Background: an optimization exercise with open tools, aiming at small area, a short achievable clock period and few clock cycles per item. Do not read the settings as production practice. At most, simulation tests tie the RTL to the original design; equivalence was not proved. Some runs may be left out. An edit can pass the tests and still lose a function that they never use. For runs 5 to 10, only the layout was checked, not whether the RTL still works.

Run 1, power grid:
Scale: 3 px per micron. Pins as bars on the die edge.
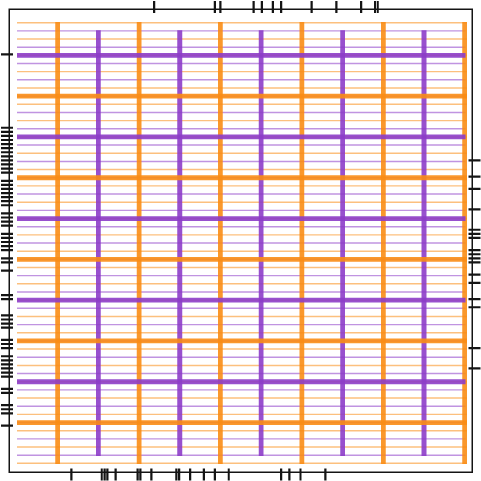
Run 1, cells colored by class:
Scale: 2 px per micron.
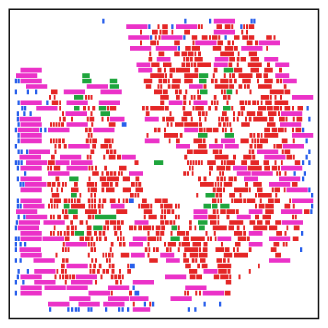
Run 1, routed clock nets over the placement:
Scale: 4 px per micron.
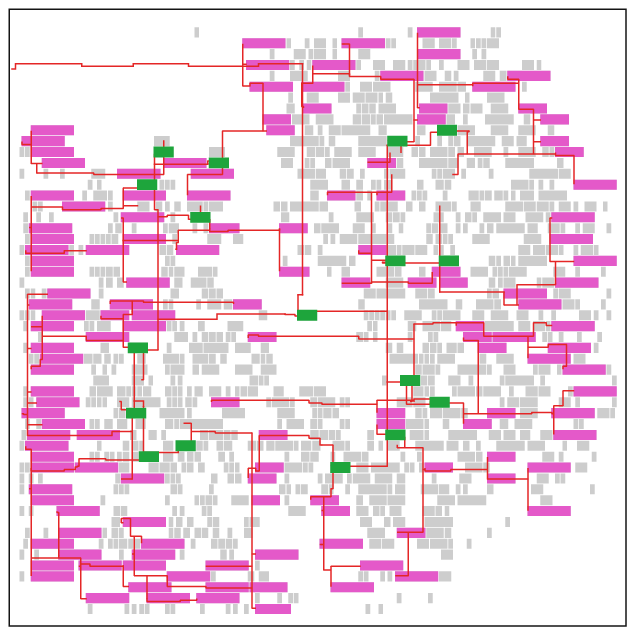
==> design/flow/design.v <==
module sqrt #(parameter width=64)
(
input                           clk,
input                           rst_n,
input                           start,
input   [width - 1'b1 : 0]      sqrt_data,
output  [width/2 - 1'b1 : 0]    sqrt_o,
output                          done
);
reg                 idle;        
reg                 busy_o;      
reg                 first;       
reg  [63:0]         x;           
reg  [3:0]          idx;         
reg  [3:0]          grp;         
reg  [31:0]         rem;         
reg  [31:0]         root;        
wire busy   = ~idle;
wire accept = start & idle;
assign done   = ~busy_o;
assign sqrt_o = root;
wire [15:0] nz;
genvar gi;
generate
    for (gi = 0; gi < 16; gi = gi + 1) begin : g_nz
        assign nz[gi] = |x[gi*4 +: 4];
    end
endgenerate
wire [7:0] lv1;
wire [7:0] lp1;
generate
    for (gi = 0; gi < 8; gi = gi + 1) begin : g_l1
        assign lv1[gi] = nz[2*gi+1] | nz[2*gi];
        assign lp1[gi] = nz[2*gi+1];
    end
endgenerate
wire [3:0] lv2;
wire [1:0] lp2 [0:3];
generate
    for (gi = 0; gi < 4; gi = gi + 1) begin : g_l2
        assign lv2[gi] = lv1[2*gi+1] | lv1[2*gi];
        assign lp2[gi] = lv1[2*gi+1] ? {1'b1, lp1[2*gi+1]} : {1'b0, lp1[2*gi]};
    end
endgenerate
wire [1:0] lv3;
wire [2:0] lp3 [0:1];
generate
    for (gi = 0; gi < 2; gi = gi + 1) begin : g_l3
        assign lv3[gi] = lv2[2*gi+1] | lv2[2*gi];
        assign lp3[gi] = lv2[2*gi+1] ? {1'b1, lp2[2*gi+1]} : {1'b0, lp2[2*gi]};
    end
endgenerate
wire [3:0] lead = lv3[1] ? {1'b1, lp3[1]} : {1'b0, lp3[0]};
wire [3:0] cur  = first ? lead : idx;
wire [3:0] nidx = cur - 1'b1;
wire       last = (cur == 4'd0);
wire [2:0] esel = cur[3:1];
wire [2:0] osel = cur[0] ? cur[3:1] : cur[3:1] - 1'b1;
wire [31:0] xe, xo;
generate
    for (gi = 0; gi < 8; gi = gi + 1) begin : g_bank
        assign xe[gi*4 +: 4] = x[(2*gi)*4 +: 4];
        assign xo[gi*4 +: 4] = x[(2*gi+1)*4 +: 4];
    end
endgenerate
wire [3:0] ge = xe[esel*4 +: 4];
wire [3:0] go = xo[osel*4 +: 4];
wire [3:0] gcur = cur[0] ? go : ge;
wire [3:0] gnxt = cur[0] ? ge : go;
wire [3:0] g0 = gcur;
wire [1:0] s0 = (g0 >= 4'd9) ? 2'd3 : (g0 >= 4'd4) ? 2'd2 : (g0 != 4'd0) ? 2'd1 : 2'd0;
wire [3:0] rr0 = g0 - s0 * s0;
wire [3:0] r0  = s0[0] ? rr0 : rr0 - {s0, 1'b1};
wire [29:0] q0   = root[29:0];
wire        neg0 = rem[31];
wire [32:0] r1;
bk_add #(.W(33)) u_add1 (.a({rem[30:0], grp[3:2]}), .b({~neg0, q0 ^ {30{~neg0}}, 2'b11}), .s(r1));
wire        neg1 = r1[32];
wire [30:0] q1   = {q0, ~neg1};
wire [33:0] r2;
bk_add #(.W(34)) u_add2 (.a({r1[31:0], grp[1:0]}), .b({~neg1, q1 ^ {31{~neg1}}, 2'b11}), .s(r2));
wire        neg2 = r2[33];
wire idle_nx = accept ? 1'b0 : (idle | last);
always @(posedge clk or negedge rst_n) begin
    if (!rst_n) begin
        idle   <= 1'b1;
        busy_o <= 1'b0;
    end else begin
        idle   <= idle_nx;
        busy_o <= ~idle_nx;
    end
end
always @(posedge clk) begin
    first <= idle;
    if (idle)
        x <= sqrt_data;
    idx <= nidx;
    grp <= gnxt;
    rem <= first ? {{28{r0[3]}}, r0} : r2[31:0];
    if (busy)
        root <= first ? {30'd0, s0} : {q1, ~neg2};
end
endmodule
module bk_add #(parameter W=33)
(
input   [W-1:0] a,
input   [W-1:0] b,
output  [W-1:0] s
);
wire [W-1:0] g = a & b;
wire [W-1:0] p = a ^ b;
reg  [W-1:0] G, P;
integer i, k;
always @* begin
    G = g;
    P = p;
    for (k = 1; k < W; k = k*2)
        for (i = 2*k-1; i < W; i = i + 2*k) begin
            G[i] = G[i] | (P[i] & G[i-k]);
            P[i] = P[i] & P[i-k];
        end
    for (k = 32; k >= 1; k = k/2)
        if (2*k < W)
            for (i = 3*k-1; i < W; i = i + 2*k) begin
                G[i] = G[i] | (P[i] & G[i-k]);
                P[i] = P[i] & P[i-k];
            end
end
assign s = p ^ {G[W-2:0], 1'b0};
endmodule
==> design/flow/flow/run.sh <==
#!/bin/bash
# The standard layout, with each port buffered by a small buf_1 cell instead
# of the cell buffer_ports picks by default (clkdlybuf4s50_1).
set -euo pipefail
export BUFFER_PORTS_ARGS="-buffer_cell sky130_fd_sc_hd__buf_1"
bash standard.sh > standard.log 2>&1
==> design/flow/standard.sh <==
#!/bin/bash
# synth_recipe.tcl (not shown) runs the flow's synth.tcl, then flattens the netlist and writes it again
# the make line also repeats each setting of config.mk as NAME=value (left out here)
make -C /OpenROAD-flow-scripts/flow DESIGN_CONFIG=/design/flow/config.mk WORK_HOME=/design/flow/orfs CLKGATE_MAP_FILE= SYNTH_SCRIPT=/design/flow/synth_recipe.tcl "${@:-finish}"
==> design/flow/config.mk <==
export PLATFORM = sky130hd
export DESIGN_NAME = sqrt
export DESIGN_NICKNAME = sqrt
export VERILOG_FILES = /design/flow/design.v
export SDC_FILE = /design/flow/constraint.sdc
export NUM_CORES = 4
export LEC_CHECK = 0
export ABC_AREA = 1
export CAP_MARGIN = 20
export CORE_MARGIN = 2
export CORE_UTILIZATION = 40
export CTS_BUF_LIST = sky130_fd_sc_hd__clkbuf_8
export SLEW_MARGIN = 20
==> design/flow/constraint.sdc <==
create_clock -name core_clock -period 30.0 [get_ports {clk}]
set_input_delay 6.0000 -clock core_clock [delete_from_list [all_inputs] [get_ports {clk}]]
set_output_delay 6.0000 -clock core_clock [all_outputs]
set_load 0.01 [all_outputs]
==> results_dict.tcl, run 1 <==
set metrics [dict create \
    cp.required_ns 24.00 \
    fin_util_pct 45.6 \
    ant_nets 0 \
    yosysTopAreaCell "edfxtp_1" \
    die-area_sq_um 23700 \
    use_met1_pct 23.1 \
    grt.total_usage_pct 17.4 \
    final_cells 1328 \
    synth_cells 937 \
    vias_per_cell 4.90 \
    synthTopCellsByCount "123 x inv_1, 108 x nand2_1, 96 x edfxtp_1" \
    path_depth 1 \
    ys_types 50 \
    drt-met1-wl_microns 9110 \
    yosysWarningCount 3 \
    rsz0062_at_grt "no" \
    max_freq_mhz 141 \
    die_h_microns 154 \
    start_kind "flip-flop" \
    syn-cell-area_sq_um 8980 \
    path_buf_inv 1 \
    dr_wl_met3_microns 787 \
    holdPathEnd "rem[0]$_DFF_P_" \
    die_w_microns 154 \
    core-area_sq_um 22000 \
    synth_edf_count 96 \
    finalHoldViolations 0 \
    maxCapViolations 0 \
    port_buffers 99 \
    fin_tns_setup_ns 0 \
    largest_reg_flops 64 \
    r2r-start "x[57]$_DFFE_PP_" \
    drv_slew 0 \
    diodes 0 \
    clock_latency_ns 0.45 \
    stdcell_area_sq_um 10000 \
    synth.area.top_cells "edfxtp_1 32%, ha_1 10%, dfxtp_1 9.1%" \
    run_status "timing/DRC/antenna clean" \
    hold_ws_ns 0.504 \
    path_class "flip-flop to output pin" \
    worstPathArrival_ns 1.10 \
    rrSetupSlack_ns 23.42 \
    path_delay_family "flip-flops" \
    cp_cell_sequence "buf_1" \
    grt_pass1_wl_microns 32600 \
    worst_pin_slew_ns 1.05 \
    clock_skew_ns 0.0190 \
    dp_cells 1296 \
]
Testbench counts for the RTL of run 1, summed over its fixed seeds: cycles 44,815, ops 4,800.
-- 'power grid' (at the start) --
Key: orange = VSS; purple = VDD
11 straps on met4. 100 signal pins sit on the boundary. 10 straps on met5. The core has 54 rows. 55 met1 rails follow the rows.

-- 'cells colored by class' (at the start) --
Key: red = all other logic [cells 774, share of their area 53%]; green = clock drivers and dummy loads [cells 32, share of their area 4.2%]; magenta = flip-flops [cells 139, share of their area 39%]; blue = other buffers and delay cells [cells 103, share of their area 4.2%]

-- 'routed clock nets over the placement' (at the start) --
Key: green = cells driving clock nets [count 17]; red = clock wires [length 2,090 microns]; magenta = flip-flops [count 139]
There are 18 routed clock nets.

## run 1: cell type report
cell class                      count  area, sq um
Fill cell                        2129        11900
Clock inverter                     15          170
Tap cell                          280          350
Timing Repair Buffer              103          402
Clock buffer                       17          234
Inverter                          129          487
Multi-Input combinational cell    645         4610
Sequential cell                   139         3760
## run 1: kinds of logic after synthesis
family,count (synthesis),synth area share (%)
adders and majority gates,101,16.5
DFF,139,41.8
xor gates and xnor gates,84,8.19
AOI/OAI and AO/OA,132,8.62
buffers and inverters,153,6.87
and+or+nand+nor,320,17.1
muxes,8,0.892
## run 1: cell usage in the layout, fill, tap and decap left out, drive strengths merged, types with 10 or more instances in the layout
| cell | n |
|---|---|
| edfxtp | 96 |
| clkbuf | 17 |
| nand3 | 59 |
| o21ai | 53 |
| dfxtp | 41 |
| fa | 29 |
| xnor2 | 31 |
| xor2 | 53 |
| nand4 | 10 |
| inv | 139 |
| nand2 | 138 |
| buf | 103 |
| nor2 | 93 |
| ha | 72 |
| a21oi | 43 |
Run 1, routed metal, one color a layer:
Scale: 3 px per micron.
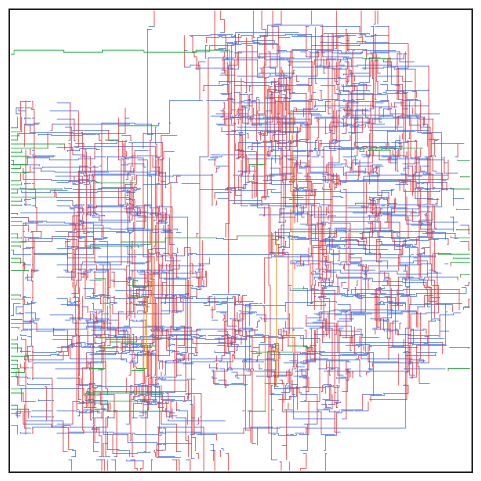

==> inputs of run 2 (changes only) <==
--- a/design/flow/config.mk
+++ b/design/flow/config.mk
@@ -9,5 +9,4 @@
 export CAP_MARGIN = 20
 export CORE_MARGIN = 2
 export CORE_UTILIZATION = 40
-export CTS_BUF_LIST = sky130_fd_sc_hd__clkbuf_8
 export SLEW_MARGIN = 20
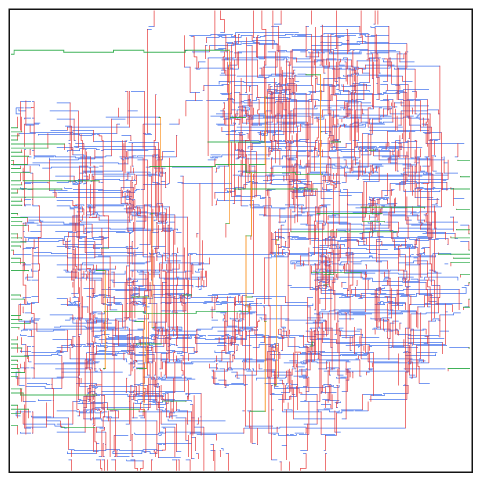
Run 2: routed metal, one color a layer
Scale: 3 px per micron.
Key: orange = met4 [wire length 380 microns]; red = met2 [wire length 9,200 microns]; green = met3 [wire length 771 microns]; blue = met1 [wire length 9,180 microns]

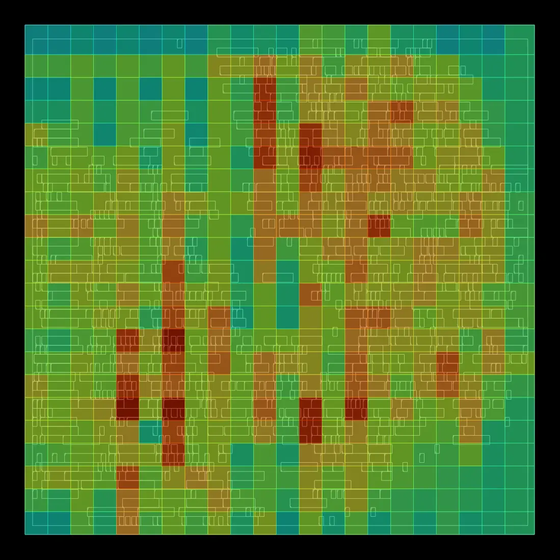
Run 2: routing congestion map
met1 Track Usage GR: 23.1%
WL per Instance: 14.7 microns
fin util: 46.5%

==> run 2 against run 1 <==
Largest cell class unchanged. Critical path depth is the same. Critical path type unchanged. Fmax grew 0.50%. Worst setup slack gained 0.036 ns. Flip-flop and latch count is the same. Count of clock-buffer cells in the layout is the same. Non-clock buffer count is the same. Synthesized area is the same.
==> results_dict.tcl, run 2 <==
set metrics [dict create \
    run_status "timing/DRC/antenna clean" \
    yosysWarningCount 3 \
    synth_top_family_by_area "simple AND/OR/NAND/NOR gates" \
    clk_share_pct 5.84 \
    final_cells 1328 \
    synth_edf_count 96 \
    num-nonclk-inverters 129 \
    synthAdderAreaFrac_pct 16.5 \
    die_h_microns 154 \
    yosysTopAreaCell "edfxtp_1" \
    seq_area_sq_um 3760 \
    path_class "flip-flop to output pin" \
    synth-xor-area-share_pct 8.19 \
    port_buffers 99 \
    rrSetupSlack_ns 23.44 \
    grt_pass1_wl_microns 32900 \
    rsz0062_at_grt "no" \
    clock_buffers 17 \
    finalHoldViolations 0 \
    vias_per_cell 4.88 \
    n_all_buffers 103 \
    n_fill_cell 2118 \
    synth.area.top_cells "edfxtp_1 32%, ha_1 10%, dfxtp_1 9.1%" \
    path_buf_inv 1 \
    yosys.area_share.simple_pct 17.1 \
    path_delay_family "flip-flops" \
    cp_cell_sequence "buf_1" \
    grt.total_usage_pct 17.6 \
    multi_input_cells 645 \
    fin_tns_setup_ns 0 \
    die_w_microns 154 \
    final_cell_mix "123 x inv_1, 107 x nand2_1, 99 x buf_1, 96 x edfxtp_1, 86 x nor2_1" \
    final_common_cell "inv_1" \
    synth_compound_area_share_pct 8.62 \
    dp_cells 1296 \
    drt-met1-wl_microns 9180 \
    seq_share_pct 36.8 \
    synth_mux_area_share_pct 0.892 \
    seq_cells 139 \
    max_freq_mhz 142 \
    dr_wl_met3_microns 770 \
    synthTopCellsByCount "123 x inv_1, 108 x nand2_1, 96 x edfxtp_1" \
    largest_reg_flops 64 \
    synth_cells 937 \
    ys_types 50 \
    die-area_sq_um 23700 \
    well_tap_count 280 \
    worst_pin_slew_ns 1.04 \
    largestClassByArea "multi-input gates" \
    clock_skew_ns 0.0149 \
    clock_latency_ns 0.43 \
    r2r-start "x[57]$_DFFE_PP_" \
]
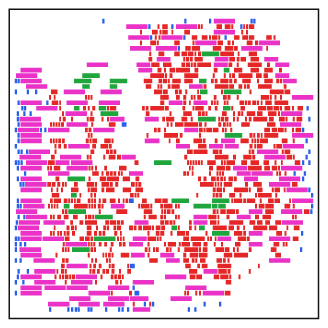
Run 2: cells colored by class
Scale: 2 px per micron.
Key: green = clock drivers and dummy loads [cells 32, share of their area 6.0%]; magenta = flip-flops [cells 139, share of their area 38%]; blue = other buffers and delay cells [cells 103, share of their area 4.1%]; red = all other logic [cells 774, share of their area 52%]

==> run 2: cell counts after synthesis <==
No cell type changed its count.
==> run 2: stage by stage <==
step | setup WS, ns | hold WS [ns]
detailed placement | 23.39 | 0.491
floorplan | 23.55 | 0.458
global placement | 23.40 | 0.483
global route | 22.70 | 0.559
finish | 22.94 | 0.498
CTS | 22.92 | 0.506
==> run 2: final timing paths <==
| kind | to | cells past startpoint |
|---|---|---|
| min reg2reg | rem[0]$_DFF_P_ | 3 |
| max in group asynchronous | idle$_DFF_PN1_ | 1 |
| max reg2reg | rem[22]$_DFF_P_ | 28 |
| min | rem[0]$_DFF_P_ | 3 |
| min in group asynchronous | busy_o$_DFF_PN0_ | 1 |
| max | sqrt_o[6] | 1 |
==> inputs of run 3 (changes only) <==
--- a/design/flow/config.mk
+++ b/design/flow/config.mk
@@ -9,4 +9,6 @@
 export CAP_MARGIN = 20
 export CORE_MARGIN = 2
 export CORE_UTILIZATION = 40
+export CTS_CLUSTER_DIAMETER = 150
+export CTS_CLUSTER_SIZE = 40
 export SLEW_MARGIN = 20
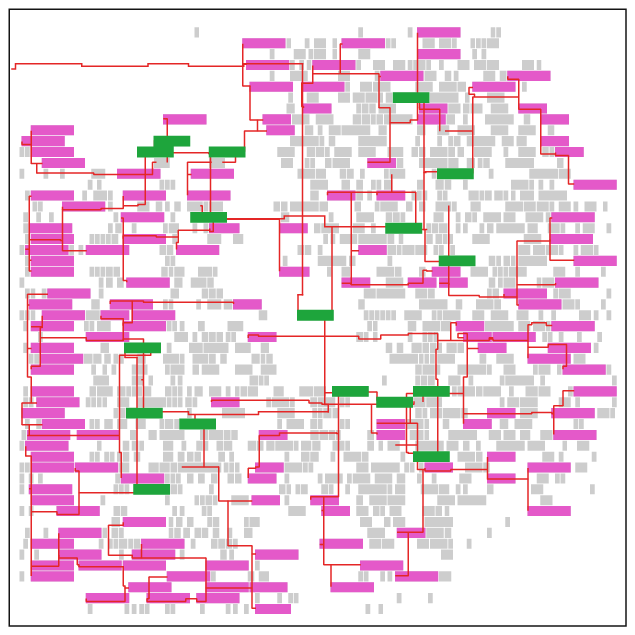
Run 3: routed clock nets over the placement
Scale: 4 px per micron.
Key: red = clock wires [length 2,200 microns]; green = cells driving clock nets [count 17]; magenta = flip-flops [count 139]
There are 18 routed clock nets.

==> run 3 against run 2 <==
Synthesized cell count stayed put. Register-to-register slack hardly changed. Final cell count is the same. Critical path depth is the same. Utilization unchanged. Clock skew stayed put. Sequential share of layout area stayed put. Flip-flop and latch count did not move. Design area stayed put. Non-clock buffer count unchanged.
==> results_dict.tcl, run 3 <==
set metrics [dict create \
    port_buffers 99 \
    synthTopCellsByCount "123 x inv_1, 108 x nand2_1, 96 x edfxtp_1" \
    finalHoldViolations 0 \
    synth_edf_count 96 \
    use_met1_pct 23.1 \
    final_common_cell "inv_1" \
    synth_cells 937 \
    largestClassByArea "multi-input gates" \
    drt-wirelength-per-cell_microns 14.7 \
    well_tap_count 280 \
    drt-met1-wl_microns 9180 \
    path_delay_family "flip-flops" \
    r2r-start "x[57]$_DFFE_PP_" \
    synth.area.top_cells "edfxtp_1 32%, ha_1 10%, dfxtp_1 9.1%" \
    run_status "timing/DRC/antenna clean" \
    ys_types 50 \
    fin_tns_setup_ns 0 \
    dp_slack_ns 23.39 \
    clock_buffers 17 \
    fin_util_pct 46.5 \
    finalWorstSetupSlack_ns 22.94 \
    multi_input_cells 645 \
    grt_pass1_wl_microns 32900 \
]
[run 3: cell families (layout without fill, tap and decap cells)]
group,count (synthesis),after routing,share of synthesized area [%]
AND/OR/NAND/NOR,320,320,17.1
adder cells (fa/ha/maj),101,101,16.5
buffers and inverters,153,264,6.87
AO/OA/AOI/OAI,132,132,8.62
multiplexers,8,8,0.892
flip-flops,139,139,41.8
XOR/XNOR,84,84,8.19
[run 3: how the worst max path moves through the flow]
stage                      startpoint  slack [ns]  cells past startpoint         endpoint
2_1_floorplan       root[0]$_DFFE_PN_       23.55                      0        sqrt_o[0]
3_3_place_gp        root[0]$_DFFE_PN_       23.40                      1        sqrt_o[0]
3_5_place_dp   root[23]$_SDFFCE_PP0N_       23.39                      1       sqrt_o[23]
4_1_cts         root[6]$_SDFFCE_PP0N_       22.92                      1        sqrt_o[6]
5_1_grt               x[53]$_DFFE_PP_       22.70                     28  rem[16]$_DFF_P_
6_report        root[6]$_SDFFCE_PP0N_       22.94                      1        sqrt_o[6]
[run 3: worst min-delay path, delay by kind of cell, from the launching register on]
kind                   cells  cell delay [ns]
AOI/OAI and AO/OA          1             0.06
buffers and inverters      1             0.06
and+or+nand+nor            1             0.05
DFF                        1             0.30
==> inputs of run 4 (changes only) <==
--- a/design/flow/config.mk
+++ b/design/flow/config.mk
@@ -9,6 +9,5 @@
 export CAP_MARGIN = 20
 export CORE_MARGIN = 2
 export CORE_UTILIZATION = 40
-export CTS_CLUSTER_DIAMETER = 150
-export CTS_CLUSTER_SIZE = 40
+export CTS_BUF_LIST = sky130_fd_sc_hd__clkbuf_8 sky130_fd_sc_hd__clkbuf_16
 export SLEW_MARGIN = 20
==> run 4 against run 3 <==
Via count is the same. Still clean on timing, DRC and antenna. Critical path depth is the same. Critical path type unchanged. First-iteration DRC count is the same. Global-route usage is the same. Worst hold slack is the same. Non-clock buffer count is the same. Count of clock-buffer cells in the layout is the same. Utilization is the same.
==> results_dict.tcl, run 4 <==
set metrics [dict create \
    dp_slack_ns 23.39 \
    startpoint "root[6]$_SDFFCE_PP0N_" \
    synthAdderAreaFrac_pct 16.5 \
    synth_mux_area_share_pct 0.892 \
    grt_pass1_wl_microns 32900 \
    ios 100 \
    fin_tns_setup_ns 0 \
    slew_headroom_pct 30.5 \
    finalHoldViolations 0 \
    initialDrtViolationCount 339 \
    yosys.area_share.simple_pct 17.1 \
    port_buffers 99 \
    finalWorstSetupSlack_ns 22.94 \
    worstSetupEndpoint "sqrt_o[6]" \
    path_depth 1 \
    final_common_cell "inv_1" \
    synth_edf_count 96 \
    synthTopCellsByCount "123 x inv_1, 108 x nand2_1, 96 x edfxtp_1" \
    hold_buffers 0 \
    fin_util_pct 46.5 \
    r2r-start "x[57]$_DFFE_PP_" \
    drv_slew 0 \
    path_delay_family "flip-flops" \
    drt-wirelength-per-cell_microns 14.7 \
    ys_types 50 \
    synth_cells 937 \
    run_status "timing/DRC/antenna clean" \
    avgSynthCellArea_sq_um 9.58 \
    synth.area.top_cells "edfxtp_1 32%, ha_1 10%, dfxtp_1 9.1%" \
    synth_top_family_by_area "simple AND/OR/NAND/NOR gates" \
    synth_flop_cell "edfxtp_1" \
    synth-xor-area-share_pct 8.19 \
]
## run 4: cell counts in the layout (fill, tap and decap cells not counted)
No cell type changed its count.
## run 4: area by class of cell
| type | instances | share of cell area [%] |
|---|---|---|
| Clock buffer | 17 | 4.17 |
| Clock inverter | 15 | 1.67 |
| Timing Repair Buffer | 103 | 3.94 |
| Tap cell | 280 | 3.43 |
| Multi-Input combinational cell | 645 | 45.2 |
| Sequential cell | 139 | 36.8 |
| Inverter | 129 | 4.77 |
## run 4: kinds of logic after synthesis
group           after synthesis
flops                       139
compound gates              132
fa+ha+maj                   101
simple gates                320
buf+inv                     153
mux                           8
xor+xnor                     84
## run 4: routing by layer
layer | track usage [%] | vias to the layer above | wire length, microns
li1 | - | 3329 | -
met1 | 23.1 | 2990 | 9180
met2 | 29.5 | 141 | 9200
met3 | 3.18 | 27 | 770
met4 | 5.74 | 0 | 379
met5 | 0 | - | 0
==> inputs of run 5 (changes only) <==
--- a/design/flow/design.v
+++ b/design/flow/design.v
@@ -73,12 +73,10 @@
 wire [3:0] r0  = s0[0] ? rr0 : rr0 - {s0, 1'b1};
 wire [29:0] q0   = root[29:0];
 wire        neg0 = rem[31];
-wire [32:0] r1;
-bk_add #(.W(33)) u_add1 (.a({rem[30:0], grp[3:2]}), .b({~neg0, q0 ^ {30{~neg0}}, 2'b11}), .s(r1));
+wire [32:0] r1   = {rem[30:0], grp[3:2]} + {~neg0, q0 ^ {30{~neg0}}, 2'b11};
 wire        neg1 = r1[32];
 wire [30:0] q1   = {q0, ~neg1};
-wire [33:0] r2;
-bk_add #(.W(34)) u_add2 (.a({r1[31:0], grp[1:0]}), .b({~neg1, q1 ^ {31{~neg1}}, 2'b11}), .s(r2));
+wire [33:0] r2   = {r1[31:0], grp[1:0]} + {~neg1, q1 ^ {31{~neg1}}, 2'b11};
 wire        neg2 = r2[33];
 wire idle_nx = accept ? 1'b0 : (idle | last);
 always @(posedge clk or negedge rst_n) begin
@@ -101,30 +99,3 @@
         root <= first ? {30'd0, s0} : {q1, ~neg2};
 end
 endmodule
-module bk_add #(parameter W=33)
-(
-input   [W-1:0] a,
-input   [W-1:0] b,
-output  [W-1:0] s
-);
-wire [W-1:0] g = a & b;
-wire [W-1:0] p = a ^ b;
-reg  [W-1:0] G, P;
-integer i, k;
-always @* begin
-    G = g;
-    P = p;
-    for (k = 1; k < W; k = k*2)
-        for (i = 2*k-1; i < W; i = i + 2*k) begin
-            G[i] = G[i] | (P[i] & G[i-k]);
-            P[i] = P[i] & P[i-k];
-        end
-    for (k = 32; k >= 1; k = k/2)
-        if (2*k < W)
-            for (i = 3*k-1; i < W; i = i + 2*k) begin
-                G[i] = G[i] | (P[i] & G[i-k]);
-                P[i] = P[i] & P[i-k];
-            end
-end
-assign s = p ^ {G[W-2:0], 1'b0};
-endmodule
--- a/design/flow/config.mk
+++ b/design/flow/config.mk
@@ -9,5 +9,4 @@
 export CAP_MARGIN = 20
 export CORE_MARGIN = 2
 export CORE_UTILIZATION = 40
-export CTS_BUF_LIST = sky130_fd_sc_hd__clkbuf_8 sky130_fd_sc_hd__clkbuf_16
 export SLEW_MARGIN = 20
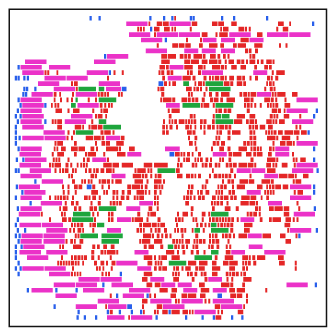
Run 5: cells colored by class
Scale: 2 px per micron.
Key: magenta = flip-flops [cells 139, share of their area 36%]; blue = other buffers and delay cells [cells 105, share of their area 4.0%]; green = clock drivers and dummy loads [cells 32, share of their area 6.0%]; red = all other logic [cells 980, share of their area 54%]

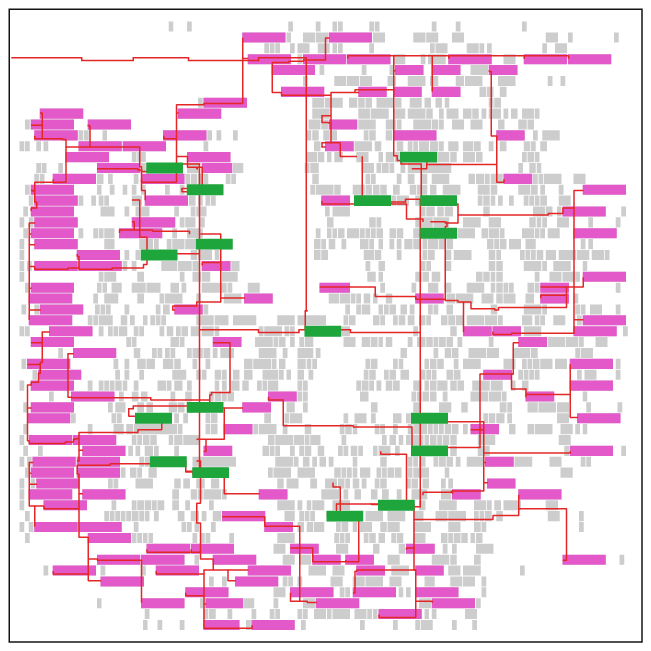
Run 5: routed clock nets over the placement
Scale: 4 px per micron.
Key: magenta = flip-flops [count 139]; green = cells driving clock nets [count 17]; red = clock wires [length 2,280 microns]
Position of the flops: spread over the die. There are 18 routed clock nets.

==> run 5 against run 4 <==
Still clean on timing, DRC and antenna. Clock skew shrank 0.0012 ns. Synthesized cell count grew 22%. Utilization fell by 0.36 points. Sequential share of layout area is 1.9 points lower. Global-route usage rose by 2.4 points. Via count grew 23%. Synthesized area rose by 5.4%. Highest routed layer unchanged.
==> results_dict.tcl, run 5 <==
set metrics [dict create \
    ios 100 \
    use_met1_pct 25.2 \
    synthTopCellsByCount "238 x nand2_1, 112 x inv_1, 101 x a21oi_1, 101 x nor2_1, 96 x edfxtp_1" \
    n_all_buffers 105 \
    dp_slack_ns 23.38 \
    synth_edf_count 96 \
    r2r-start "rem[31]$_DFF_P_" \
    path_depth 1 \
    path_delay_family "flip-flops" \
    multi_input_area_share_pct 47.5 \
    clk_share_pct 5.80 \
    run_status "timing/DRC/antenna clean" \
    global_route.usage.met3_pct 2.93 \
    clock_buffers 17 \
    finalHoldViolations 0 \
    top_usage_layer "met2" \
    initialDrtViolationCount 542 \
    slew_headroom_pct 51.6 \
    well_tap_count 319 \
    seq_cells 139 \
    drt-met1-wl_microns 10800 \
    layout.nonclk_buf_share_pct 3.87 \
    synth_flop_cell "edfxtp_1" \
    ys_types 51 \
    synth.area.top_cells "edfxtp_1 30%, nand2_1 9.4%, ha_1 9.3%" \
    dr_wl_met3_microns 969 \
    largestClassByArea "multi-input gates" \
    final_common_cell "nand2_1" \
    multi_input_cells 862 \
    avgSynthCellArea_sq_um 8.27 \
    worstSetupEndpoint "sqrt_o[24]" \
    drt-wirelength-per-cell_microns 15.2 \
    drv_slew 0 \
]
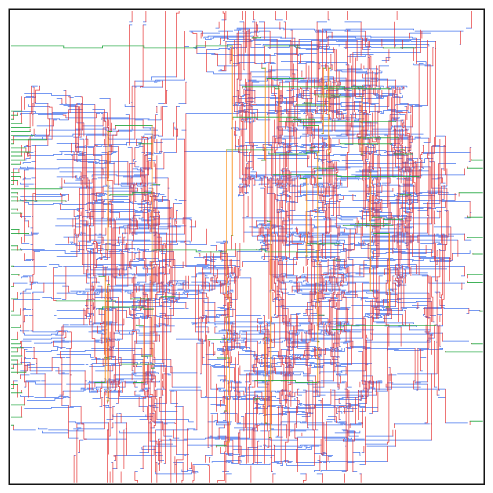
Run 5: routed metal, one color a layer
Scale: 3 px per micron.
Key: orange = met4 [wire length 776 microns]; red = met2 [wire length 11,500 microns]; green = met3 [wire length 970 microns]; blue = met1 [wire length 10,800 microns]

[run 5: cell types whose count changed after synthesis, sizes merged, moves of 4 or more]
cell / change
nand2: +124
clkbuf: +5
inv: -10
o211ai: +13
a21oi: +58
nor2: +12
o21ai: +27
xnor2: +10
fa: -29
nand3b: -5
nor4: +4
[run 5: kinds of logic (layout without fill, tap and decap cells)]
logic type | count (synthesis) | after routing | share of synthesized area, %
AOI/OAI and AO/OA | 227 | 227 | 13.5
xor gates and xnor gates | 97 | 97 | 8.98
adders and majority gates | 70 | 70 | 9.25
buffers and inverters | 144 | 255 | 6.32
DFF | 139 | 139 | 39.7
muxes | 6 | 6 | 0.635
and+or+nand+nor | 462 | 462 | 21.6
[run 5: through the flow]
stage / util, %
6_report: 46.1
4_1_cts: 46.1
2_1_floorplan: -
3_5_place_dp: 43.4
5_1_grt: 46.1
3_3_place_gp: 43.4
Run 5, power grid:
Scale: 3 px per micron. Pins as bars on the die edge.
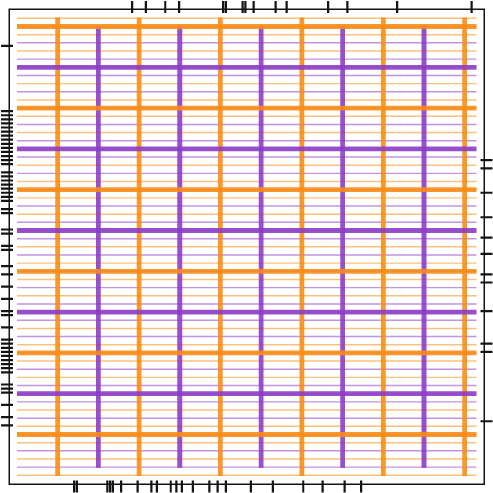

==> inputs of run 6 (changes only) <==
--- a/design/flow/design.v
+++ b/design/flow/design.v
@@ -7,17 +7,17 @@
 output  [width/2 - 1'b1 : 0]    sqrt_o,
 output                          done
 );
-reg                 idle;        
-reg                 busy_o;      
+reg                 busy;        
+reg                 done_r;      
 reg                 first;       
 reg  [63:0]         x;           
 reg  [3:0]          idx;         
 reg  [3:0]          grp;         
 reg  [31:0]         rem;         
 reg  [31:0]         root;        
-wire busy   = ~idle;
+wire idle   = ~busy;
 wire accept = start & idle;
-assign done   = ~busy_o;
+assign done   = done_r;
 assign sqrt_o = root;
 wire [15:0] nz;
 genvar gi;
@@ -81,11 +81,11 @@
 wire idle_nx = accept ? 1'b0 : (idle | last);
 always @(posedge clk or negedge rst_n) begin
     if (!rst_n) begin
-        idle   <= 1'b1;
-        busy_o <= 1'b0;
+        busy   <= 1'b0;
+        done_r <= 1'b1;
     end else begin
-        idle   <= idle_nx;
-        busy_o <= ~idle_nx;
+        busy   <= ~idle_nx;
+        done_r <= idle_nx;
     end
 end
 always @(posedge clk) begin
--- a/design/flow/config.mk
+++ b/design/flow/config.mk
@@ -5,7 +5,6 @@
 export SDC_FILE = /design/flow/constraint.sdc
 export NUM_CORES = 4
 export LEC_CHECK = 0
-export ABC_AREA = 1
 export CAP_MARGIN = 20
 export CORE_MARGIN = 2
 export CORE_UTILIZATION = 40
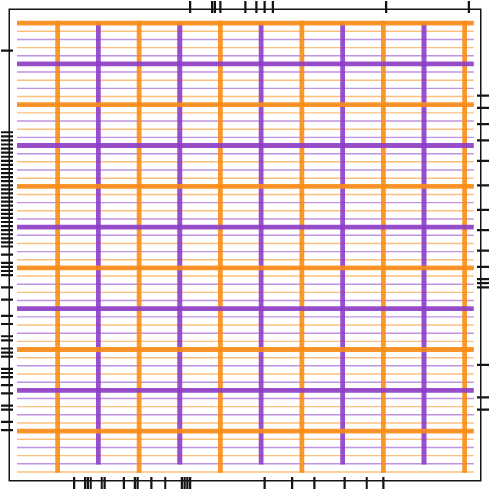
Run 6: power grid
Scale: 3 px per micron. Pins as bars on the die edge.
Key: purple = VDD; orange = VSS
56 met1 rails follow the rows. The core has 55 rows. 100 signal pins sit on the boundary. 11 straps on met5.

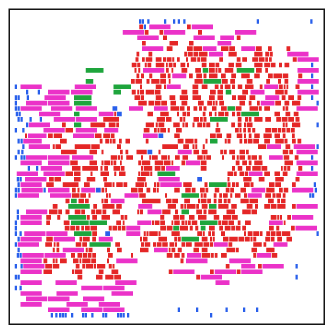
Run 6: cells colored by class
Scale: 2 px per micron.
Key: red = all other logic [cells 724, share of their area 53%]; green = clock drivers and dummy loads [cells 32, share of their area 6.0%]; blue = other buffers and delay cells [cells 106, share of their area 4.2%]; magenta = flip-flops [cells 139, share of their area 37%]

==> run 6 against run 5 <==
Still clean. Fmax is 0.79% lower. Via count is 12% lower. Non-clock buffer count is 1 higher. Critical path depth is 23 higher. Largest cell class unchanged.
==> results_dict.tcl, run 6 <==
set metrics [dict create \
    dp_slack_ns 22.94 \
    synthAdderAreaFrac_pct 9.39 \
    run_status "timing/DRC/antenna clean" \
    largestClassByArea "multi-input gates" \
    well_tap_count 313 \
    seq_cells 139 \
    ys_types 73 \
    synth_compound_area_share_pct 17.1 \
    synth-xor-area-share_pct 11.4 \
    layout.nonclk_buf_share_pct 4.01 \
    worstSetupEndpoint "root[0]$_DFFE_PP_" \
    synth_top_family_by_area "compound AO/OA/AOI/OAI gates" \
    finalHoldViolations 0 \
    r2r-start "rem[31]$_DFF_P_" \
    drv_slew 0 \
    initialDrtViolationCount 470 \
    path_depth 24 \
    avgSynthCellArea_sq_um 10.4 \
    multi_input_cells 689 \
    yosys.area_share.simple_pct 13.8 \
    clk_share_pct 5.82 \
    slew_headroom_pct 37.2 \
    ios 100 \
    synthTopCellsByCount "96 x edfxtp_1, 70 x ha_1, 62 x xnor2_1" \
    synth_edf_count 96 \
    synth_mux_area_share_pct 4.76 \
    multi_input_area_share_pct 49.7 \
    synth.area.top_cells "edfxtp_1 31%, ha_1 9.4%, dfxtp_1 8.8%" \
]
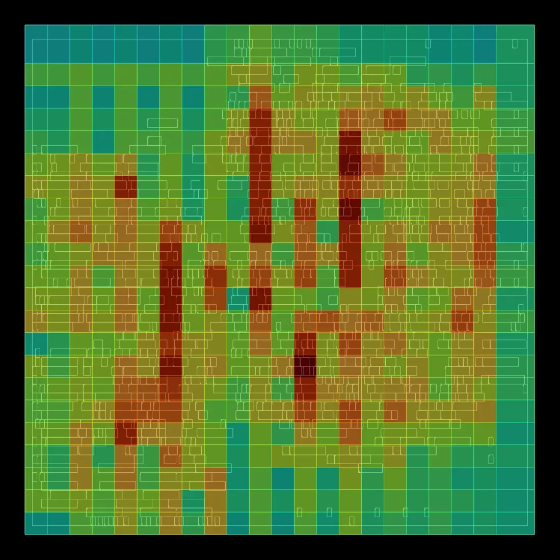
Run 6: routing congestion map
grt met3 use: 3.27%
Most Used Layer, Global Route: met2
Total GRT Usage: 18.6%
fin util: 46.5%
met1 Track Usage GR: 24.2%

## run 6: worst reg2reg max path, cell delays in order (launching register included)
cell,delay (ns)
dfxtp_2,0.31
buf_4,0.46
xnor2_1,0.19
ha_1,0.38
a21o_1,0.21
a211oi_1,0.32
nand3b_1,0.16
o211ai_1,0.22
o311ai_1,0.45
a31oi_1,0.29
nor4b_1,0.34
a211o_1,0.45
buf_4,0.46
xor2_1,0.13
ha_1,0.38
and3_1,0.25
nand3_1,0.14
nor2_1,0.05
a211oi_1,0.29
o22a_1,0.21
a211oi_1,0.09
a41o_1,0.26
o41ai_1,0.39
xnor3_1,0.40
mux2i_1,0.14
## run 6: layer usage
layer	vias up	wire length [microns]
met5	-	0
met4	0	289
met3	21	872
met2	157	10800
met1	3311	10200
li1	3526	-
Run 6, routed clock nets over the placement:
Scale: 4 px per micron.
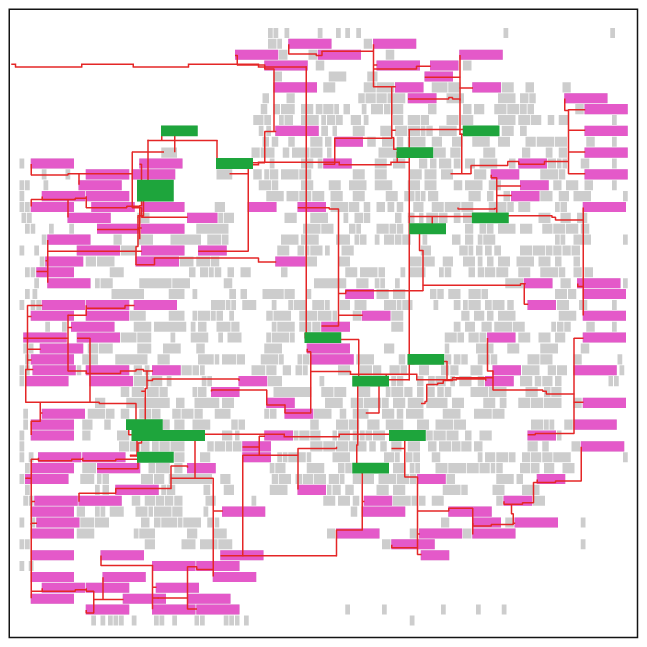

==> inputs of run 7 (changes only) <==
--- a/design/flow/design.v
+++ b/design/flow/design.v
@@ -13,7 +13,7 @@
 reg  [63:0]         x;           
 reg  [3:0]          idx;         
 reg  [3:0]          grp;         
-reg  [31:0]         rem;         
+reg  [30:0]         rem;         
 reg  [31:0]         root;        
 wire idle   = ~busy;
 wire accept = start & idle;
@@ -69,15 +69,17 @@
 wire [3:0] gnxt = cur[0] ? ge : go;
 wire [3:0] g0 = gcur;
 wire [1:0] s0 = (g0 >= 4'd9) ? 2'd3 : (g0 >= 4'd4) ? 2'd2 : (g0 != 4'd0) ? 2'd1 : 2'd0;
-wire [3:0] rr0 = g0 - s0 * s0;
-wire [3:0] r0  = s0[0] ? rr0 : rr0 - {s0, 1'b1};
-wire [29:0] q0   = root[29:0];
-wire        neg0 = rem[31];
-wire [32:0] r1   = {rem[30:0], grp[3:2]} + {~neg0, q0 ^ {30{~neg0}}, 2'b11};
-wire        neg1 = r1[32];
-wire [30:0] q1   = {q0, ~neg1};
-wire [33:0] r2   = {r1[31:0], grp[1:0]} + {~neg1, q1 ^ {31{~neg1}}, 2'b11};
-wire        neg2 = r2[33];
+wire [2:0] r0 = g0 - s0 * s0;
+wire [29:0] q0 = root[29:0];
+wire [32:0] rp1 = {rem, grp[3:2]};
+wire [33:0] d1  = {1'b0, rp1} - {2'b00, q0, 2'b01};
+wire        b1  = d1[33];
+wire [31:0] rem1 = b1 ? rp1[31:0] : d1[31:0];
+wire [30:0] q1   = {q0, ~b1};
+wire [33:0] rp2 = {rem1, grp[1:0]};
+wire [34:0] d2  = {1'b0, rp2} - {2'b00, q1, 2'b01};
+wire        b2  = d2[34];
+wire [30:0] rem2 = b2 ? rp2[30:0] : d2[30:0];
 wire idle_nx = accept ? 1'b0 : (idle | last);
 always @(posedge clk or negedge rst_n) begin
     if (!rst_n) begin
@@ -94,8 +96,8 @@
         x <= sqrt_data;
     idx <= nidx;
     grp <= gnxt;
-    rem <= first ? {{28{r0[3]}}, r0} : r2[31:0];
+    rem <= first ? {28'd0, r0} : rem2;
     if (busy)
-        root <= first ? {30'd0, s0} : {q1, ~neg2};
+        root <= first ? {30'd0, s0} : {q1, ~b2};
 end
 endmodule
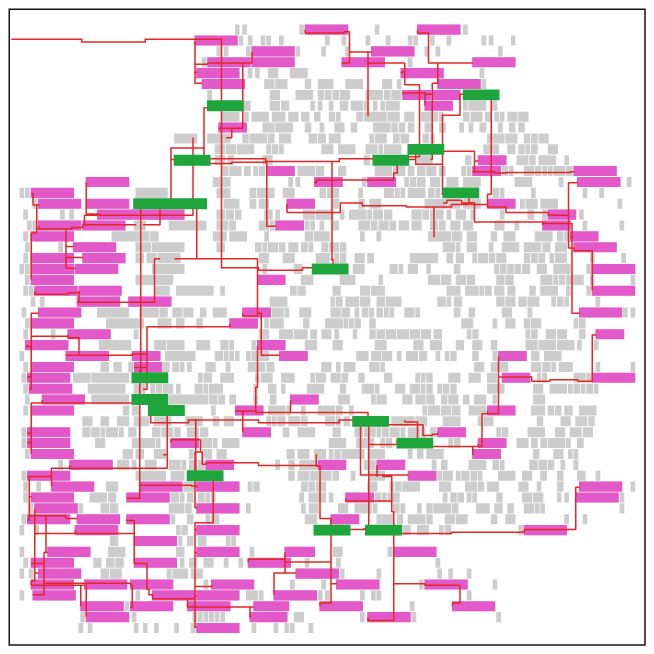
Run 7: routed clock nets over the placement
Scale: 4 px per micron.
Key: green = cells driving clock nets [count 17]; magenta = flip-flops [count 138]; red = clock wires [length 2,270 microns]
Position of the flops: spread over the die. There are 18 routed clock nets.

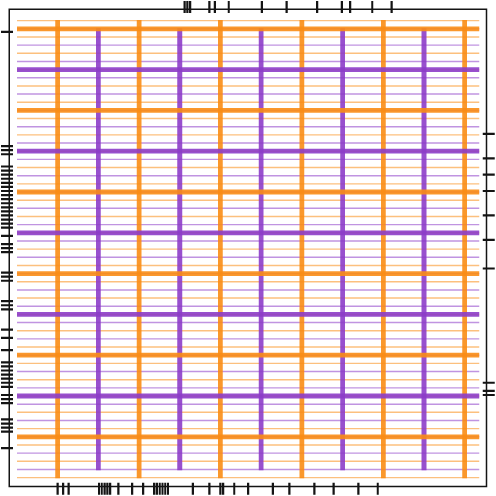
Run 7: power grid
Scale: 3 px per micron. Pins as bars on the die edge.
Key: orange = VSS; purple = VDD
57 met1 rails follow the rows. The core has 56 rows. 11 straps on met5. 11 straps on met4.

==> run 7 against run 6 <==
Count of clock-buffer cells in the layout stayed put. Sequential share of layout area is 1.2 points lower. Worst setup slack better by 0.036 ns. Still clean. Synthesized cell count is 14% higher. Flip-flop and latch count is 1 lower. First-iteration DRC count is 19% higher. Non-clock buffer count is 1 higher. Largest cell class unchanged.
==> results_dict.tcl, run 7 <==
set metrics [dict create \
    multi_input_cells 789 \
    synthTopCellsByCount "120 x nor2_1, 96 x edfxtp_1, 88 x a21oi_1" \
    well_tap_count 319 \
    dr.max_layer_used "met4" \
    finalHoldViolations 0 \
    initialDrtViolationCount 560 \
    drt-met1-wl_microns 11400 \
    n_all_buffers 107 \
    clk_share_pct 5.74 \
    global_route.usage.met3_pct 3.46 \
    slew_headroom_pct 45.1 \
    top_usage_layer "met2" \
    layout.nonclk_buf_share_pct 3.97 \
    dp_slack_ns 23.26 \
    use_met1_pct 26.9 \
    grt.total_usage_pct 20.6 \
    synth_edf_count 96 \
    synth.area.top_cells "edfxtp_1 30%, ha_1 8.9%, dfxtp_1 8.4%" \
    grt_pass1_vias 7856 \
    multi_input_area_share_pct 50.2 \
    r2r-start "root[24]$_SDFFCE_PP0P_" \
    dr_wl_met3_microns 924 \
    ios 100 \
    run_status "timing/DRC/antenna clean" \
    drt-wirelength-per-cell_microns 17.1 \
    met2_length_microns 12000 \
    seq_cells 138 \
]
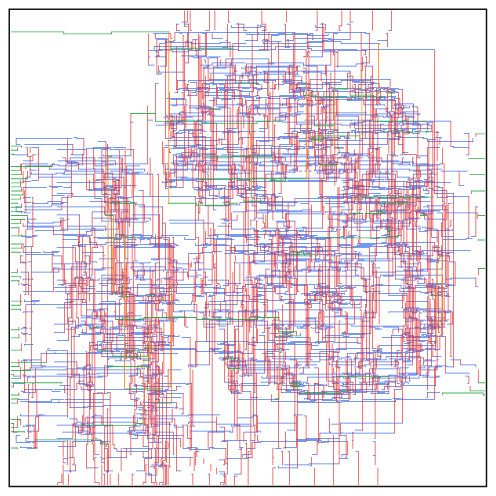
Run 7: routed metal, one color a layer
Scale: 3 px per micron.
Key: orange = met4 [wire length 442 microns]; green = met3 [wire length 924 microns]; red = met2 [wire length 12,000 microns]; blue = met1 [wire length 11,400 microns]

## run 7: logic make-up (layout without fill, tap and decap cells)
group / count (synthesis) / count (layout) / synth area share, %
XOR/XNOR: 42 / 42 / 3.85
multiplexers: 27 / 27 / 4.92
adder cells (fa/ha/maj): 68 / 68 / 8.90
buffers and inverters: 94 / 200 / 3.78
AO/OA/AOI/OAI: 301 / 301 / 21.5
flip-flops: 138 / 138 / 39.1
AND/OR/NAND/NOR: 351 / 351 / 18.0
## run 7: path summary, 6_finish.rpt
kind | endpoint | cells after the start
max reg2reg | rem[26]$_SDFF_PP0_ | 22
max in group asynchronous | done_r$_DFF_PN1_ | 1
min | root[4]$_SDFFCE_PP0P_ | 1
min in group asynchronous | busy$_DFF_PN0_ | 1
max | done | 1
min reg2reg | root[4]$_SDFFCE_PP0P_ | 1
## run 7: metrics by stage
step | util, % | area (sq um) | hold WS [ns]
2_1_floorplan | - | 9560 | 0.546
3_3_place_gp | 43.7 | 10300 | 0.584
3_5_place_dp | 43.7 | 10300 | 0.585
4_1_cts | 46.4 | 10900 | 0.607
5_1_grt | 46.4 | 10900 | 0.641
6_report | 46.4 | 10900 | 0.592
Run 7, cells colored by class:
Scale: 2 px per micron.
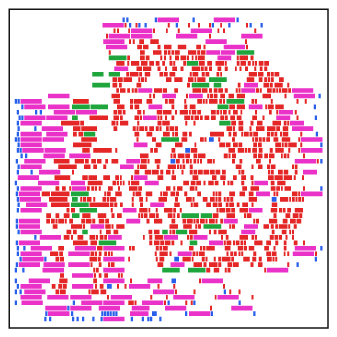

==> inputs of run 8 (changes only) <==
--- a/design/flow/design.v
+++ b/design/flow/design.v
@@ -12,18 +12,18 @@
 reg                 first;       
 reg  [63:0]         x;           
 reg  [3:0]          idx;         
-reg  [3:0]          grp;         
 reg  [30:0]         rem;         
 reg  [31:0]         root;        
 wire idle   = ~busy;
 wire accept = start & idle;
+wire last   = (idx == 4'd0);
 assign done   = done_r;
 assign sqrt_o = root;
 wire [15:0] nz;
 genvar gi;
 generate
     for (gi = 0; gi < 16; gi = gi + 1) begin : g_nz
-        assign nz[gi] = |x[gi*4 +: 4];
+        assign nz[gi] = |sqrt_data[gi*4 +: 4];
     end
 endgenerate
 wire [7:0] lv1;
@@ -51,26 +51,8 @@
     end
 endgenerate
 wire [3:0] lead = lv3[1] ? {1'b1, lp3[1]} : {1'b0, lp3[0]};
-wire [3:0] cur  = first ? lead : idx;
-wire [3:0] nidx = cur - 1'b1;
-wire       last = (cur == 4'd0);
-wire [2:0] esel = cur[3:1];
-wire [2:0] osel = cur[0] ? cur[3:1] : cur[3:1] - 1'b1;
-wire [31:0] xe, xo;
-generate
-    for (gi = 0; gi < 8; gi = gi + 1) begin : g_bank
-        assign xe[gi*4 +: 4] = x[(2*gi)*4 +: 4];
-        assign xo[gi*4 +: 4] = x[(2*gi+1)*4 +: 4];
-    end
-endgenerate
-wire [3:0] ge = xe[esel*4 +: 4];
-wire [3:0] go = xo[osel*4 +: 4];
-wire [3:0] gcur = cur[0] ? go : ge;
-wire [3:0] gnxt = cur[0] ? ge : go;
-wire [3:0] g0 = gcur;
-wire [1:0] s0 = (g0 >= 4'd9) ? 2'd3 : (g0 >= 4'd4) ? 2'd2 : (g0 != 4'd0) ? 2'd1 : 2'd0;
-wire [2:0] r0 = g0 - s0 * s0;
-wire [29:0] q0 = root[29:0];
+wire [3:0] grp = x[idx*4 +: 4];
+wire [29:0] q0 = first ? 30'd0 : root[29:0];
 wire [32:0] rp1 = {rem, grp[3:2]};
 wire [33:0] d1  = {1'b0, rp1} - {2'b00, q0, 2'b01};
 wire        b1  = d1[33];
@@ -92,12 +74,14 @@
 end
 always @(posedge clk) begin
     first <= idle;
-    if (idle)
-        x <= sqrt_data;
-    idx <= nidx;
-    grp <= gnxt;
-    rem <= first ? {28'd0, r0} : rem2;
-    if (busy)
-        root <= first ? {30'd0, s0} : {q1, ~b2};
+    if (idle) begin
+        x    <= sqrt_data;
+        idx  <= lead;
+        rem  <= 31'd0;
+    end else begin
+        idx  <= idx - 1'b1;
+        rem  <= rem2;
+        root <= {q1, ~b2};
+    end
 end
 endmodule
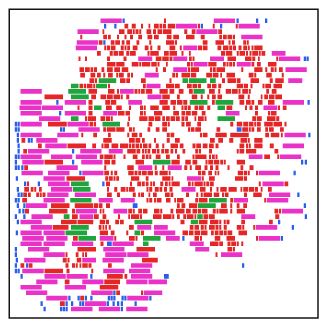
Run 8: cells colored by class
Scale: 2 px per micron.
Key: blue = other buffers and delay cells [cells 103, share of their area 4.1%]; green = clock drivers and dummy loads [cells 32, share of their area 6.4%]; magenta = flip-flops [cells 134, share of their area 37%]; red = all other logic [cells 739, share of their area 52%]

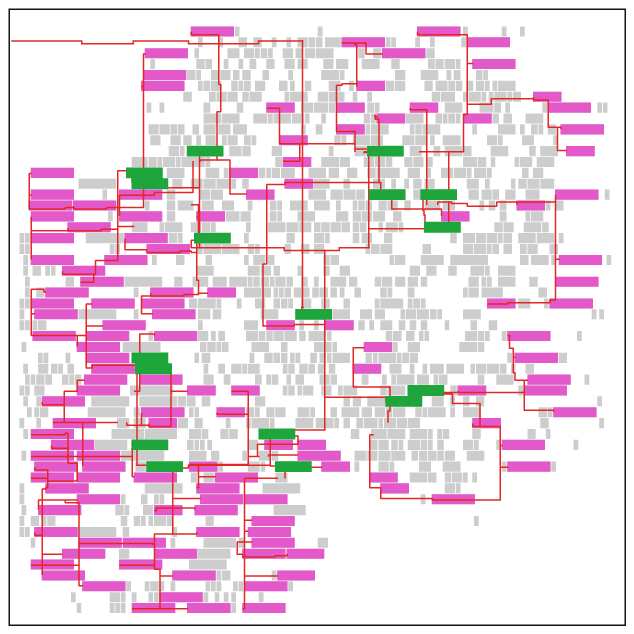
Run 8: routed clock nets over the placement
Scale: 4 px per micron.
Key: green = cells driving clock nets [count 17]; magenta = flip-flops [count 134]; red = clock wires [length 2,070 microns]
Position of the flops: spread over the die.

==> run 8 against run 7 <==
Synthesized cell count down 11%. Fmax is 10% lower. Largest cell class unchanged. Flip-flop and latch count shrank 4. Critical path depth up 22.
==> results_dict.tcl, run 8 <==
set metrics [dict create \
    drt-wirelength-per-cell_microns 18.3 \
    synth_top_family_by_area "compound AO/OA/AOI/OAI gates" \
    grt_pass1_vias 7020 \
    final_nets 1126 \
    well_tap_count 280 \
    synth-xor-area-share_pct 4.99 \
    synth_compound_area_share_pct 17.8 \
    synth.net_count 1038 \
    stdcell_area_sq_um 10200 \
    holdPathEnd "root[24]$_DFFE_PP_" \
    reg2reg_to "rem[30]$_SDFF_PN0_" \
    synth_mux_area_share_pct 7.09 \
    ff2ff_path_depth 23 \
    synthTopCellsByCount "96 x edfxtp_1, 80 x nand2_1, 65 x a21oi_1" \
    synthAdderAreaFrac_pct 8.94 \
    place_area_sq_um 9530 \
    layout.nonclk_buf_share_pct 3.95 \
    hold_ws_ns 0.610 \
    regMostFlops "x" \
    seq_cells 134 \
    fin_util_pct 46.4 \
    grt.total_usage_pct 20.4 \
    multi_input_cells 679 \
    initialDrtViolationCount 644 \
    slew_headroom_pct 32.8 \
    synth.area.top_cells "edfxtp_1 32%, ha_1 8.9%, dfxtp_1 8.1%" \
    n_all_buffers 103 \
    run_status "timing/DRC/antenna clean" \
    synth_edf_count 96 \
    layout-drive-gt1-share_pct 6.65 \
    yosys.area_share.simple_pct 15.8 \
    r2r-start "first$_DFF_P_" \
    finalHoldViolations 0 \
    ios 100 \
]
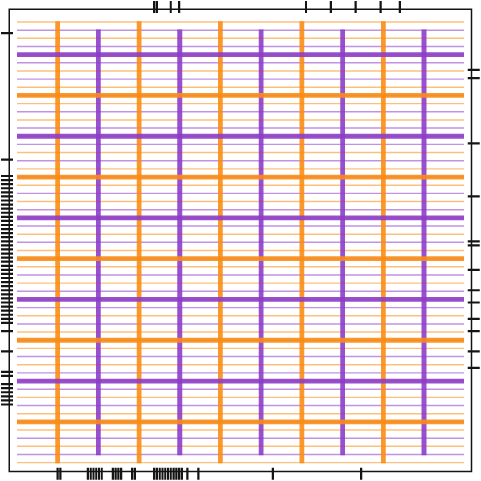
Run 8: power grid
Scale: 3 px per micron. Pins as bars on the die edge.
Key: purple = VDD; orange = VSS
100 signal pins sit on the boundary. The core has 54 rows.

==> run 8: changes by cell type after synthesis, sizes merged, moves of 6 or more <==
cell / delta
nor2: -57
o21ai: +18
a211oi: -13
nand2b: +28
nor3: -14
a21oi: -25
o22ai: -6
==> run 8: critical path, stage by stage, from the launching register on <==
cell	delay, ns
dfxtp_1	0.98
nand2b_1	0.28
ha_1	0.23
nand4_1	0.22
or4_1	0.59
nor3_1	0.23
a211oi_1	0.10
o32ai_2	0.44
or2_1	0.58
inv_4	0.37
o21ai_0	0.43
ha_1	0.39
a21oi_1	0.35
a21oi_1	0.18
o211ai_1	0.26
a31oi_1	0.15
a41o_1	0.28
a211o_1	0.31
a211oi_1	0.40
o221ai_4	0.13
buf_4	0.31
inv_2	0.33
nor3_1	0.11
a31o_1	0.20
==> run 8: layer usage <==
layer  share of wire, %  global-route usage, %
met1                 49                   29.3
met2                 45                   32.1
met3                5.0                   3.78
met4                1.2                   4.85
met5                  0                      0
Run 8, routing congestion map:
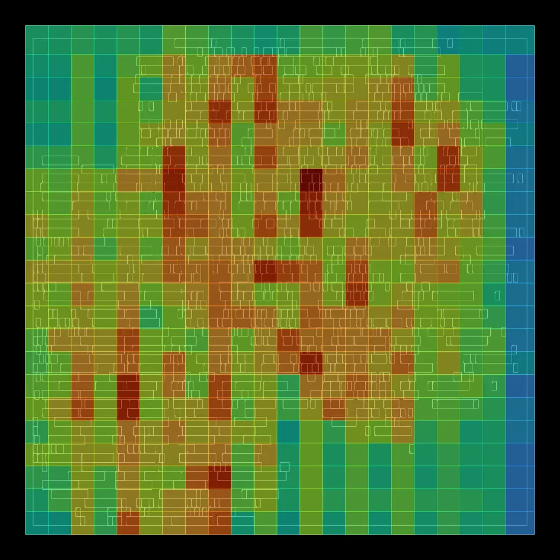

==> inputs of run 9 (changes only) <==
==> design/flow/run.sh (new file) <==
#!/bin/bash
# synth_recipe.tcl (not shown) runs the flow's synth.tcl, then flattens the netlist and writes it again
# the make line also repeats each setting of config.mk as NAME=value (left out here)
make -C /OpenROAD-flow-scripts/flow DESIGN_CONFIG=/design/flow/config.mk WORK_HOME=/design/flow/orfs CLKGATE_MAP_FILE= SYNTH_SCRIPT=/design/flow/synth_recipe.tcl finish
removed: design/flow/flow/run.sh
removed: design/flow/standard.sh
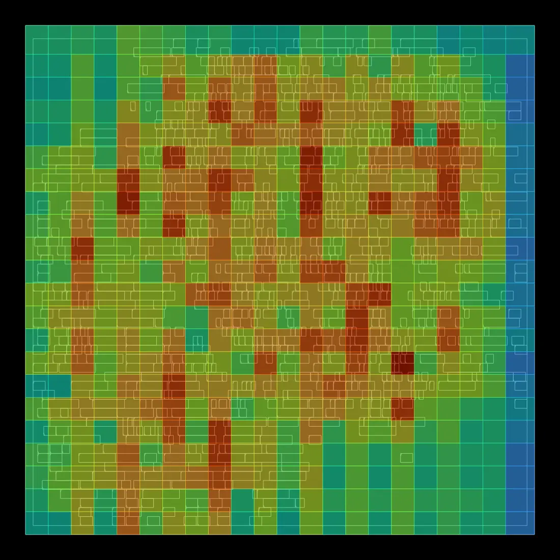
Run 9: routing congestion map
WL per Instance: 18.7 microns
fin util: 49.2%

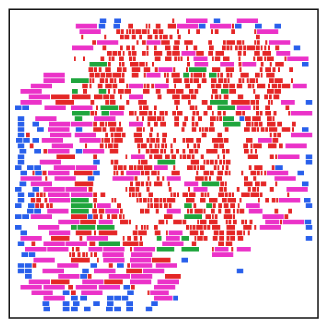
Run 9: cells colored by class
Scale: 2 px per micron.
Key: magenta = flip-flops [cells 134, share of their area 35%]; red = all other logic [cells 739, share of their area 49%]; blue = other buffers and delay cells [cells 103, share of their area 9.8%]; green = clock drivers and dummy loads [cells 32, share of their area 6.0%]

==> run 9 against run 8 <==
Die area is the same. Design area up 6.1%. Critical path type unchanged. Largest cell class unchanged.
==> results_dict.tcl, run 9 <==
set metrics [dict create \
    run_status "timing/DRC/antenna clean" \
    r2r-start "first$_DFF_P_" \
    avgSynthCellArea_sq_um 9.87 \
    synthTopCellsByCount "96 x edfxtp_1, 80 x nand2_1, 65 x a21oi_1" \
    num-nonclk-inverters 60 \
    n_all_buffers 103 \
    dr_wl_met3_microns 1560 \
    top_usage_layer "met2" \
    layout-drive-gt1-share_pct 6.65 \
    global_route.usage.met3_pct 4.09 \
    hold_buffers 0 \
    synth_cells 907 \
    core-area_sq_um 21900 \
    yosysTopAreaCell "edfxtp_1" \
    synth-xor-area-share_pct 4.99 \
    fp-row-count 54 \
    use_met1_pct 28.8 \
    initialDrtViolationCount 559 \
    finalHoldViolations 0 \
    synth_top_family_by_area "compound AO/OA/AOI/OAI gates" \
    ff2ff_path_depth 23 \
    synth.net_count 1038 \
    drt-met1-wl_microns 11300 \
    dr.max_layer_used "met4" \
    period_share_pct 26.3 \
    tritoncts "done" \
    multi_input_cells 679 \
    synth_mux_area_share_pct 7.09 \
    synth_most_common_cell "edfxtp_1" \
    layout.nonclk_buf_share_pct 9.51 \
    met2_length_microns 10900 \
    seq_area_sq_um 3660 \
    synth.area.top_cells "edfxtp_1 32%, ha_1 8.9%, dfxtp_1 8.1%" \
    n_fill_cell 2090 \
    regMostFlops "x" \
    slew_headroom_pct 29.7 \
    multi_input_area_share_pct 45.4 \
    well_tap_count 280 \
    seq_cells 134 \
    synth_edf_count 96 \
    grt.total_usage_pct 20.4 \
    numCtsBuffers 17 \
    holdPathEnd "rem[16]$_SDFF_PN0_" \
    multi_input_area_sq_um 4890 \
    met2_usage_pct 32.5 \
    grt_pass1_vias 7002 \
    final_common_cell "clkdlybuf4s50_1" \
    reg2reg_to "rem[30]$_SDFF_PN0_" \
    clock_latency_ns 0.43 \
    synthAdderAreaFrac_pct 8.94 \
    ios 100 \
    synth_compound_area_share_pct 17.8 \
    yosys.area_share.simple_pct 15.8 \
    final_nets 1126 \
    vias_per_cell 5.67 \
]
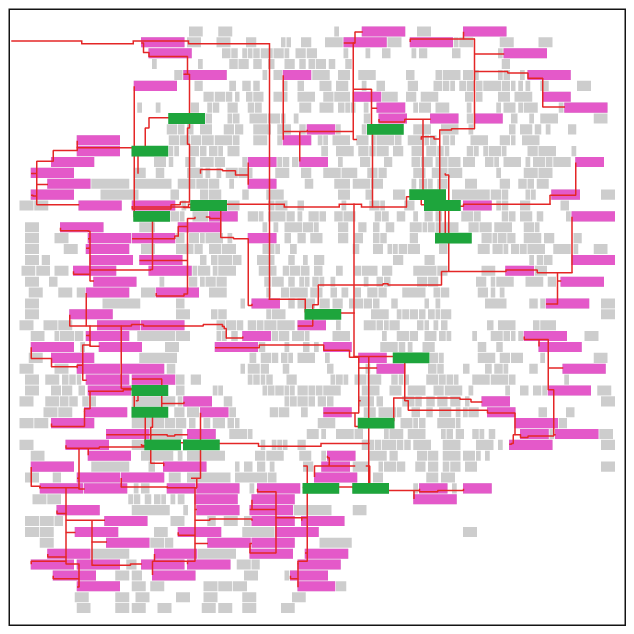
Run 9: routed clock nets over the placement
Scale: 4 px per micron.
Key: magenta = flip-flops [count 134]; green = cells driving clock nets [count 17]; red = clock wires [length 2,060 microns]
Position of the flops: spread over the die.

## run 9: cell counts after synthesis
No cell type changed its count.
## run 9: through the flow
| stage | hold slack, ns | cell area, sq um | utilization, % |
|---|---|---|---|
| final | 0.608 | 10800 | 49.2 |
| after global routing | 0.632 | 10800 | 49.2 |
| after CTS | 0.605 | 10800 | 49.2 |
| after detailed placement | 0.595 | 10200 | 46.4 |
| after global placement | 0.594 | 10200 | 46.4 |
| after floorplan | 0.551 | 8950 | - |
## run 9: worst max-delay path, cell delays in order (launching register included)
cell      delay, ns
dfxtp_1        1.01
nand2b_1       0.27
ha_1           0.22
nand4_1        0.21
or4_1          0.58
nor3_1         0.24
a211oi_1       0.10
o32ai_2        0.42
or2_1          0.55
inv_4          0.34
o31ai_1        0.48
ha_1           0.38
a21o_1         0.19
a21o_1         0.24
o211ai_1       0.27
a31oi_1        0.14
a41o_1         0.28
a211o_1        0.31
a211oi_1       0.41
o221ai_4       0.13
buf_4          0.30
inv_2          0.33
nor3_1         0.09
a31o_1         0.21
Run 9, routed metal, one color a layer:
Scale: 3 px per micron.
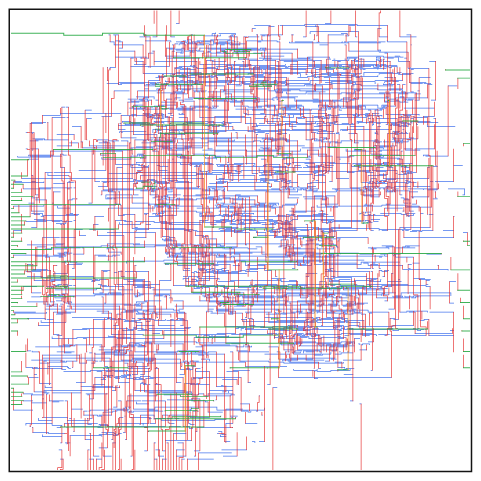

==> inputs of run 10 (changes only) <==
==> design/flow/design.v (replaced) <==
module sqrt #(parameter width=64)
(
input                           clk,
input                           rst_n,
input                           start,
input   [width - 1'b1 : 0]      sqrt_data,
output  [width/2 - 1'b1 : 0]    sqrt_o,
output                          done
);
localparam R  = 2;                   
localparam GW = 2*R;                 
localparam NG = (32 + R - 1) / R;    
localparam XW = NG*GW;
localparam IW = (NG > 1) ? $clog2(NG) : 1;
reg                 idle;        
reg                 first;       
reg  [63:0]         x;           
reg  [IW-1:0]       idx;         
reg  [32:0]         rem;         
reg  [31:0]         root;        
wire busy   = ~idle;
wire accept = start & idle;
wire last   = (idx == {IW{1'b0}});
assign done   = idle;
assign sqrt_o = root;
wire [XW-1:0] din = {{(XW-64){1'b0}}, sqrt_data};
reg  [IW-1:0] lead;
integer i;
always @* begin
    lead = {IW{1'b0}};
    for (i = 0; i < NG; i = i + 1)
        if (|din[i*GW +: GW]) lead = i;
end
wire [XW-1:0] xp = {{(XW-64){1'b0}}, x};
wire [GW-1:0] grp = xp[idx*GW +: GW];
reg  [32:0] rr;
reg  [31:0] qq;
reg  [34:0] rp;
reg  [35:0] d;
integer j;
always @* begin
    rr = rem;
    qq = first ? 32'd0 : root;
    for (j = 0; j < R; j = j + 1) begin
        rp = {rr, grp[GW-1-2*j -: 2]};
        d  = {1'b0, rp} - {2'b00, qq, 2'b01};
        if (!d[35]) begin
            rr = d[32:0];
            qq = {qq[30:0], 1'b1};
        end else begin
            rr = rp[32:0];
            qq = {qq[30:0], 1'b0};
        end
    end
end
always @(posedge clk or negedge rst_n) begin
    if (!rst_n)
        idle <= 1'b1;
    else if (accept)
        idle <= 1'b0;
    else if (last)
        idle <= 1'b1;
end
always @(posedge clk) begin
    first <= idle;
    if (idle) begin
        x    <= sqrt_data;
        idx  <= lead;
        rem  <= 33'd0;
    end else begin
        idx  <= idx - 1'b1;
        rem  <= rr;
        root <= qq;
    end
end
endmodule
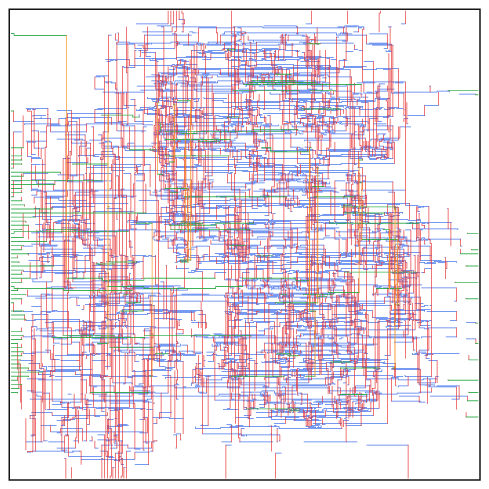
Run 10: routed metal, one color a layer
Scale: 3 px per micron.
Key: orange = met4 [wire length 637 microns]; green = met3 [wire length 1,460 microns]; red = met2 [wire length 11,200 microns]; blue = met1 [wire length 12,200 microns]

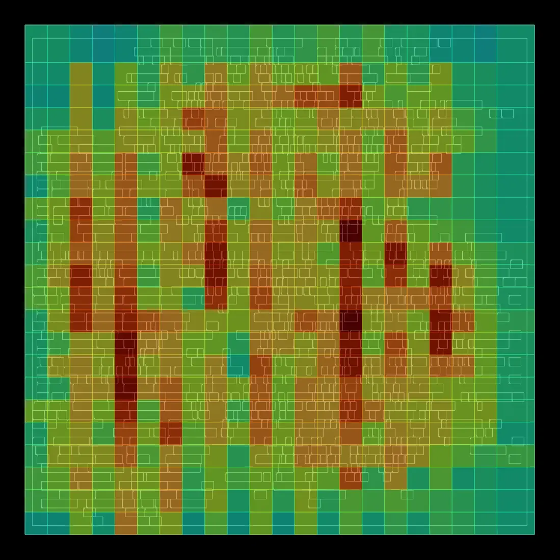
Run 10: routing congestion map
grt met3 use: 3.24%
met1 Track Usage GR: 30.2%

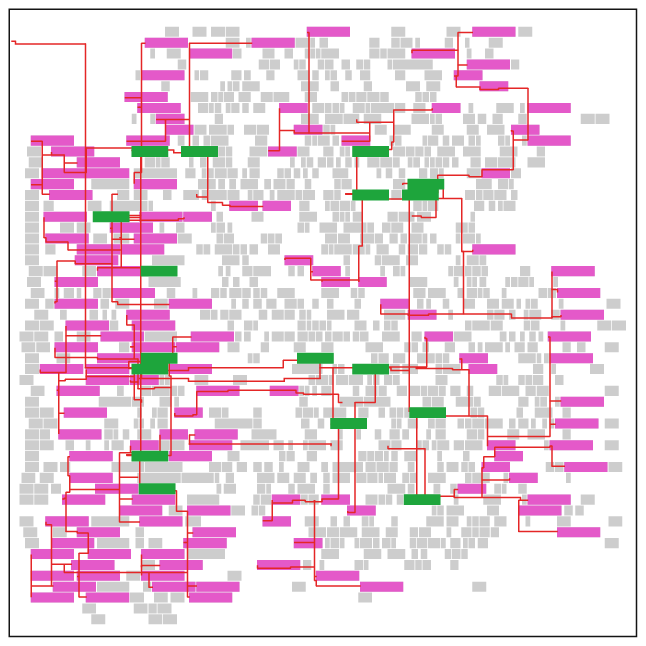
Run 10: routed clock nets over the placement
Scale: 4 px per micron.
Key: green = cells driving clock nets [count 17]; magenta = flip-flops [count 135]; red = clock wires [length 2,110 microns]
There are 18 routed clock nets.

==> run 10 against run 9 <==
Still clean. Global-route usage rose by 1.2 points. Design area grew 3.7%. Clock skew decreased by 0.0031 ns. Final cell count increased by 4.6%. Critical endpoint is now done. Largest cell class unchanged.
==> results_dict.tcl, run 10 <==
set metrics [dict create \
    drt-wirelength-per-cell_microns 18.9 \
    slowest_stage "dfstp_4" \
    tritoncts "done" \
    r2r-start "idx[0]$_DFF_P_" \
    yosysTopAreaCell "edfxtp_1" \
    synth.area.top_cells "edfxtp_1 31%, ha_1 9.0%, dfxtp_1 8.2%" \
    numCtsBuffers 17 \
    vias_per_cell 5.80 \
    synth.net_count 1096 \
    fin_util_pct 49.2 \
    fp-row-count 55 \
    path_buf_inv 1 \
    path_depth 1 \
    reg2reg_to "rem[15]$_SDFF_PP0_" \
    holdPathEnd "root[4]$_DFFE_PN_" \
    synth_cells 962 \
    period_share_pct 27.2 \
    final_nets 1183 \
    synthTopCellsByCount "96 x edfxtp_1, 82 x a21oi_1, 80 x o21ai_0" \
    layout-drive-gt1-share_pct 6.87 \
    hold_ws_ns 0.605 \
    clock_latency_ns 0.43 \
    ios 100 \
    run_status "timing/DRC/antenna clean" \
    grt.total_usage_pct 21.6 \
    path_delay_family "flip-flops" \
    core-area_sq_um 22700 \
    finalHoldViolations 0 \
]
==> run 10: area by class of cell <==
cell class,instances,area [sq um]
flip-flops and latches,135,3670
repair buffers,109,1070
clock buffers,17,425
fillers,2149,11500
clock inverters,15,200
inverters,62,233
well taps,285,357
multi-input cells,724,5220
==> run 10: kinds of logic (layout without fill, tap and decap cells) <==
logic type,after synthesis,in the layout,share of synthesized area (%)
buf+inv,103,203,4.50
fa+ha+maj,67,67,9.02
simple gates,271,271,15.2
mux,23,23,4.75
compound gates,306,306,21.7
flops,135,135,39.5
xor+xnor,57,57,5.37
==> run 10: per-layer routing <==
layer	routed length (microns)	vias up	global-route usage, %
li1	-	3806	-
met1	12200	3731	30.2
met2	11200	234	33.9
met3	1460	36	3.24
met4	636	0	8.08
met5	0	-	0
==> run 10: tightest hold or removal path, stage by stage (launching register included) <==
cell,delay (ns)
edfxtp_1,0.35
nand2b_1,0.10
inv_1,0.06
Run 10, cells colored by class:
Scale: 2 px per micron.
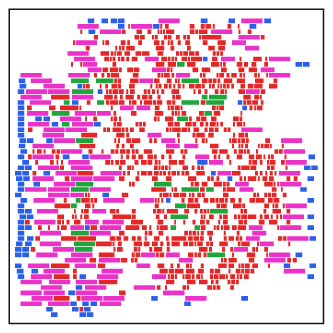

==> run 11: a larger rewrite; changed files in full <==
removed: design/flow/run.sh
==> design/flow/design.v <==
module sqrt #(parameter width=64)
(
input                           clk,
input                           rst_n,
input                           start,
input   [width - 1'b1 : 0]      sqrt_data,
output  [width/2 - 1'b1 : 0]    sqrt_o,
output                          done
);
reg                 idle;        
reg                 busy_o;      
reg                 first;       
reg  [63:0]         x;           
reg  [3:0]          n;           
reg  [3:0]          grp;         
reg  [31:0]         rem;         
reg  [31:0]         root;        
wire busy   = ~idle;
wire accept = start & idle;
assign done   = ~busy_o;
assign sqrt_o = root;
wire [15:0] nz;
genvar gi;
generate
    for (gi = 0; gi < 16; gi = gi + 1) begin : g_nz
        assign nz[gi] = |x[gi*4 +: 4];
    end
endgenerate
wire [7:0] lv1;
wire [7:0] lp1;
generate
    for (gi = 0; gi < 8; gi = gi + 1) begin : g_l1
        assign lv1[gi] = nz[2*gi+1] | nz[2*gi];
        assign lp1[gi] = nz[2*gi+1];
    end
endgenerate
wire [3:0] lv2;
wire [1:0] lp2 [0:3];
generate
    for (gi = 0; gi < 4; gi = gi + 1) begin : g_l2
        assign lv2[gi] = lv1[2*gi+1] | lv1[2*gi];
        assign lp2[gi] = lv1[2*gi+1] ? {1'b1, lp1[2*gi+1]} : {1'b0, lp1[2*gi]};
    end
endgenerate
wire [1:0] lv3;
wire [2:0] lp3 [0:1];
generate
    for (gi = 0; gi < 2; gi = gi + 1) begin : g_l3
        assign lv3[gi] = lv2[2*gi+1] | lv2[2*gi];
        assign lp3[gi] = lv2[2*gi+1] ? {1'b1, lp2[2*gi+1]} : {1'b0, lp2[2*gi]};
    end
endgenerate
wire [3:0] lead = lv3[1] ? {1'b1, lp3[1]} : {1'b0, lp3[0]};
wire [3:0] lead1 = {lead[3:1], lead[0] | (lead[3:1] == 3'd0)};
wire [3:0] c    = first ? lead1 : n;
wire       last = (c[3:1] == 3'd0);
wire [3:0] bo [0:3];
generate
    for (gi = 0; gi < 4; gi = gi + 1) begin : g_bank
        wire [15:0] bank = {x[(12+gi)*4 +: 4], x[(8+gi)*4 +: 4], x[(4+gi)*4 +: 4], x[gi*4 +: 4]};
        wire [1:0]  bsel = c[3:2] - (gi > c[1:0]);
        assign bo[gi] = bank[bsel*4 +: 4];
    end
endgenerate
wire [1:0] c0 = c[1:0];
wire [1:0] c1 = c[1:0] - 2'd1;
wire [1:0] c2 = c[1:0] - 2'd2;
wire [3:0] ghi  = bo[c0];
wire [3:0] glo  = bo[c1];
wire [3:0] gpre = bo[c2];
wire [7:0] v8 = {ghi, glo};
reg  [3:0] s8;
reg  [5:0] r0;
always @* begin
    case (v8)
        8'd0: {s8, r0} = {4'd0, 6'd63};
        8'd1: {s8, r0} = {4'd1, 6'd0};
        8'd2: {s8, r0} = {4'd1, 6'd1};
        8'd3: {s8, r0} = {4'd1, 6'd2};
        8'd4: {s8, r0} = {4'd2, 6'd59};
        8'd5: {s8, r0} = {4'd2, 6'd60};
        8'd6: {s8, r0} = {4'd2, 6'd61};
        8'd7: {s8, r0} = {4'd2, 6'd62};
        8'd8: {s8, r0} = {4'd2, 6'd63};
        8'd9: {s8, r0} = {4'd3, 6'd0};
        8'd10: {s8, r0} = {4'd3, 6'd1};
        8'd11: {s8, r0} = {4'd3, 6'd2};
        8'd12: {s8, r0} = {4'd3, 6'd3};
        8'd13: {s8, r0} = {4'd3, 6'd4};
        8'd14: {s8, r0} = {4'd3, 6'd5};
        8'd15: {s8, r0} = {4'd3, 6'd6};
        8'd16: {s8, r0} = {4'd4, 6'd55};
        8'd17: {s8, r0} = {4'd4, 6'd56};
        8'd18: {s8, r0} = {4'd4, 6'd57};
        8'd19: {s8, r0} = {4'd4, 6'd58};
        8'd20: {s8, r0} = {4'd4, 6'd59};
        8'd21: {s8, r0} = {4'd4, 6'd60};
        8'd22: {s8, r0} = {4'd4, 6'd61};
        8'd23: {s8, r0} = {4'd4, 6'd62};
        8'd24: {s8, r0} = {4'd4, 6'd63};
        8'd25: {s8, r0} = {4'd5, 6'd0};
        8'd26: {s8, r0} = {4'd5, 6'd1};
        8'd27: {s8, r0} = {4'd5, 6'd2};
        8'd28: {s8, r0} = {4'd5, 6'd3};
        8'd29: {s8, r0} = {4'd5, 6'd4};
        8'd30: {s8, r0} = {4'd5, 6'd5};
        8'd31: {s8, r0} = {4'd5, 6'd6};
        8'd32: {s8, r0} = {4'd5, 6'd7};
        8'd33: {s8, r0} = {4'd5, 6'd8};
        8'd34: {s8, r0} = {4'd5, 6'd9};
        8'd35: {s8, r0} = {4'd5, 6'd10};
        8'd36: {s8, r0} = {4'd6, 6'd51};
        8'd37: {s8, r0} = {4'd6, 6'd52};
        8'd38: {s8, r0} = {4'd6, 6'd53};
        8'd39: {s8, r0} = {4'd6, 6'd54};
        8'd40: {s8, r0} = {4'd6, 6'd55};
        8'd41: {s8, r0} = {4'd6, 6'd56};
        8'd42: {s8, r0} = {4'd6, 6'd57};
        8'd43: {s8, r0} = {4'd6, 6'd58};
        8'd44: {s8, r0} = {4'd6, 6'd59};
        8'd45: {s8, r0} = {4'd6, 6'd60};
        8'd46: {s8, r0} = {4'd6, 6'd61};
        8'd47: {s8, r0} = {4'd6, 6'd62};
        8'd48: {s8, r0} = {4'd6, 6'd63};
        8'd49: {s8, r0} = {4'd7, 6'd0};
        8'd50: {s8, r0} = {4'd7, 6'd1};
        8'd51: {s8, r0} = {4'd7, 6'd2};
        8'd52: {s8, r0} = {4'd7, 6'd3};
        8'd53: {s8, r0} = {4'd7, 6'd4};
        8'd54: {s8, r0} = {4'd7, 6'd5};
        8'd55: {s8, r0} = {4'd7, 6'd6};
        8'd56: {s8, r0} = {4'd7, 6'd7};
        8'd57: {s8, r0} = {4'd7, 6'd8};
        8'd58: {s8, r0} = {4'd7, 6'd9};
        8'd59: {s8, r0} = {4'd7, 6'd10};
        8'd60: {s8, r0} = {4'd7, 6'd11};
        8'd61: {s8, r0} = {4'd7, 6'd12};
        8'd62: {s8, r0} = {4'd7, 6'd13};
        8'd63: {s8, r0} = {4'd7, 6'd14};
        8'd64: {s8, r0} = {4'd8, 6'd47};
        8'd65: {s8, r0} = {4'd8, 6'd48};
        8'd66: {s8, r0} = {4'd8, 6'd49};
        8'd67: {s8, r0} = {4'd8, 6'd50};
        8'd68: {s8, r0} = {4'd8, 6'd51};
        8'd69: {s8, r0} = {4'd8, 6'd52};
        8'd70: {s8, r0} = {4'd8, 6'd53};
        8'd71: {s8, r0} = {4'd8, 6'd54};
        8'd72: {s8, r0} = {4'd8, 6'd55};
        8'd73: {s8, r0} = {4'd8, 6'd56};
        8'd74: {s8, r0} = {4'd8, 6'd57};
        8'd75: {s8, r0} = {4'd8, 6'd58};
        8'd76: {s8, r0} = {4'd8, 6'd59};
        8'd77: {s8, r0} = {4'd8, 6'd60};
        8'd78: {s8, r0} = {4'd8, 6'd61};
        8'd79: {s8, r0} = {4'd8, 6'd62};
        8'd80: {s8, r0} = {4'd8, 6'd63};
        8'd81: {s8, r0} = {4'd9, 6'd0};
        8'd82: {s8, r0} = {4'd9, 6'd1};
        8'd83: {s8, r0} = {4'd9, 6'd2};
        8'd84: {s8, r0} = {4'd9, 6'd3};
        8'd85: {s8, r0} = {4'd9, 6'd4};
        8'd86: {s8, r0} = {4'd9, 6'd5};
        8'd87: {s8, r0} = {4'd9, 6'd6};
        8'd88: {s8, r0} = {4'd9, 6'd7};
        8'd89: {s8, r0} = {4'd9, 6'd8};
        8'd90: {s8, r0} = {4'd9, 6'd9};
        8'd91: {s8, r0} = {4'd9, 6'd10};
        8'd92: {s8, r0} = {4'd9, 6'd11};
        8'd93: {s8, r0} = {4'd9, 6'd12};
        8'd94: {s8, r0} = {4'd9, 6'd13};
        8'd95: {s8, r0} = {4'd9, 6'd14};
        8'd96: {s8, r0} = {4'd9, 6'd15};
        8'd97: {s8, r0} = {4'd9, 6'd16};
        8'd98: {s8, r0} = {4'd9, 6'd17};
        8'd99: {s8, r0} = {4'd9, 6'd18};
        8'd100: {s8, r0} = {4'd10, 6'd43};
        8'd101: {s8, r0} = {4'd10, 6'd44};
        8'd102: {s8, r0} = {4'd10, 6'd45};
        8'd103: {s8, r0} = {4'd10, 6'd46};
        8'd104: {s8, r0} = {4'd10, 6'd47};
        8'd105: {s8, r0} = {4'd10, 6'd48};
        8'd106: {s8, r0} = {4'd10, 6'd49};
        8'd107: {s8, r0} = {4'd10, 6'd50};
        8'd108: {s8, r0} = {4'd10, 6'd51};
        8'd109: {s8, r0} = {4'd10, 6'd52};
        8'd110: {s8, r0} = {4'd10, 6'd53};
        8'd111: {s8, r0} = {4'd10, 6'd54};
        8'd112: {s8, r0} = {4'd10, 6'd55};
        8'd113: {s8, r0} = {4'd10, 6'd56};
        8'd114: {s8, r0} = {4'd10, 6'd57};
        8'd115: {s8, r0} = {4'd10, 6'd58};
        8'd116: {s8, r0} = {4'd10, 6'd59};
        8'd117: {s8, r0} = {4'd10, 6'd60};
        8'd118: {s8, r0} = {4'd10, 6'd61};
        8'd119: {s8, r0} = {4'd10, 6'd62};
        8'd120: {s8, r0} = {4'd10, 6'd63};
        8'd121: {s8, r0} = {4'd11, 6'd0};
        8'd122: {s8, r0} = {4'd11, 6'd1};
        8'd123: {s8, r0} = {4'd11, 6'd2};
        8'd124: {s8, r0} = {4'd11, 6'd3};
        8'd125: {s8, r0} = {4'd11, 6'd4};
        8'd126: {s8, r0} = {4'd11, 6'd5};
        8'd127: {s8, r0} = {4'd11, 6'd6};
        8'd128: {s8, r0} = {4'd11, 6'd7};
        8'd129: {s8, r0} = {4'd11, 6'd8};
        8'd130: {s8, r0} = {4'd11, 6'd9};
        8'd131: {s8, r0} = {4'd11, 6'd10};
        8'd132: {s8, r0} = {4'd11, 6'd11};
        8'd133: {s8, r0} = {4'd11, 6'd12};
        8'd134: {s8, r0} = {4'd11, 6'd13};
        8'd135: {s8, r0} = {4'd11, 6'd14};
        8'd136: {s8, r0} = {4'd11, 6'd15};
        8'd137: {s8, r0} = {4'd11, 6'd16};
        8'd138: {s8, r0} = {4'd11, 6'd17};
        8'd139: {s8, r0} = {4'd11, 6'd18};
        8'd140: {s8, r0} = {4'd11, 6'd19};
        8'd141: {s8, r0} = {4'd11, 6'd20};
        8'd142: {s8, r0} = {4'd11, 6'd21};
        8'd143: {s8, r0} = {4'd11, 6'd22};
        8'd144: {s8, r0} = {4'd12, 6'd39};
        8'd145: {s8, r0} = {4'd12, 6'd40};
        8'd146: {s8, r0} = {4'd12, 6'd41};
        8'd147: {s8, r0} = {4'd12, 6'd42};
        8'd148: {s8, r0} = {4'd12, 6'd43};
        8'd149: {s8, r0} = {4'd12, 6'd44};
        8'd150: {s8, r0} = {4'd12, 6'd45};
        8'd151: {s8, r0} = {4'd12, 6'd46};
        8'd152: {s8, r0} = {4'd12, 6'd47};
        8'd153: {s8, r0} = {4'd12, 6'd48};
        8'd154: {s8, r0} = {4'd12, 6'd49};
        8'd155: {s8, r0} = {4'd12, 6'd50};
        8'd156: {s8, r0} = {4'd12, 6'd51};
        8'd157: {s8, r0} = {4'd12, 6'd52};
        8'd158: {s8, r0} = {4'd12, 6'd53};
        8'd159: {s8, r0} = {4'd12, 6'd54};
        8'd160: {s8, r0} = {4'd12, 6'd55};
        8'd161: {s8, r0} = {4'd12, 6'd56};
        8'd162: {s8, r0} = {4'd12, 6'd57};
        8'd163: {s8, r0} = {4'd12, 6'd58};
        8'd164: {s8, r0} = {4'd12, 6'd59};
        8'd165: {s8, r0} = {4'd12, 6'd60};
        8'd166: {s8, r0} = {4'd12, 6'd61};
        8'd167: {s8, r0} = {4'd12, 6'd62};
        8'd168: {s8, r0} = {4'd12, 6'd63};
        8'd169: {s8, r0} = {4'd13, 6'd0};
        8'd170: {s8, r0} = {4'd13, 6'd1};
        8'd171: {s8, r0} = {4'd13, 6'd2};
        8'd172: {s8, r0} = {4'd13, 6'd3};
        8'd173: {s8, r0} = {4'd13, 6'd4};
        8'd174: {s8, r0} = {4'd13, 6'd5};
        8'd175: {s8, r0} = {4'd13, 6'd6};
        8'd176: {s8, r0} = {4'd13, 6'd7};
        8'd177: {s8, r0} = {4'd13, 6'd8};
        8'd178: {s8, r0} = {4'd13, 6'd9};
        8'd179: {s8, r0} = {4'd13, 6'd10};
        8'd180: {s8, r0} = {4'd13, 6'd11};
        8'd181: {s8, r0} = {4'd13, 6'd12};
        8'd182: {s8, r0} = {4'd13, 6'd13};
        8'd183: {s8, r0} = {4'd13, 6'd14};
        8'd184: {s8, r0} = {4'd13, 6'd15};
        8'd185: {s8, r0} = {4'd13, 6'd16};
        8'd186: {s8, r0} = {4'd13, 6'd17};
        8'd187: {s8, r0} = {4'd13, 6'd18};
        8'd188: {s8, r0} = {4'd13, 6'd19};
        8'd189: {s8, r0} = {4'd13, 6'd20};
        8'd190: {s8, r0} = {4'd13, 6'd21};
        8'd191: {s8, r0} = {4'd13, 6'd22};
        8'd192: {s8, r0} = {4'd13, 6'd23};
        8'd193: {s8, r0} = {4'd13, 6'd24};
        8'd194: {s8, r0} = {4'd13, 6'd25};
        8'd195: {s8, r0} = {4'd13, 6'd26};
        8'd196: {s8, r0} = {4'd14, 6'd35};
        8'd197: {s8, r0} = {4'd14, 6'd36};
        8'd198: {s8, r0} = {4'd14, 6'd37};
        8'd199: {s8, r0} = {4'd14, 6'd38};
        8'd200: {s8, r0} = {4'd14, 6'd39};
        8'd201: {s8, r0} = {4'd14, 6'd40};
        8'd202: {s8, r0} = {4'd14, 6'd41};
        8'd203: {s8, r0} = {4'd14, 6'd42};
        8'd204: {s8, r0} = {4'd14, 6'd43};
        8'd205: {s8, r0} = {4'd14, 6'd44};
        8'd206: {s8, r0} = {4'd14, 6'd45};
        8'd207: {s8, r0} = {4'd14, 6'd46};
        8'd208: {s8, r0} = {4'd14, 6'd47};
        8'd209: {s8, r0} = {4'd14, 6'd48};
        8'd210: {s8, r0} = {4'd14, 6'd49};
        8'd211: {s8, r0} = {4'd14, 6'd50};
        8'd212: {s8, r0} = {4'd14, 6'd51};
        8'd213: {s8, r0} = {4'd14, 6'd52};
        8'd214: {s8, r0} = {4'd14, 6'd53};
        8'd215: {s8, r0} = {4'd14, 6'd54};
        8'd216: {s8, r0} = {4'd14, 6'd55};
        8'd217: {s8, r0} = {4'd14, 6'd56};
        8'd218: {s8, r0} = {4'd14, 6'd57};
        8'd219: {s8, r0} = {4'd14, 6'd58};
        8'd220: {s8, r0} = {4'd14, 6'd59};
        8'd221: {s8, r0} = {4'd14, 6'd60};
        8'd222: {s8, r0} = {4'd14, 6'd61};
        8'd223: {s8, r0} = {4'd14, 6'd62};
        8'd224: {s8, r0} = {4'd14, 6'd63};
        8'd225: {s8, r0} = {4'd15, 6'd0};
        8'd226: {s8, r0} = {4'd15, 6'd1};
        8'd227: {s8, r0} = {4'd15, 6'd2};
        8'd228: {s8, r0} = {4'd15, 6'd3};
        8'd229: {s8, r0} = {4'd15, 6'd4};
        8'd230: {s8, r0} = {4'd15, 6'd5};
        8'd231: {s8, r0} = {4'd15, 6'd6};
        8'd232: {s8, r0} = {4'd15, 6'd7};
        8'd233: {s8, r0} = {4'd15, 6'd8};
        8'd234: {s8, r0} = {4'd15, 6'd9};
        8'd235: {s8, r0} = {4'd15, 6'd10};
        8'd236: {s8, r0} = {4'd15, 6'd11};
        8'd237: {s8, r0} = {4'd15, 6'd12};
        8'd238: {s8, r0} = {4'd15, 6'd13};
        8'd239: {s8, r0} = {4'd15, 6'd14};
        8'd240: {s8, r0} = {4'd15, 6'd15};
        8'd241: {s8, r0} = {4'd15, 6'd16};
        8'd242: {s8, r0} = {4'd15, 6'd17};
        8'd243: {s8, r0} = {4'd15, 6'd18};
        8'd244: {s8, r0} = {4'd15, 6'd19};
        8'd245: {s8, r0} = {4'd15, 6'd20};
        8'd246: {s8, r0} = {4'd15, 6'd21};
        8'd247: {s8, r0} = {4'd15, 6'd22};
        8'd248: {s8, r0} = {4'd15, 6'd23};
        8'd249: {s8, r0} = {4'd15, 6'd24};
        8'd250: {s8, r0} = {4'd15, 6'd25};
        8'd251: {s8, r0} = {4'd15, 6'd26};
        8'd252: {s8, r0} = {4'd15, 6'd27};
        8'd253: {s8, r0} = {4'd15, 6'd28};
        8'd254: {s8, r0} = {4'd15, 6'd29};
        8'd255: {s8, r0} = {4'd15, 6'd30};
        default: {s8, r0} = 10'd0;
    endcase
end
wire [29:0] q0   = root[29:0];
wire        neg0 = rem[31];
wire [32:0] r1;
bk_add #(.W(33)) u_add1 (.a({rem[30:0], grp[3:2]}), .b({~neg0, q0 ^ {30{~neg0}}, 2'b11}), .s(r1));
wire        neg1 = r1[32];
wire [30:0] q1   = {q0, ~neg1};
wire [33:0] r2;
bk_add #(.W(34)) u_add2 (.a({r1[31:0], grp[1:0]}), .b({~neg1, q1 ^ {31{~neg1}}, 2'b11}), .s(r2));
wire        neg2 = r2[33];
wire idle_nx = accept ? 1'b0 : (idle | last);
always @(posedge clk or negedge rst_n) begin
    if (!rst_n) begin
        idle   <= 1'b1;
        busy_o <= 1'b0;
    end else begin
        idle   <= idle_nx;
        busy_o <= ~idle_nx;
    end
end
always @(posedge clk) begin
    first <= idle;
    if (idle)
        x <= sqrt_data;
    n   <= c - 1'b1;
    grp <= gpre;
    rem <= first ? {{26{r0[5]}}, r0} : r2[31:0];
    if (busy)
        root <= first ? {28'd0, s8} : {q1, ~neg2};
end
endmodule
module bk_add #(parameter W=33)
(
input   [W-1:0] a,
input   [W-1:0] b,
output  [W-1:0] s
);
wire [W-1:0] g = a & b;
wire [W-1:0] p = a ^ b;
reg  [W-1:0] G, P;
integer i, k;
always @* begin
    G = g;
    P = p;
    for (k = 1; k < W; k = k*2)
        for (i = 2*k-1; i < W; i = i + 2*k) begin
            G[i] = G[i] | (P[i] & G[i-k]);
            P[i] = P[i] & P[i-k];
        end
    for (k = 32; k >= 1; k = k/2)
        if (2*k < W)
            for (i = 3*k-1; i < W; i = i + 2*k) begin
                G[i] = G[i] | (P[i] & G[i-k]);
                P[i] = P[i] & P[i-k];
            end
end
assign s = p ^ {G[W-2:0], 1'b0};
endmodule
==> design/flow/flow/run.sh <==
#!/bin/bash
# The standard layout, with each port buffered by a small buf_1 cell instead
# of the cell buffer_ports picks by default (clkdlybuf4s50_1).
set -euo pipefail
export BUFFER_PORTS_ARGS="-buffer_cell sky130_fd_sc_hd__buf_1"
bash standard.sh > standard.log 2>&1
==> design/flow/standard.sh <==
#!/bin/bash
# synth_recipe.tcl (not shown) runs the flow's synth.tcl, then flattens the netlist and writes it again
# the make line also repeats each setting of config.mk as NAME=value (left out here)
make -C /OpenROAD-flow-scripts/flow DESIGN_CONFIG=/design/flow/config.mk WORK_HOME=/design/flow/orfs CLKGATE_MAP_FILE= SYNTH_SCRIPT=/design/flow/synth_recipe.tcl "${@:-finish}"
==> design/flow/config.mk <==
export PLATFORM = sky130hd
export DESIGN_NAME = sqrt
export DESIGN_NICKNAME = sqrt
export VERILOG_FILES = /design/flow/design.v
export SDC_FILE = /design/flow/constraint.sdc
export NUM_CORES = 4
export LEC_CHECK = 0
export ABC_AREA = 1
export CAP_MARGIN = 20
export CORE_MARGIN = 2
export CORE_UTILIZATION = 65
export CTS_BUF_LIST = sky130_fd_sc_hd__clkbuf_8
export SLEW_MARGIN = 20
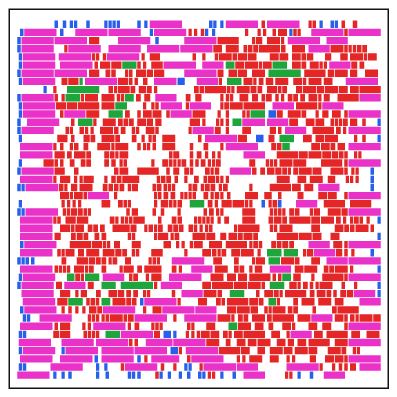
Run 11: cells colored by class
Scale: 3 px per micron.
Key: green = clock drivers and dummy loads [cells 32, share of their area 4.1%]; blue = other buffers and delay cells [cells 104, share of their area 4.0%]; magenta = flip-flops [cells 139, share of their area 36%]; red = all other logic [cells 871, share of their area 55%]

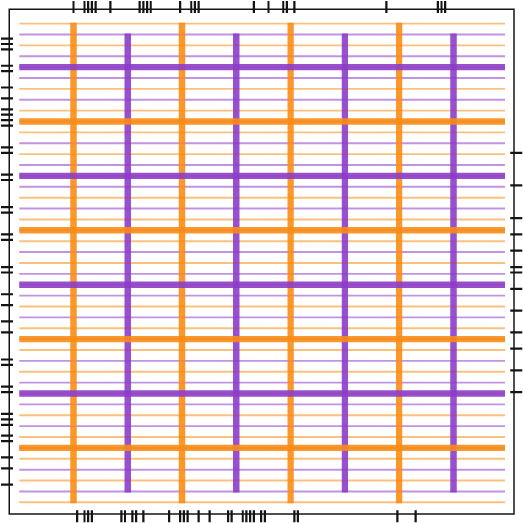
Run 11: power grid
Scale: 4 px per micron. Pins as bars on the die edge.
Key: purple = VDD; orange = VSS
8 straps on met4. 45 met1 rails follow the rows. 8 straps on met5.

==> run 11 against run 10 <==
Flip-flop and latch count is 4 higher. Still clean. Routed wire length down 19%. Sequential share of layout area increased by 2.8 points.
==> results_dict.tcl, run 11 <==
set metrics [dict create \
    seq_area_sq_um 3760 \
    clock_latency_ns 0.46 \
    drt-wirelength-per-cell_microns 15.6 \
    final_nets 1305 \
    fp-row-count 44 \
    synth_cells 1038 \
    period_share_pct 23.9 \
    path_delay_family "flip-flops" \
    numCtsBuffers 17 \
    layout-drive-gt1-share_pct 9.95 \
    synth.area.top_cells "edfxtp_1 30%, ha_1 9.9%, dfxtp_1 8.5%" \
    ios 100 \
    run_status "timing/DRC/antenna clean" \
    synthTopCellsByCount "174 x nand2_1, 97 x inv_1, 97 x nand3_1" \
    reg2reg_to "rem[30]$_DFF_P_" \
    grt.total_usage_pct 27.2 \
    vias_per_cell 5.61 \
    finalHoldViolations 0 \
    slowest_stage "edfxtp_1" \
    holdPathEnd "rem[0]$_DFF_P_" \
    yosysTopAreaCell "edfxtp_1" \
]
Testbench counts for the RTL of run 11, summed over its fixed seeds: cycles 40,378, ops 4,800.
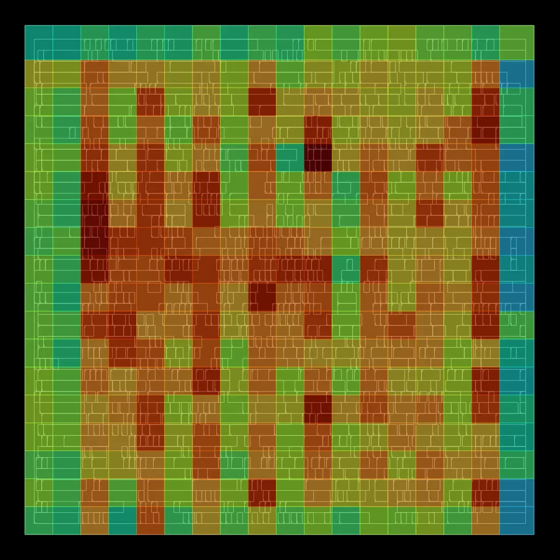
Run 11: routing congestion map
routing usage on met2: 48.1%
met1 Track Usage GR: 32.1%

run 11: area by class of cell:
class,count,area share [%]
repair buffers,104,3.88
well taps,184,2.18
clock buffers,17,2.22
multi-input cells,769,50.6
inverters,102,3.63
clock inverters,15,1.82
flip-flops and latches,139,35.7
run 11: per-stage QoR:
stage	util [%]	cell area, sq um	hold slack (ns)	worst slack [ns]
floorplan	-	9640	0.411	23.55
CTS	72.5	10500	0.463	22.81
finish	72.5	10500	0.461	22.82
global route	72.5	10500	0.457	22.31
detailed placement	69.6	10100	0.444	22.95
global placement	69.6	10100	0.422	23.14
run 11: metal layers:
layer  GRT usage [%]  vias up  routed length (microns)
li1                -     3707                        -
met1            32.1     3491                     8730
met2            48.1      202                    10300
met3            5.27       60                      818
met4            12.5        0                      865
met5               0        -                        0
run 11: logic make-up (layout without fill, tap and decap cells):
kind of cell	count (synthesis)	count (layout)	share of synthesized area, %
simple gates	440	440	21.6
xor+xnor	79	79	7.18
buf+inv	130	238	5.75
mux	23	23	2.40
flops	139	139	38.9
compound gates	122	122	8.24
fa+ha+maj	105	105	15.9
Run 11, routed clock nets over the placement:
Scale: 4 px per micron.
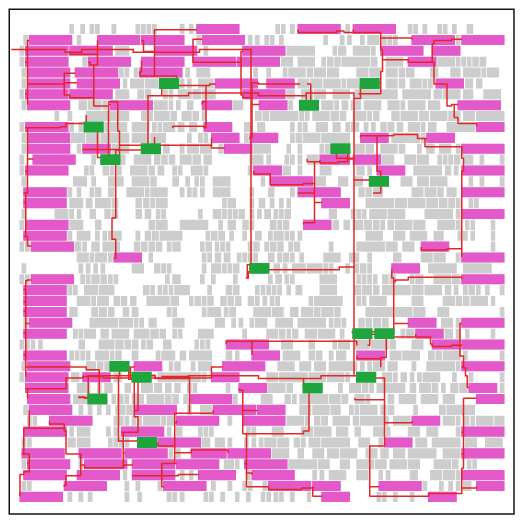

==> inputs of run 12 (changes only) <==
--- a/design/flow/config.mk
+++ b/design/flow/config.mk
@@ -8,6 +8,6 @@
 export ABC_AREA = 1
 export CAP_MARGIN = 20
 export CORE_MARGIN = 2
-export CORE_UTILIZATION = 65
+export CORE_UTILIZATION = 30
 export CTS_BUF_LIST = sky130_fd_sc_hd__clkbuf_8
 export SLEW_MARGIN = 20
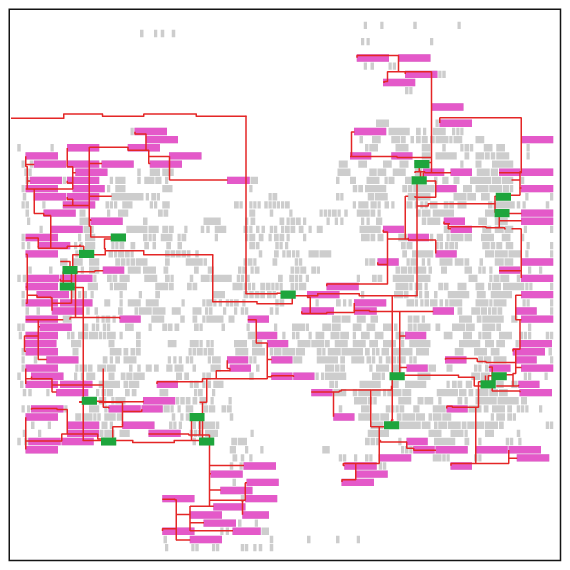
Run 12: routed clock nets over the placement
Scale: 3 px per micron.
Key: magenta = flip-flops [count 139]; red = clock wires [length 2,140 microns]; green = cells driving clock nets [count 17]
There are 18 routed clock nets.

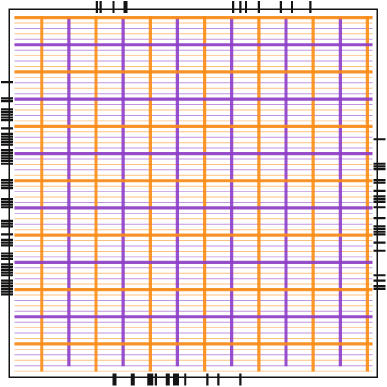
Run 12: power grid
Scale: 2 px per micron. Pins as bars on the die edge.
Key: orange = VSS; purple = VDD
13 straps on met4. The core has 65 rows.

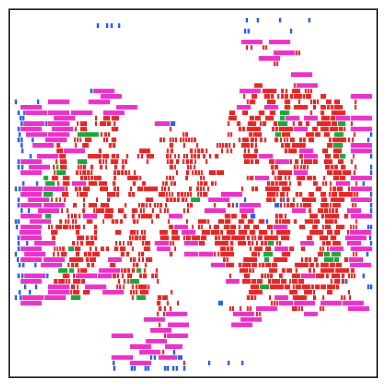
Run 12: cells colored by class
Scale: 2 px per micron.
Key: blue = other buffers and delay cells [cells 104, share of their area 4.0%]; magenta = flip-flops [cells 139, share of their area 37%]; red = all other logic [cells 871, share of their area 56%]; green = clock drivers and dummy loads [cells 32, share of their area 3.7%]

==> run 12 against run 11 <==
Still clean. Synthesized cell count unchanged. Worst hold slack got worse by 0.019 ns. Clock skew up 0.0013 ns. Global-route usage decreased by 12 points. Critical path depth did not move. Critical path type unchanged. Largest cell class unchanged.
==> results_dict.tcl, run 12 <==
set metrics [dict create \
    layout-drive-gt1-share_pct 9.95 \
    largest_registers "x x64, rem x32, root x32" \
    fin_util_pct 34.0 \
    synth_compound_area_share_pct 8.24 \
    die-area_sq_um 33600 \
    synth_top_family_by_area "simple AND/OR/NAND/NOR gates" \
    path_delay_family "flip-flops" \
    cp_max_fo 4 \
    finalHoldViolations 0 \
    startpoint "root[0]$_DFFE_PN_" \
    worst_pin_slew_ns 1.04 \
    place_area_sq_um 10400 \
    ios 100 \
    dr.pass1.iters 5 \
    synth_cells 1038 \
    cp_cell_sequence "buf_1" \
    synthTopCellsByCount "174 x nand2_1, 97 x inv_1, 97 x nand3_1" \
    finalWorstSetupSlack_ns 22.80 \
    grt.total_usage_pct 14.7 \
    yosysTopAreaCellShare_pct 29.9 \
    vias_per_cell 4.75 \
    final_common_cell "nand2_1" \
    numCtsBuffers 17 \
    yosys.area_share.simple_pct 21.6 \
    rsz0062_at_grt "no" \
    hold_ws_ns 0.442 \
    drv_slew 0 \
    final_nets 1305 \
    synthAdderAreaFrac_pct 15.9 \
    syn2layout_area_growth_pct 11.6 \
    synth_mux_area_share_pct 2.40 \
    antenna_found_initial 0 \
    fp-row-count 65 \
    grt_pass1_wl_microns 38600 \
    cts-root-buf "clkbuf_8" \
    synth.area.top_cells "edfxtp_1 30%, ha_1 9.9%, dfxtp_1 8.5%" \
    run_status "timing/DRC/antenna clean" \
    period_share_pct 24.0 \
    clock_latency_ns 0.48 \
    start_util_pct 30.5 \
    yosysTopAreaCell "edfxtp_1" \
    finalCriticalPeriod_ns 7.20 \
    drt-wirelength-per-cell_microns 15.2 \
    dp_slack_ns 23.31 \
    slowest_stage "edfxtp_1" \
    synth-xor-area-share_pct 7.18 \
]
-- run 12: cell count changes in the layout (fill, tap and decap cells not counted) --
cell | before | now
inv_8 | 2 | 1
clkinv_4 | 3 | 0
clkinvlp_4 | 3 | 6
inv_6 | 3 | 6
bufinv_16 | 3 | 1
-- run 12: cell type report --
class                   instances  area, sq um  area share [%]
clock buffers                  17          234            2.17
clock inverters                15          143            1.33
inverters                     102          383            3.56
multi-input cells             769         5330            49.6
flip-flops and latches        139         3760            34.9
well taps                     402          503            4.67
repair buffers                104          409            3.80
-- run 12: routing by layer --
metal | GRT usage, % | part of all wire, % | vias to the layer above
met5 | 0 | 0 | -
met4 | 4.86 | 2.0 | 0
met3 | 3.30 | 4.5 | 33
met2 | 24.3 | 47 | 156
met1 | 19.1 | 46 | 3462
li1 | - | - | 3697
-- run 12: worst paths after layout --
path | slack [ns] | to | cells after the start
max | 22.80 | sqrt_o[0] | 1
min | 0.44 | rem[0]$_DFF_P_ | 1
max reg2reg | 23.38 | rem[30]$_DFF_P_ | 29
min reg2reg | 0.44 | rem[0]$_DFF_P_ | 1
max in group asynchronous | 24.51 | idle$_DFF_PN1_ | 1
min in group asynchronous | 5.28 | busy_o$_DFF_PN0_ | 1
Run 12, routed metal, one color a layer:
Scale: 2 px per micron.
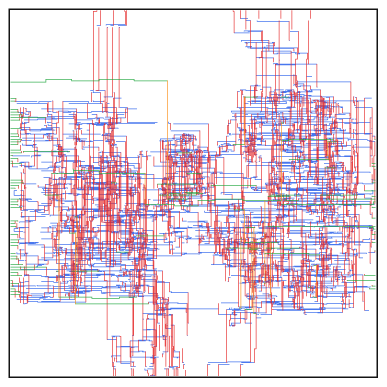

==> inputs of run 13 (changes only) <==
--- a/design/flow/config.mk
+++ b/design/flow/config.mk
@@ -8,6 +8,6 @@
 export ABC_AREA = 1
 export CAP_MARGIN = 20
 export CORE_MARGIN = 2
-export CORE_UTILIZATION = 30
+export CORE_UTILIZATION = 40
 export CTS_BUF_LIST = sky130_fd_sc_hd__clkbuf_8
 export SLEW_MARGIN = 20
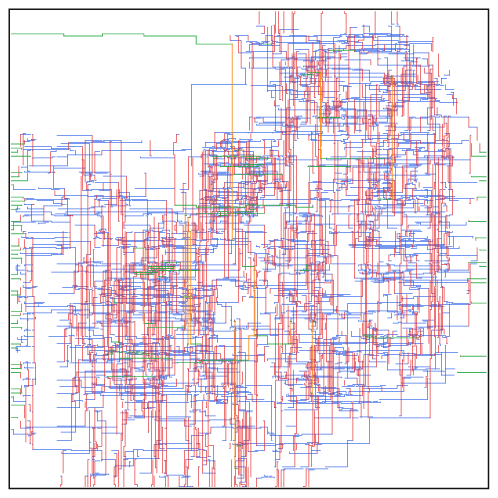
Run 13: routed metal, one color a layer
Scale: 3 px per micron.
Key: green = met3 [wire length 691 microns]; orange = met4 [wire length 404 microns]; blue = met1 [wire length 9,650 microns]; red = met2 [wire length 11,000 microns]

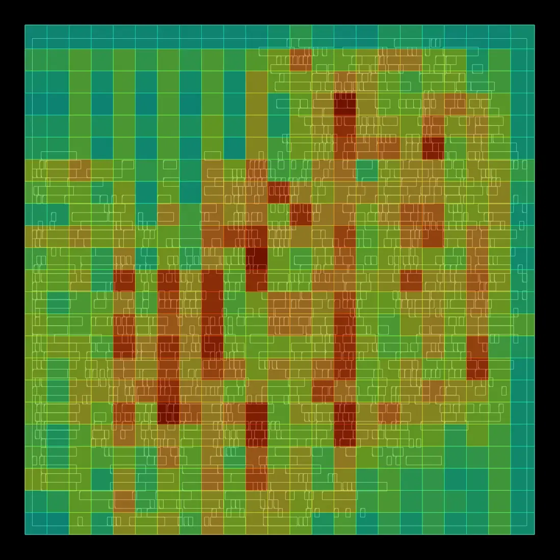
Run 13: routing congestion map
Total GRT Usage: 17.8%
WL per Instance: 14.8 microns
grt met3 use: 3.02%
met1 Track Usage GR: 22.0%

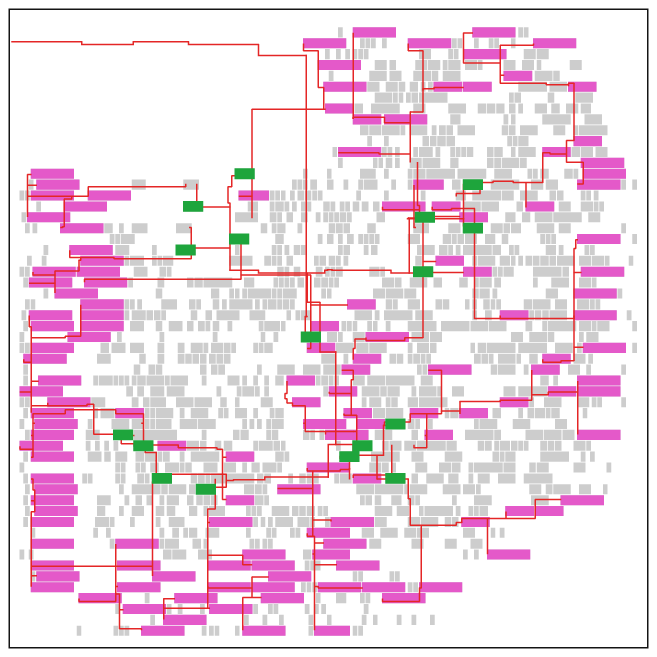
Run 13: routed clock nets over the placement
Scale: 4 px per micron.
Key: red = clock wires [length 2,020 microns]; magenta = flip-flops [count 139]; green = cells driving clock nets [count 17]
Position of the flops: spread over the die. There are 18 routed clock nets.

==> run 13 against run 12 <==
Clock skew rose by 0.0046 ns. First-iteration DRC count increased by 23%. Worst hold slack improved by 0.0076 ns. Die area decreased by 24%. Critical path type unchanged. Highest routed layer unchanged.
==> results_dict.tcl, run 13 <==
set metrics [dict create \
    run_status "timing/DRC/antenna clean" \
    grt_pass1_wl_microns 36300 \
    met2_usage_pct 31.4 \
    vias_per_cell 4.95 \
    syn2layout_area_growth_pct 11.1 \
    finalCriticalPeriod_ns 7.12 \
    dr_wl_met3_microns 690 \
    worstSetupEndpoint "sqrt_o[0]" \
    holdPathEnd "rem[0]$_DFF_P_" \
    seq_share_pct 35.1 \
    clk_share_pct 4.01 \
    dp_slack_ns 23.13 \
    largestClassByArea "multi-input gates" \
    hold_ws_ns 0.449 \
    ff2ff_path_depth 30 \
    path_delay_family "flip-flops" \
    synth.area.top_cells "edfxtp_1 30%, ha_1 9.9%, dfxtp_1 8.5%" \
    fin_util_pct 45.5 \
    seq_cells 139 \
    reg2reg_to "rem[30]$_DFF_P_" \
    whs_path_depth 1 \
    ios 100 \
    place_area_sq_um 10300 \
    layout.nonclk_buf_share_pct 3.82 \
    finalWorstSetupSlack_ns 22.88 \
    layout-drive-gt1-share_pct 10.1 \
    dr.max_layer_used "met4" \
    start_util_pct 41.0 \
    synthTopCellsByCount "174 x nand2_1, 97 x inv_1, 97 x nand3_1" \
    finalHoldViolations 0 \
    clock_latency_ns 0.45 \
    multi_input_cells 769 \
    yosysTopAreaCellShare_pct 29.9 \
    n_all_buffers 104 \
    drt-met1-wl_microns 9650 \
    cp_cell_sequence "buf_1" \
]
==> run 13: cell counts after synthesis <==
Identical to the previous run, type by type.
==> run 13: worst register-to-register path, delay by kind of cell (launching register included) <==
kind | cells | cell delay, ns
and+or+nand+nor | 16 | 2.03
AOI/OAI and AO/OA | 7 | 1.95
adders and majority gates | 3 | 1.13
DFF | 1 | 1.02
xor gates and xnor gates | 2 | 0.49
buffers and inverters | 2 | 0.13
==> run 13: kinds of logic after synthesis <==
kind of cell	synth area share [%]
AO/OA/AOI/OAI	8.24
XOR/XNOR	7.18
adder cells (fa/ha/maj)	15.9
buffers and inverters	5.75
flip-flops	38.9
multiplexers	2.40
AND/OR/NAND/NOR	21.6
==> inputs of run 14 (changes only) <==
--- a/design/flow/config.mk
+++ b/design/flow/config.mk
@@ -9,5 +9,5 @@
 export CAP_MARGIN = 20
 export CORE_MARGIN = 2
 export CORE_UTILIZATION = 40
-export CTS_BUF_LIST = sky130_fd_sc_hd__clkbuf_8
+export CTS_BUF_LIST = sky130_fd_sc_hd__clkbuf_4 sky130_fd_sc_hd__clkbuf_8
 export SLEW_MARGIN = 20
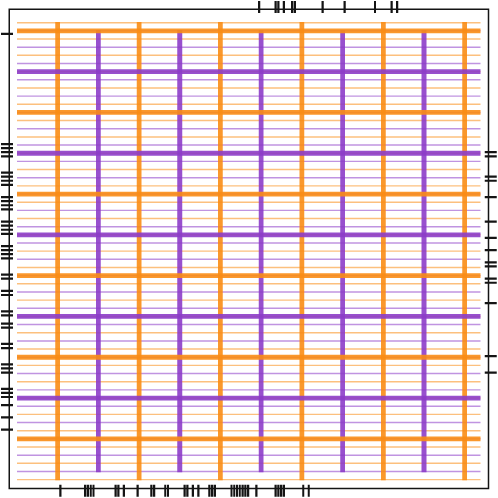
Run 14: power grid
Scale: 3 px per micron. Pins as bars on the die edge.
Key: purple = VDD; orange = VSS
11 straps on met5. 11 straps on met4. 57 met1 rails follow the rows. The core has 56 rows.

==> run 14 against run 13 <==
Design area unchanged. Largest cell class unchanged. Count of clock-buffer cells in the layout is the same. Worst setup slack unchanged. Critical path depth stayed put. Critical endpoint unchanged. Global-route usage did not move. Flip-flop and latch count unchanged. First-iteration DRC count unchanged. Still clean on timing, DRC and antenna. Synthesized area unchanged. Register-to-register slack about the same.
==> results_dict.tcl, run 14 <==
set metrics [dict create \
    run_status "timing/DRC/antenna clean" \
    synth.area.top_cells "edfxtp_1 30%, ha_1 9.9%, dfxtp_1 8.5%" \
    clock_skew_ns 0.0188 \
    path_delay_family "flip-flops" \
    start_util_pct 41.0 \
    global_route.usage.met3_pct 3.02 \
    dr_wl_met3_microns 690 \
    clk_share_pct 4.01 \
    multi_input_cells 769 \
    drt-met1-wl_microns 9650 \
    dp_slack_ns 23.13 \
    largestClassByArea "multi-input gates" \
    finalCriticalPeriod_ns 7.12 \
    ff2ff_path_depth 30 \
    syn2layout_area_growth_pct 11.1 \
    ios 100 \
    fin_tns_setup_ns 0 \
    grt.total_usage_pct 17.8 \
    reg2reg_to "rem[30]$_DFF_P_" \
    layout.nonclk_buf_share_pct 3.82 \
    use_met1_pct 22.0 \
    drt-wirelength-per-cell_microns 14.8 \
    dr.max_layer_used "met4" \
    seq_share_pct 35.1 \
    n_all_buffers 104 \
    fin_util_pct 45.5 \
    place_area_sq_um 10300 \
    finalWorstSetupSlack_ns 22.88 \
    synthTopCellsByCount "174 x nand2_1, 97 x inv_1, 97 x nand3_1" \
    seq_cells 139 \
    vias_per_cell 4.95 \
    finalHoldViolations 0 \
    grt_pass1_wl_microns 36300 \
    clock_latency_ns 0.45 \
]
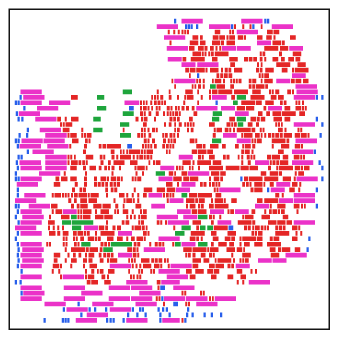
Run 14: cells colored by class
Scale: 2 px per micron.
Key: blue = other buffers and delay cells [cells 104, share of their area 4.0%]; red = all other logic [cells 871, share of their area 55%]; green = clock drivers and dummy loads [cells 32, share of their area 4.2%]; magenta = flip-flops [cells 139, share of their area 36%]

run 14: cell counts after synthesis:
Identical to the previous run, type by type.
run 14: kinds of logic (layout without fill, tap and decap cells):
kind of cell,Yosys count,after routing,share of synthesized area (%)
AO/OA/AOI/OAI,122,122,8.24
adder cells (fa/ha/maj),105,105,15.9
AND/OR/NAND/NOR,440,440,21.6
flip-flops,139,139,38.9
multiplexers,23,23,2.40
XOR/XNOR,79,79,7.18
buffers and inverters,130,238,5.75
run 14: worst min path at each step:
stage | slack [ns] | end | cells past startpoint | start
detailed placement | 0.45 | rem[0]$_DFF_P_ | 1 | grp[0]$_DFF_P_
floorplan | 0.41 | rem[0]$_DFF_P_ | 1 | grp[0]$_DFF_P_
finish | 0.45 | rem[0]$_DFF_P_ | 1 | grp[0]$_DFF_P_
CTS | 0.45 | rem[0]$_DFF_P_ | 1 | grp[0]$_DFF_P_
global placement | 0.44 | rem[0]$_DFF_P_ | 1 | grp[0]$_DFF_P_
global route | 0.46 | rem[0]$_DFF_P_ | 1 | grp[0]$_DFF_P_

==> screenshots <==
Routed metal, one color a layer.
Plate I
Scale: 3 px per micron.
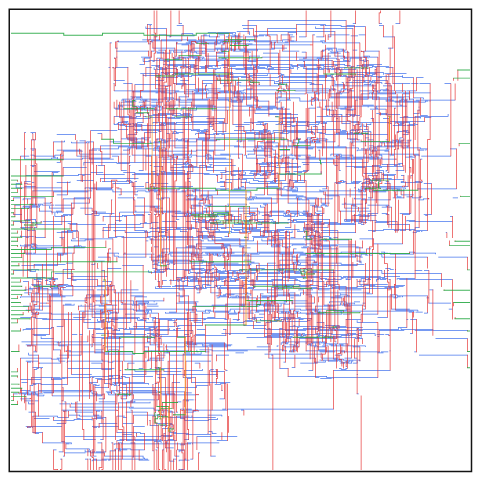
Plate II
Scale: 3 px per micron.
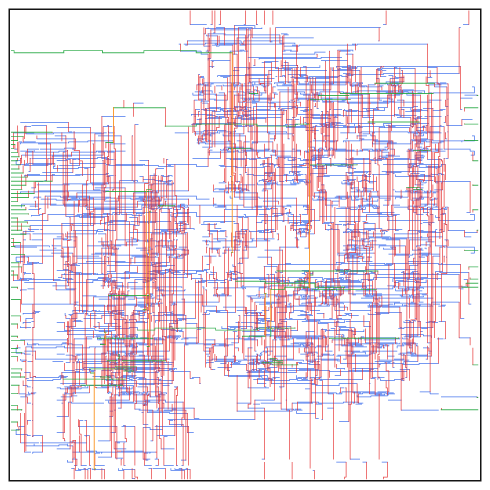
Plate III
Scale: 4 px per micron.
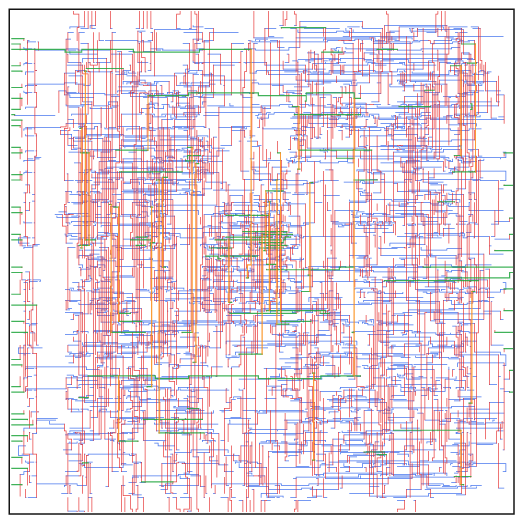
For run 6, see Plate II.
For run 11, see Plate III.
For run 8, see Plate I.


==> gallery <==
Routing congestion map.
image #1
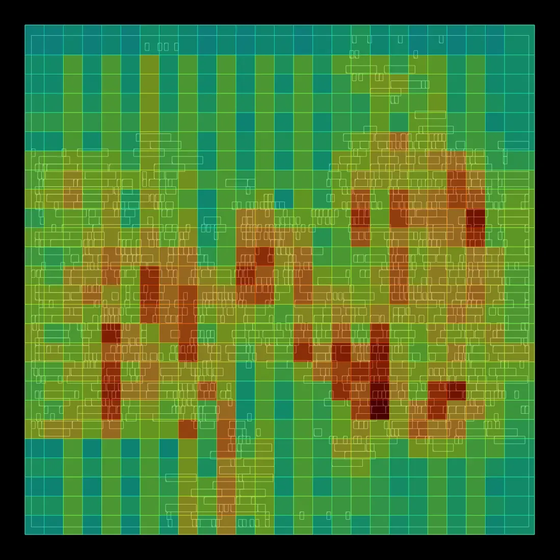
image #2
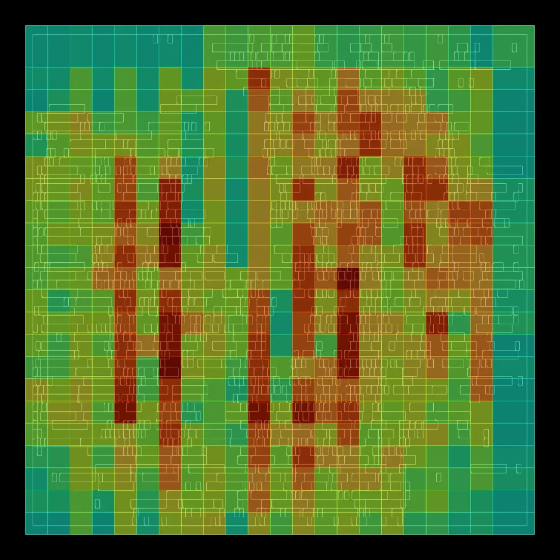
run 12 -> image #1
run 5 -> image #2
The one with the highest utilization is image #2.
The one with the highest track usage is image #2.

separate check: timing with driven ports:
No port has a modelled driver above. Below, the same layouts with a new extraction and two added sets of constraints.
Step 1, drivers: a clkbuf_16 drives clk and a buf_2 each remaining input, both assumed.
Step 2 adds t to the input delays and takes it off the output delays; t is the mean of the earliest and latest rising clock arrival at the registers after step 1. Input paths then give back, and output paths get back, about the clock's delay inside the block.
Slacks: no drivers / after step 1 / after step 2; pairs: no drivers / after step 1.
| run | t, ns | slack for setup (ns) | slew at the worst register clock pin (ns) |
|---|---|---|---|
| run 1 | 0.486 | 22.905 / 22.864 / 23.350 | 0.10 / 0.10 |
| run 2 | 0.467 | 22.940 / 22.896 / 23.362 | 0.07 / 0.07 |
| run 3 | 0.467 | 22.940 / 22.896 / 23.362 | 0.07 / 0.07 |
| run 4 | 0.467 | 22.940 / 22.896 / 23.362 | 0.07 / 0.07 |
| run 5 | 0.477 | 22.917 / 22.873 / 23.350 | 0.07 / 0.07 |
| run 6 | 0.472 | 22.861 / 22.844 / 22.861 | 0.07 / 0.07 |
| run 7 | 0.478 | 22.896 / 22.853 / 23.227 | 0.08 / 0.08 |
| run 8 | 0.472 | 22.066 / 22.066 / 22.066 | 0.07 / 0.07 |
| run 9 | 0.466 | 22.121 / 22.121 / 21.792 | 0.07 / 0.07 |
| run 10 | 0.474 | 21.828 / 21.779 / 21.737 | 0.07 / 0.07 |
| run 11 | 0.490 | 22.822 / 22.783 / 22.919 | 0.09 / 0.09 |
| run 12 | 0.516 | 22.799 / 22.759 / 23.275 | 0.09 / 0.09 |
| run 13 | 0.481 | 22.884 / 22.844 / 23.182 | 0.10 / 0.10 |
| run 14 | 0.481 | 22.884 / 22.844 / 23.182 | 0.10 / 0.10 |
After both steps every run listed still meets setup and hold. For run 9, which loses most, drivers alone change the setup slack by 0.000 ns; drivers and shift together by -0.329 ns.
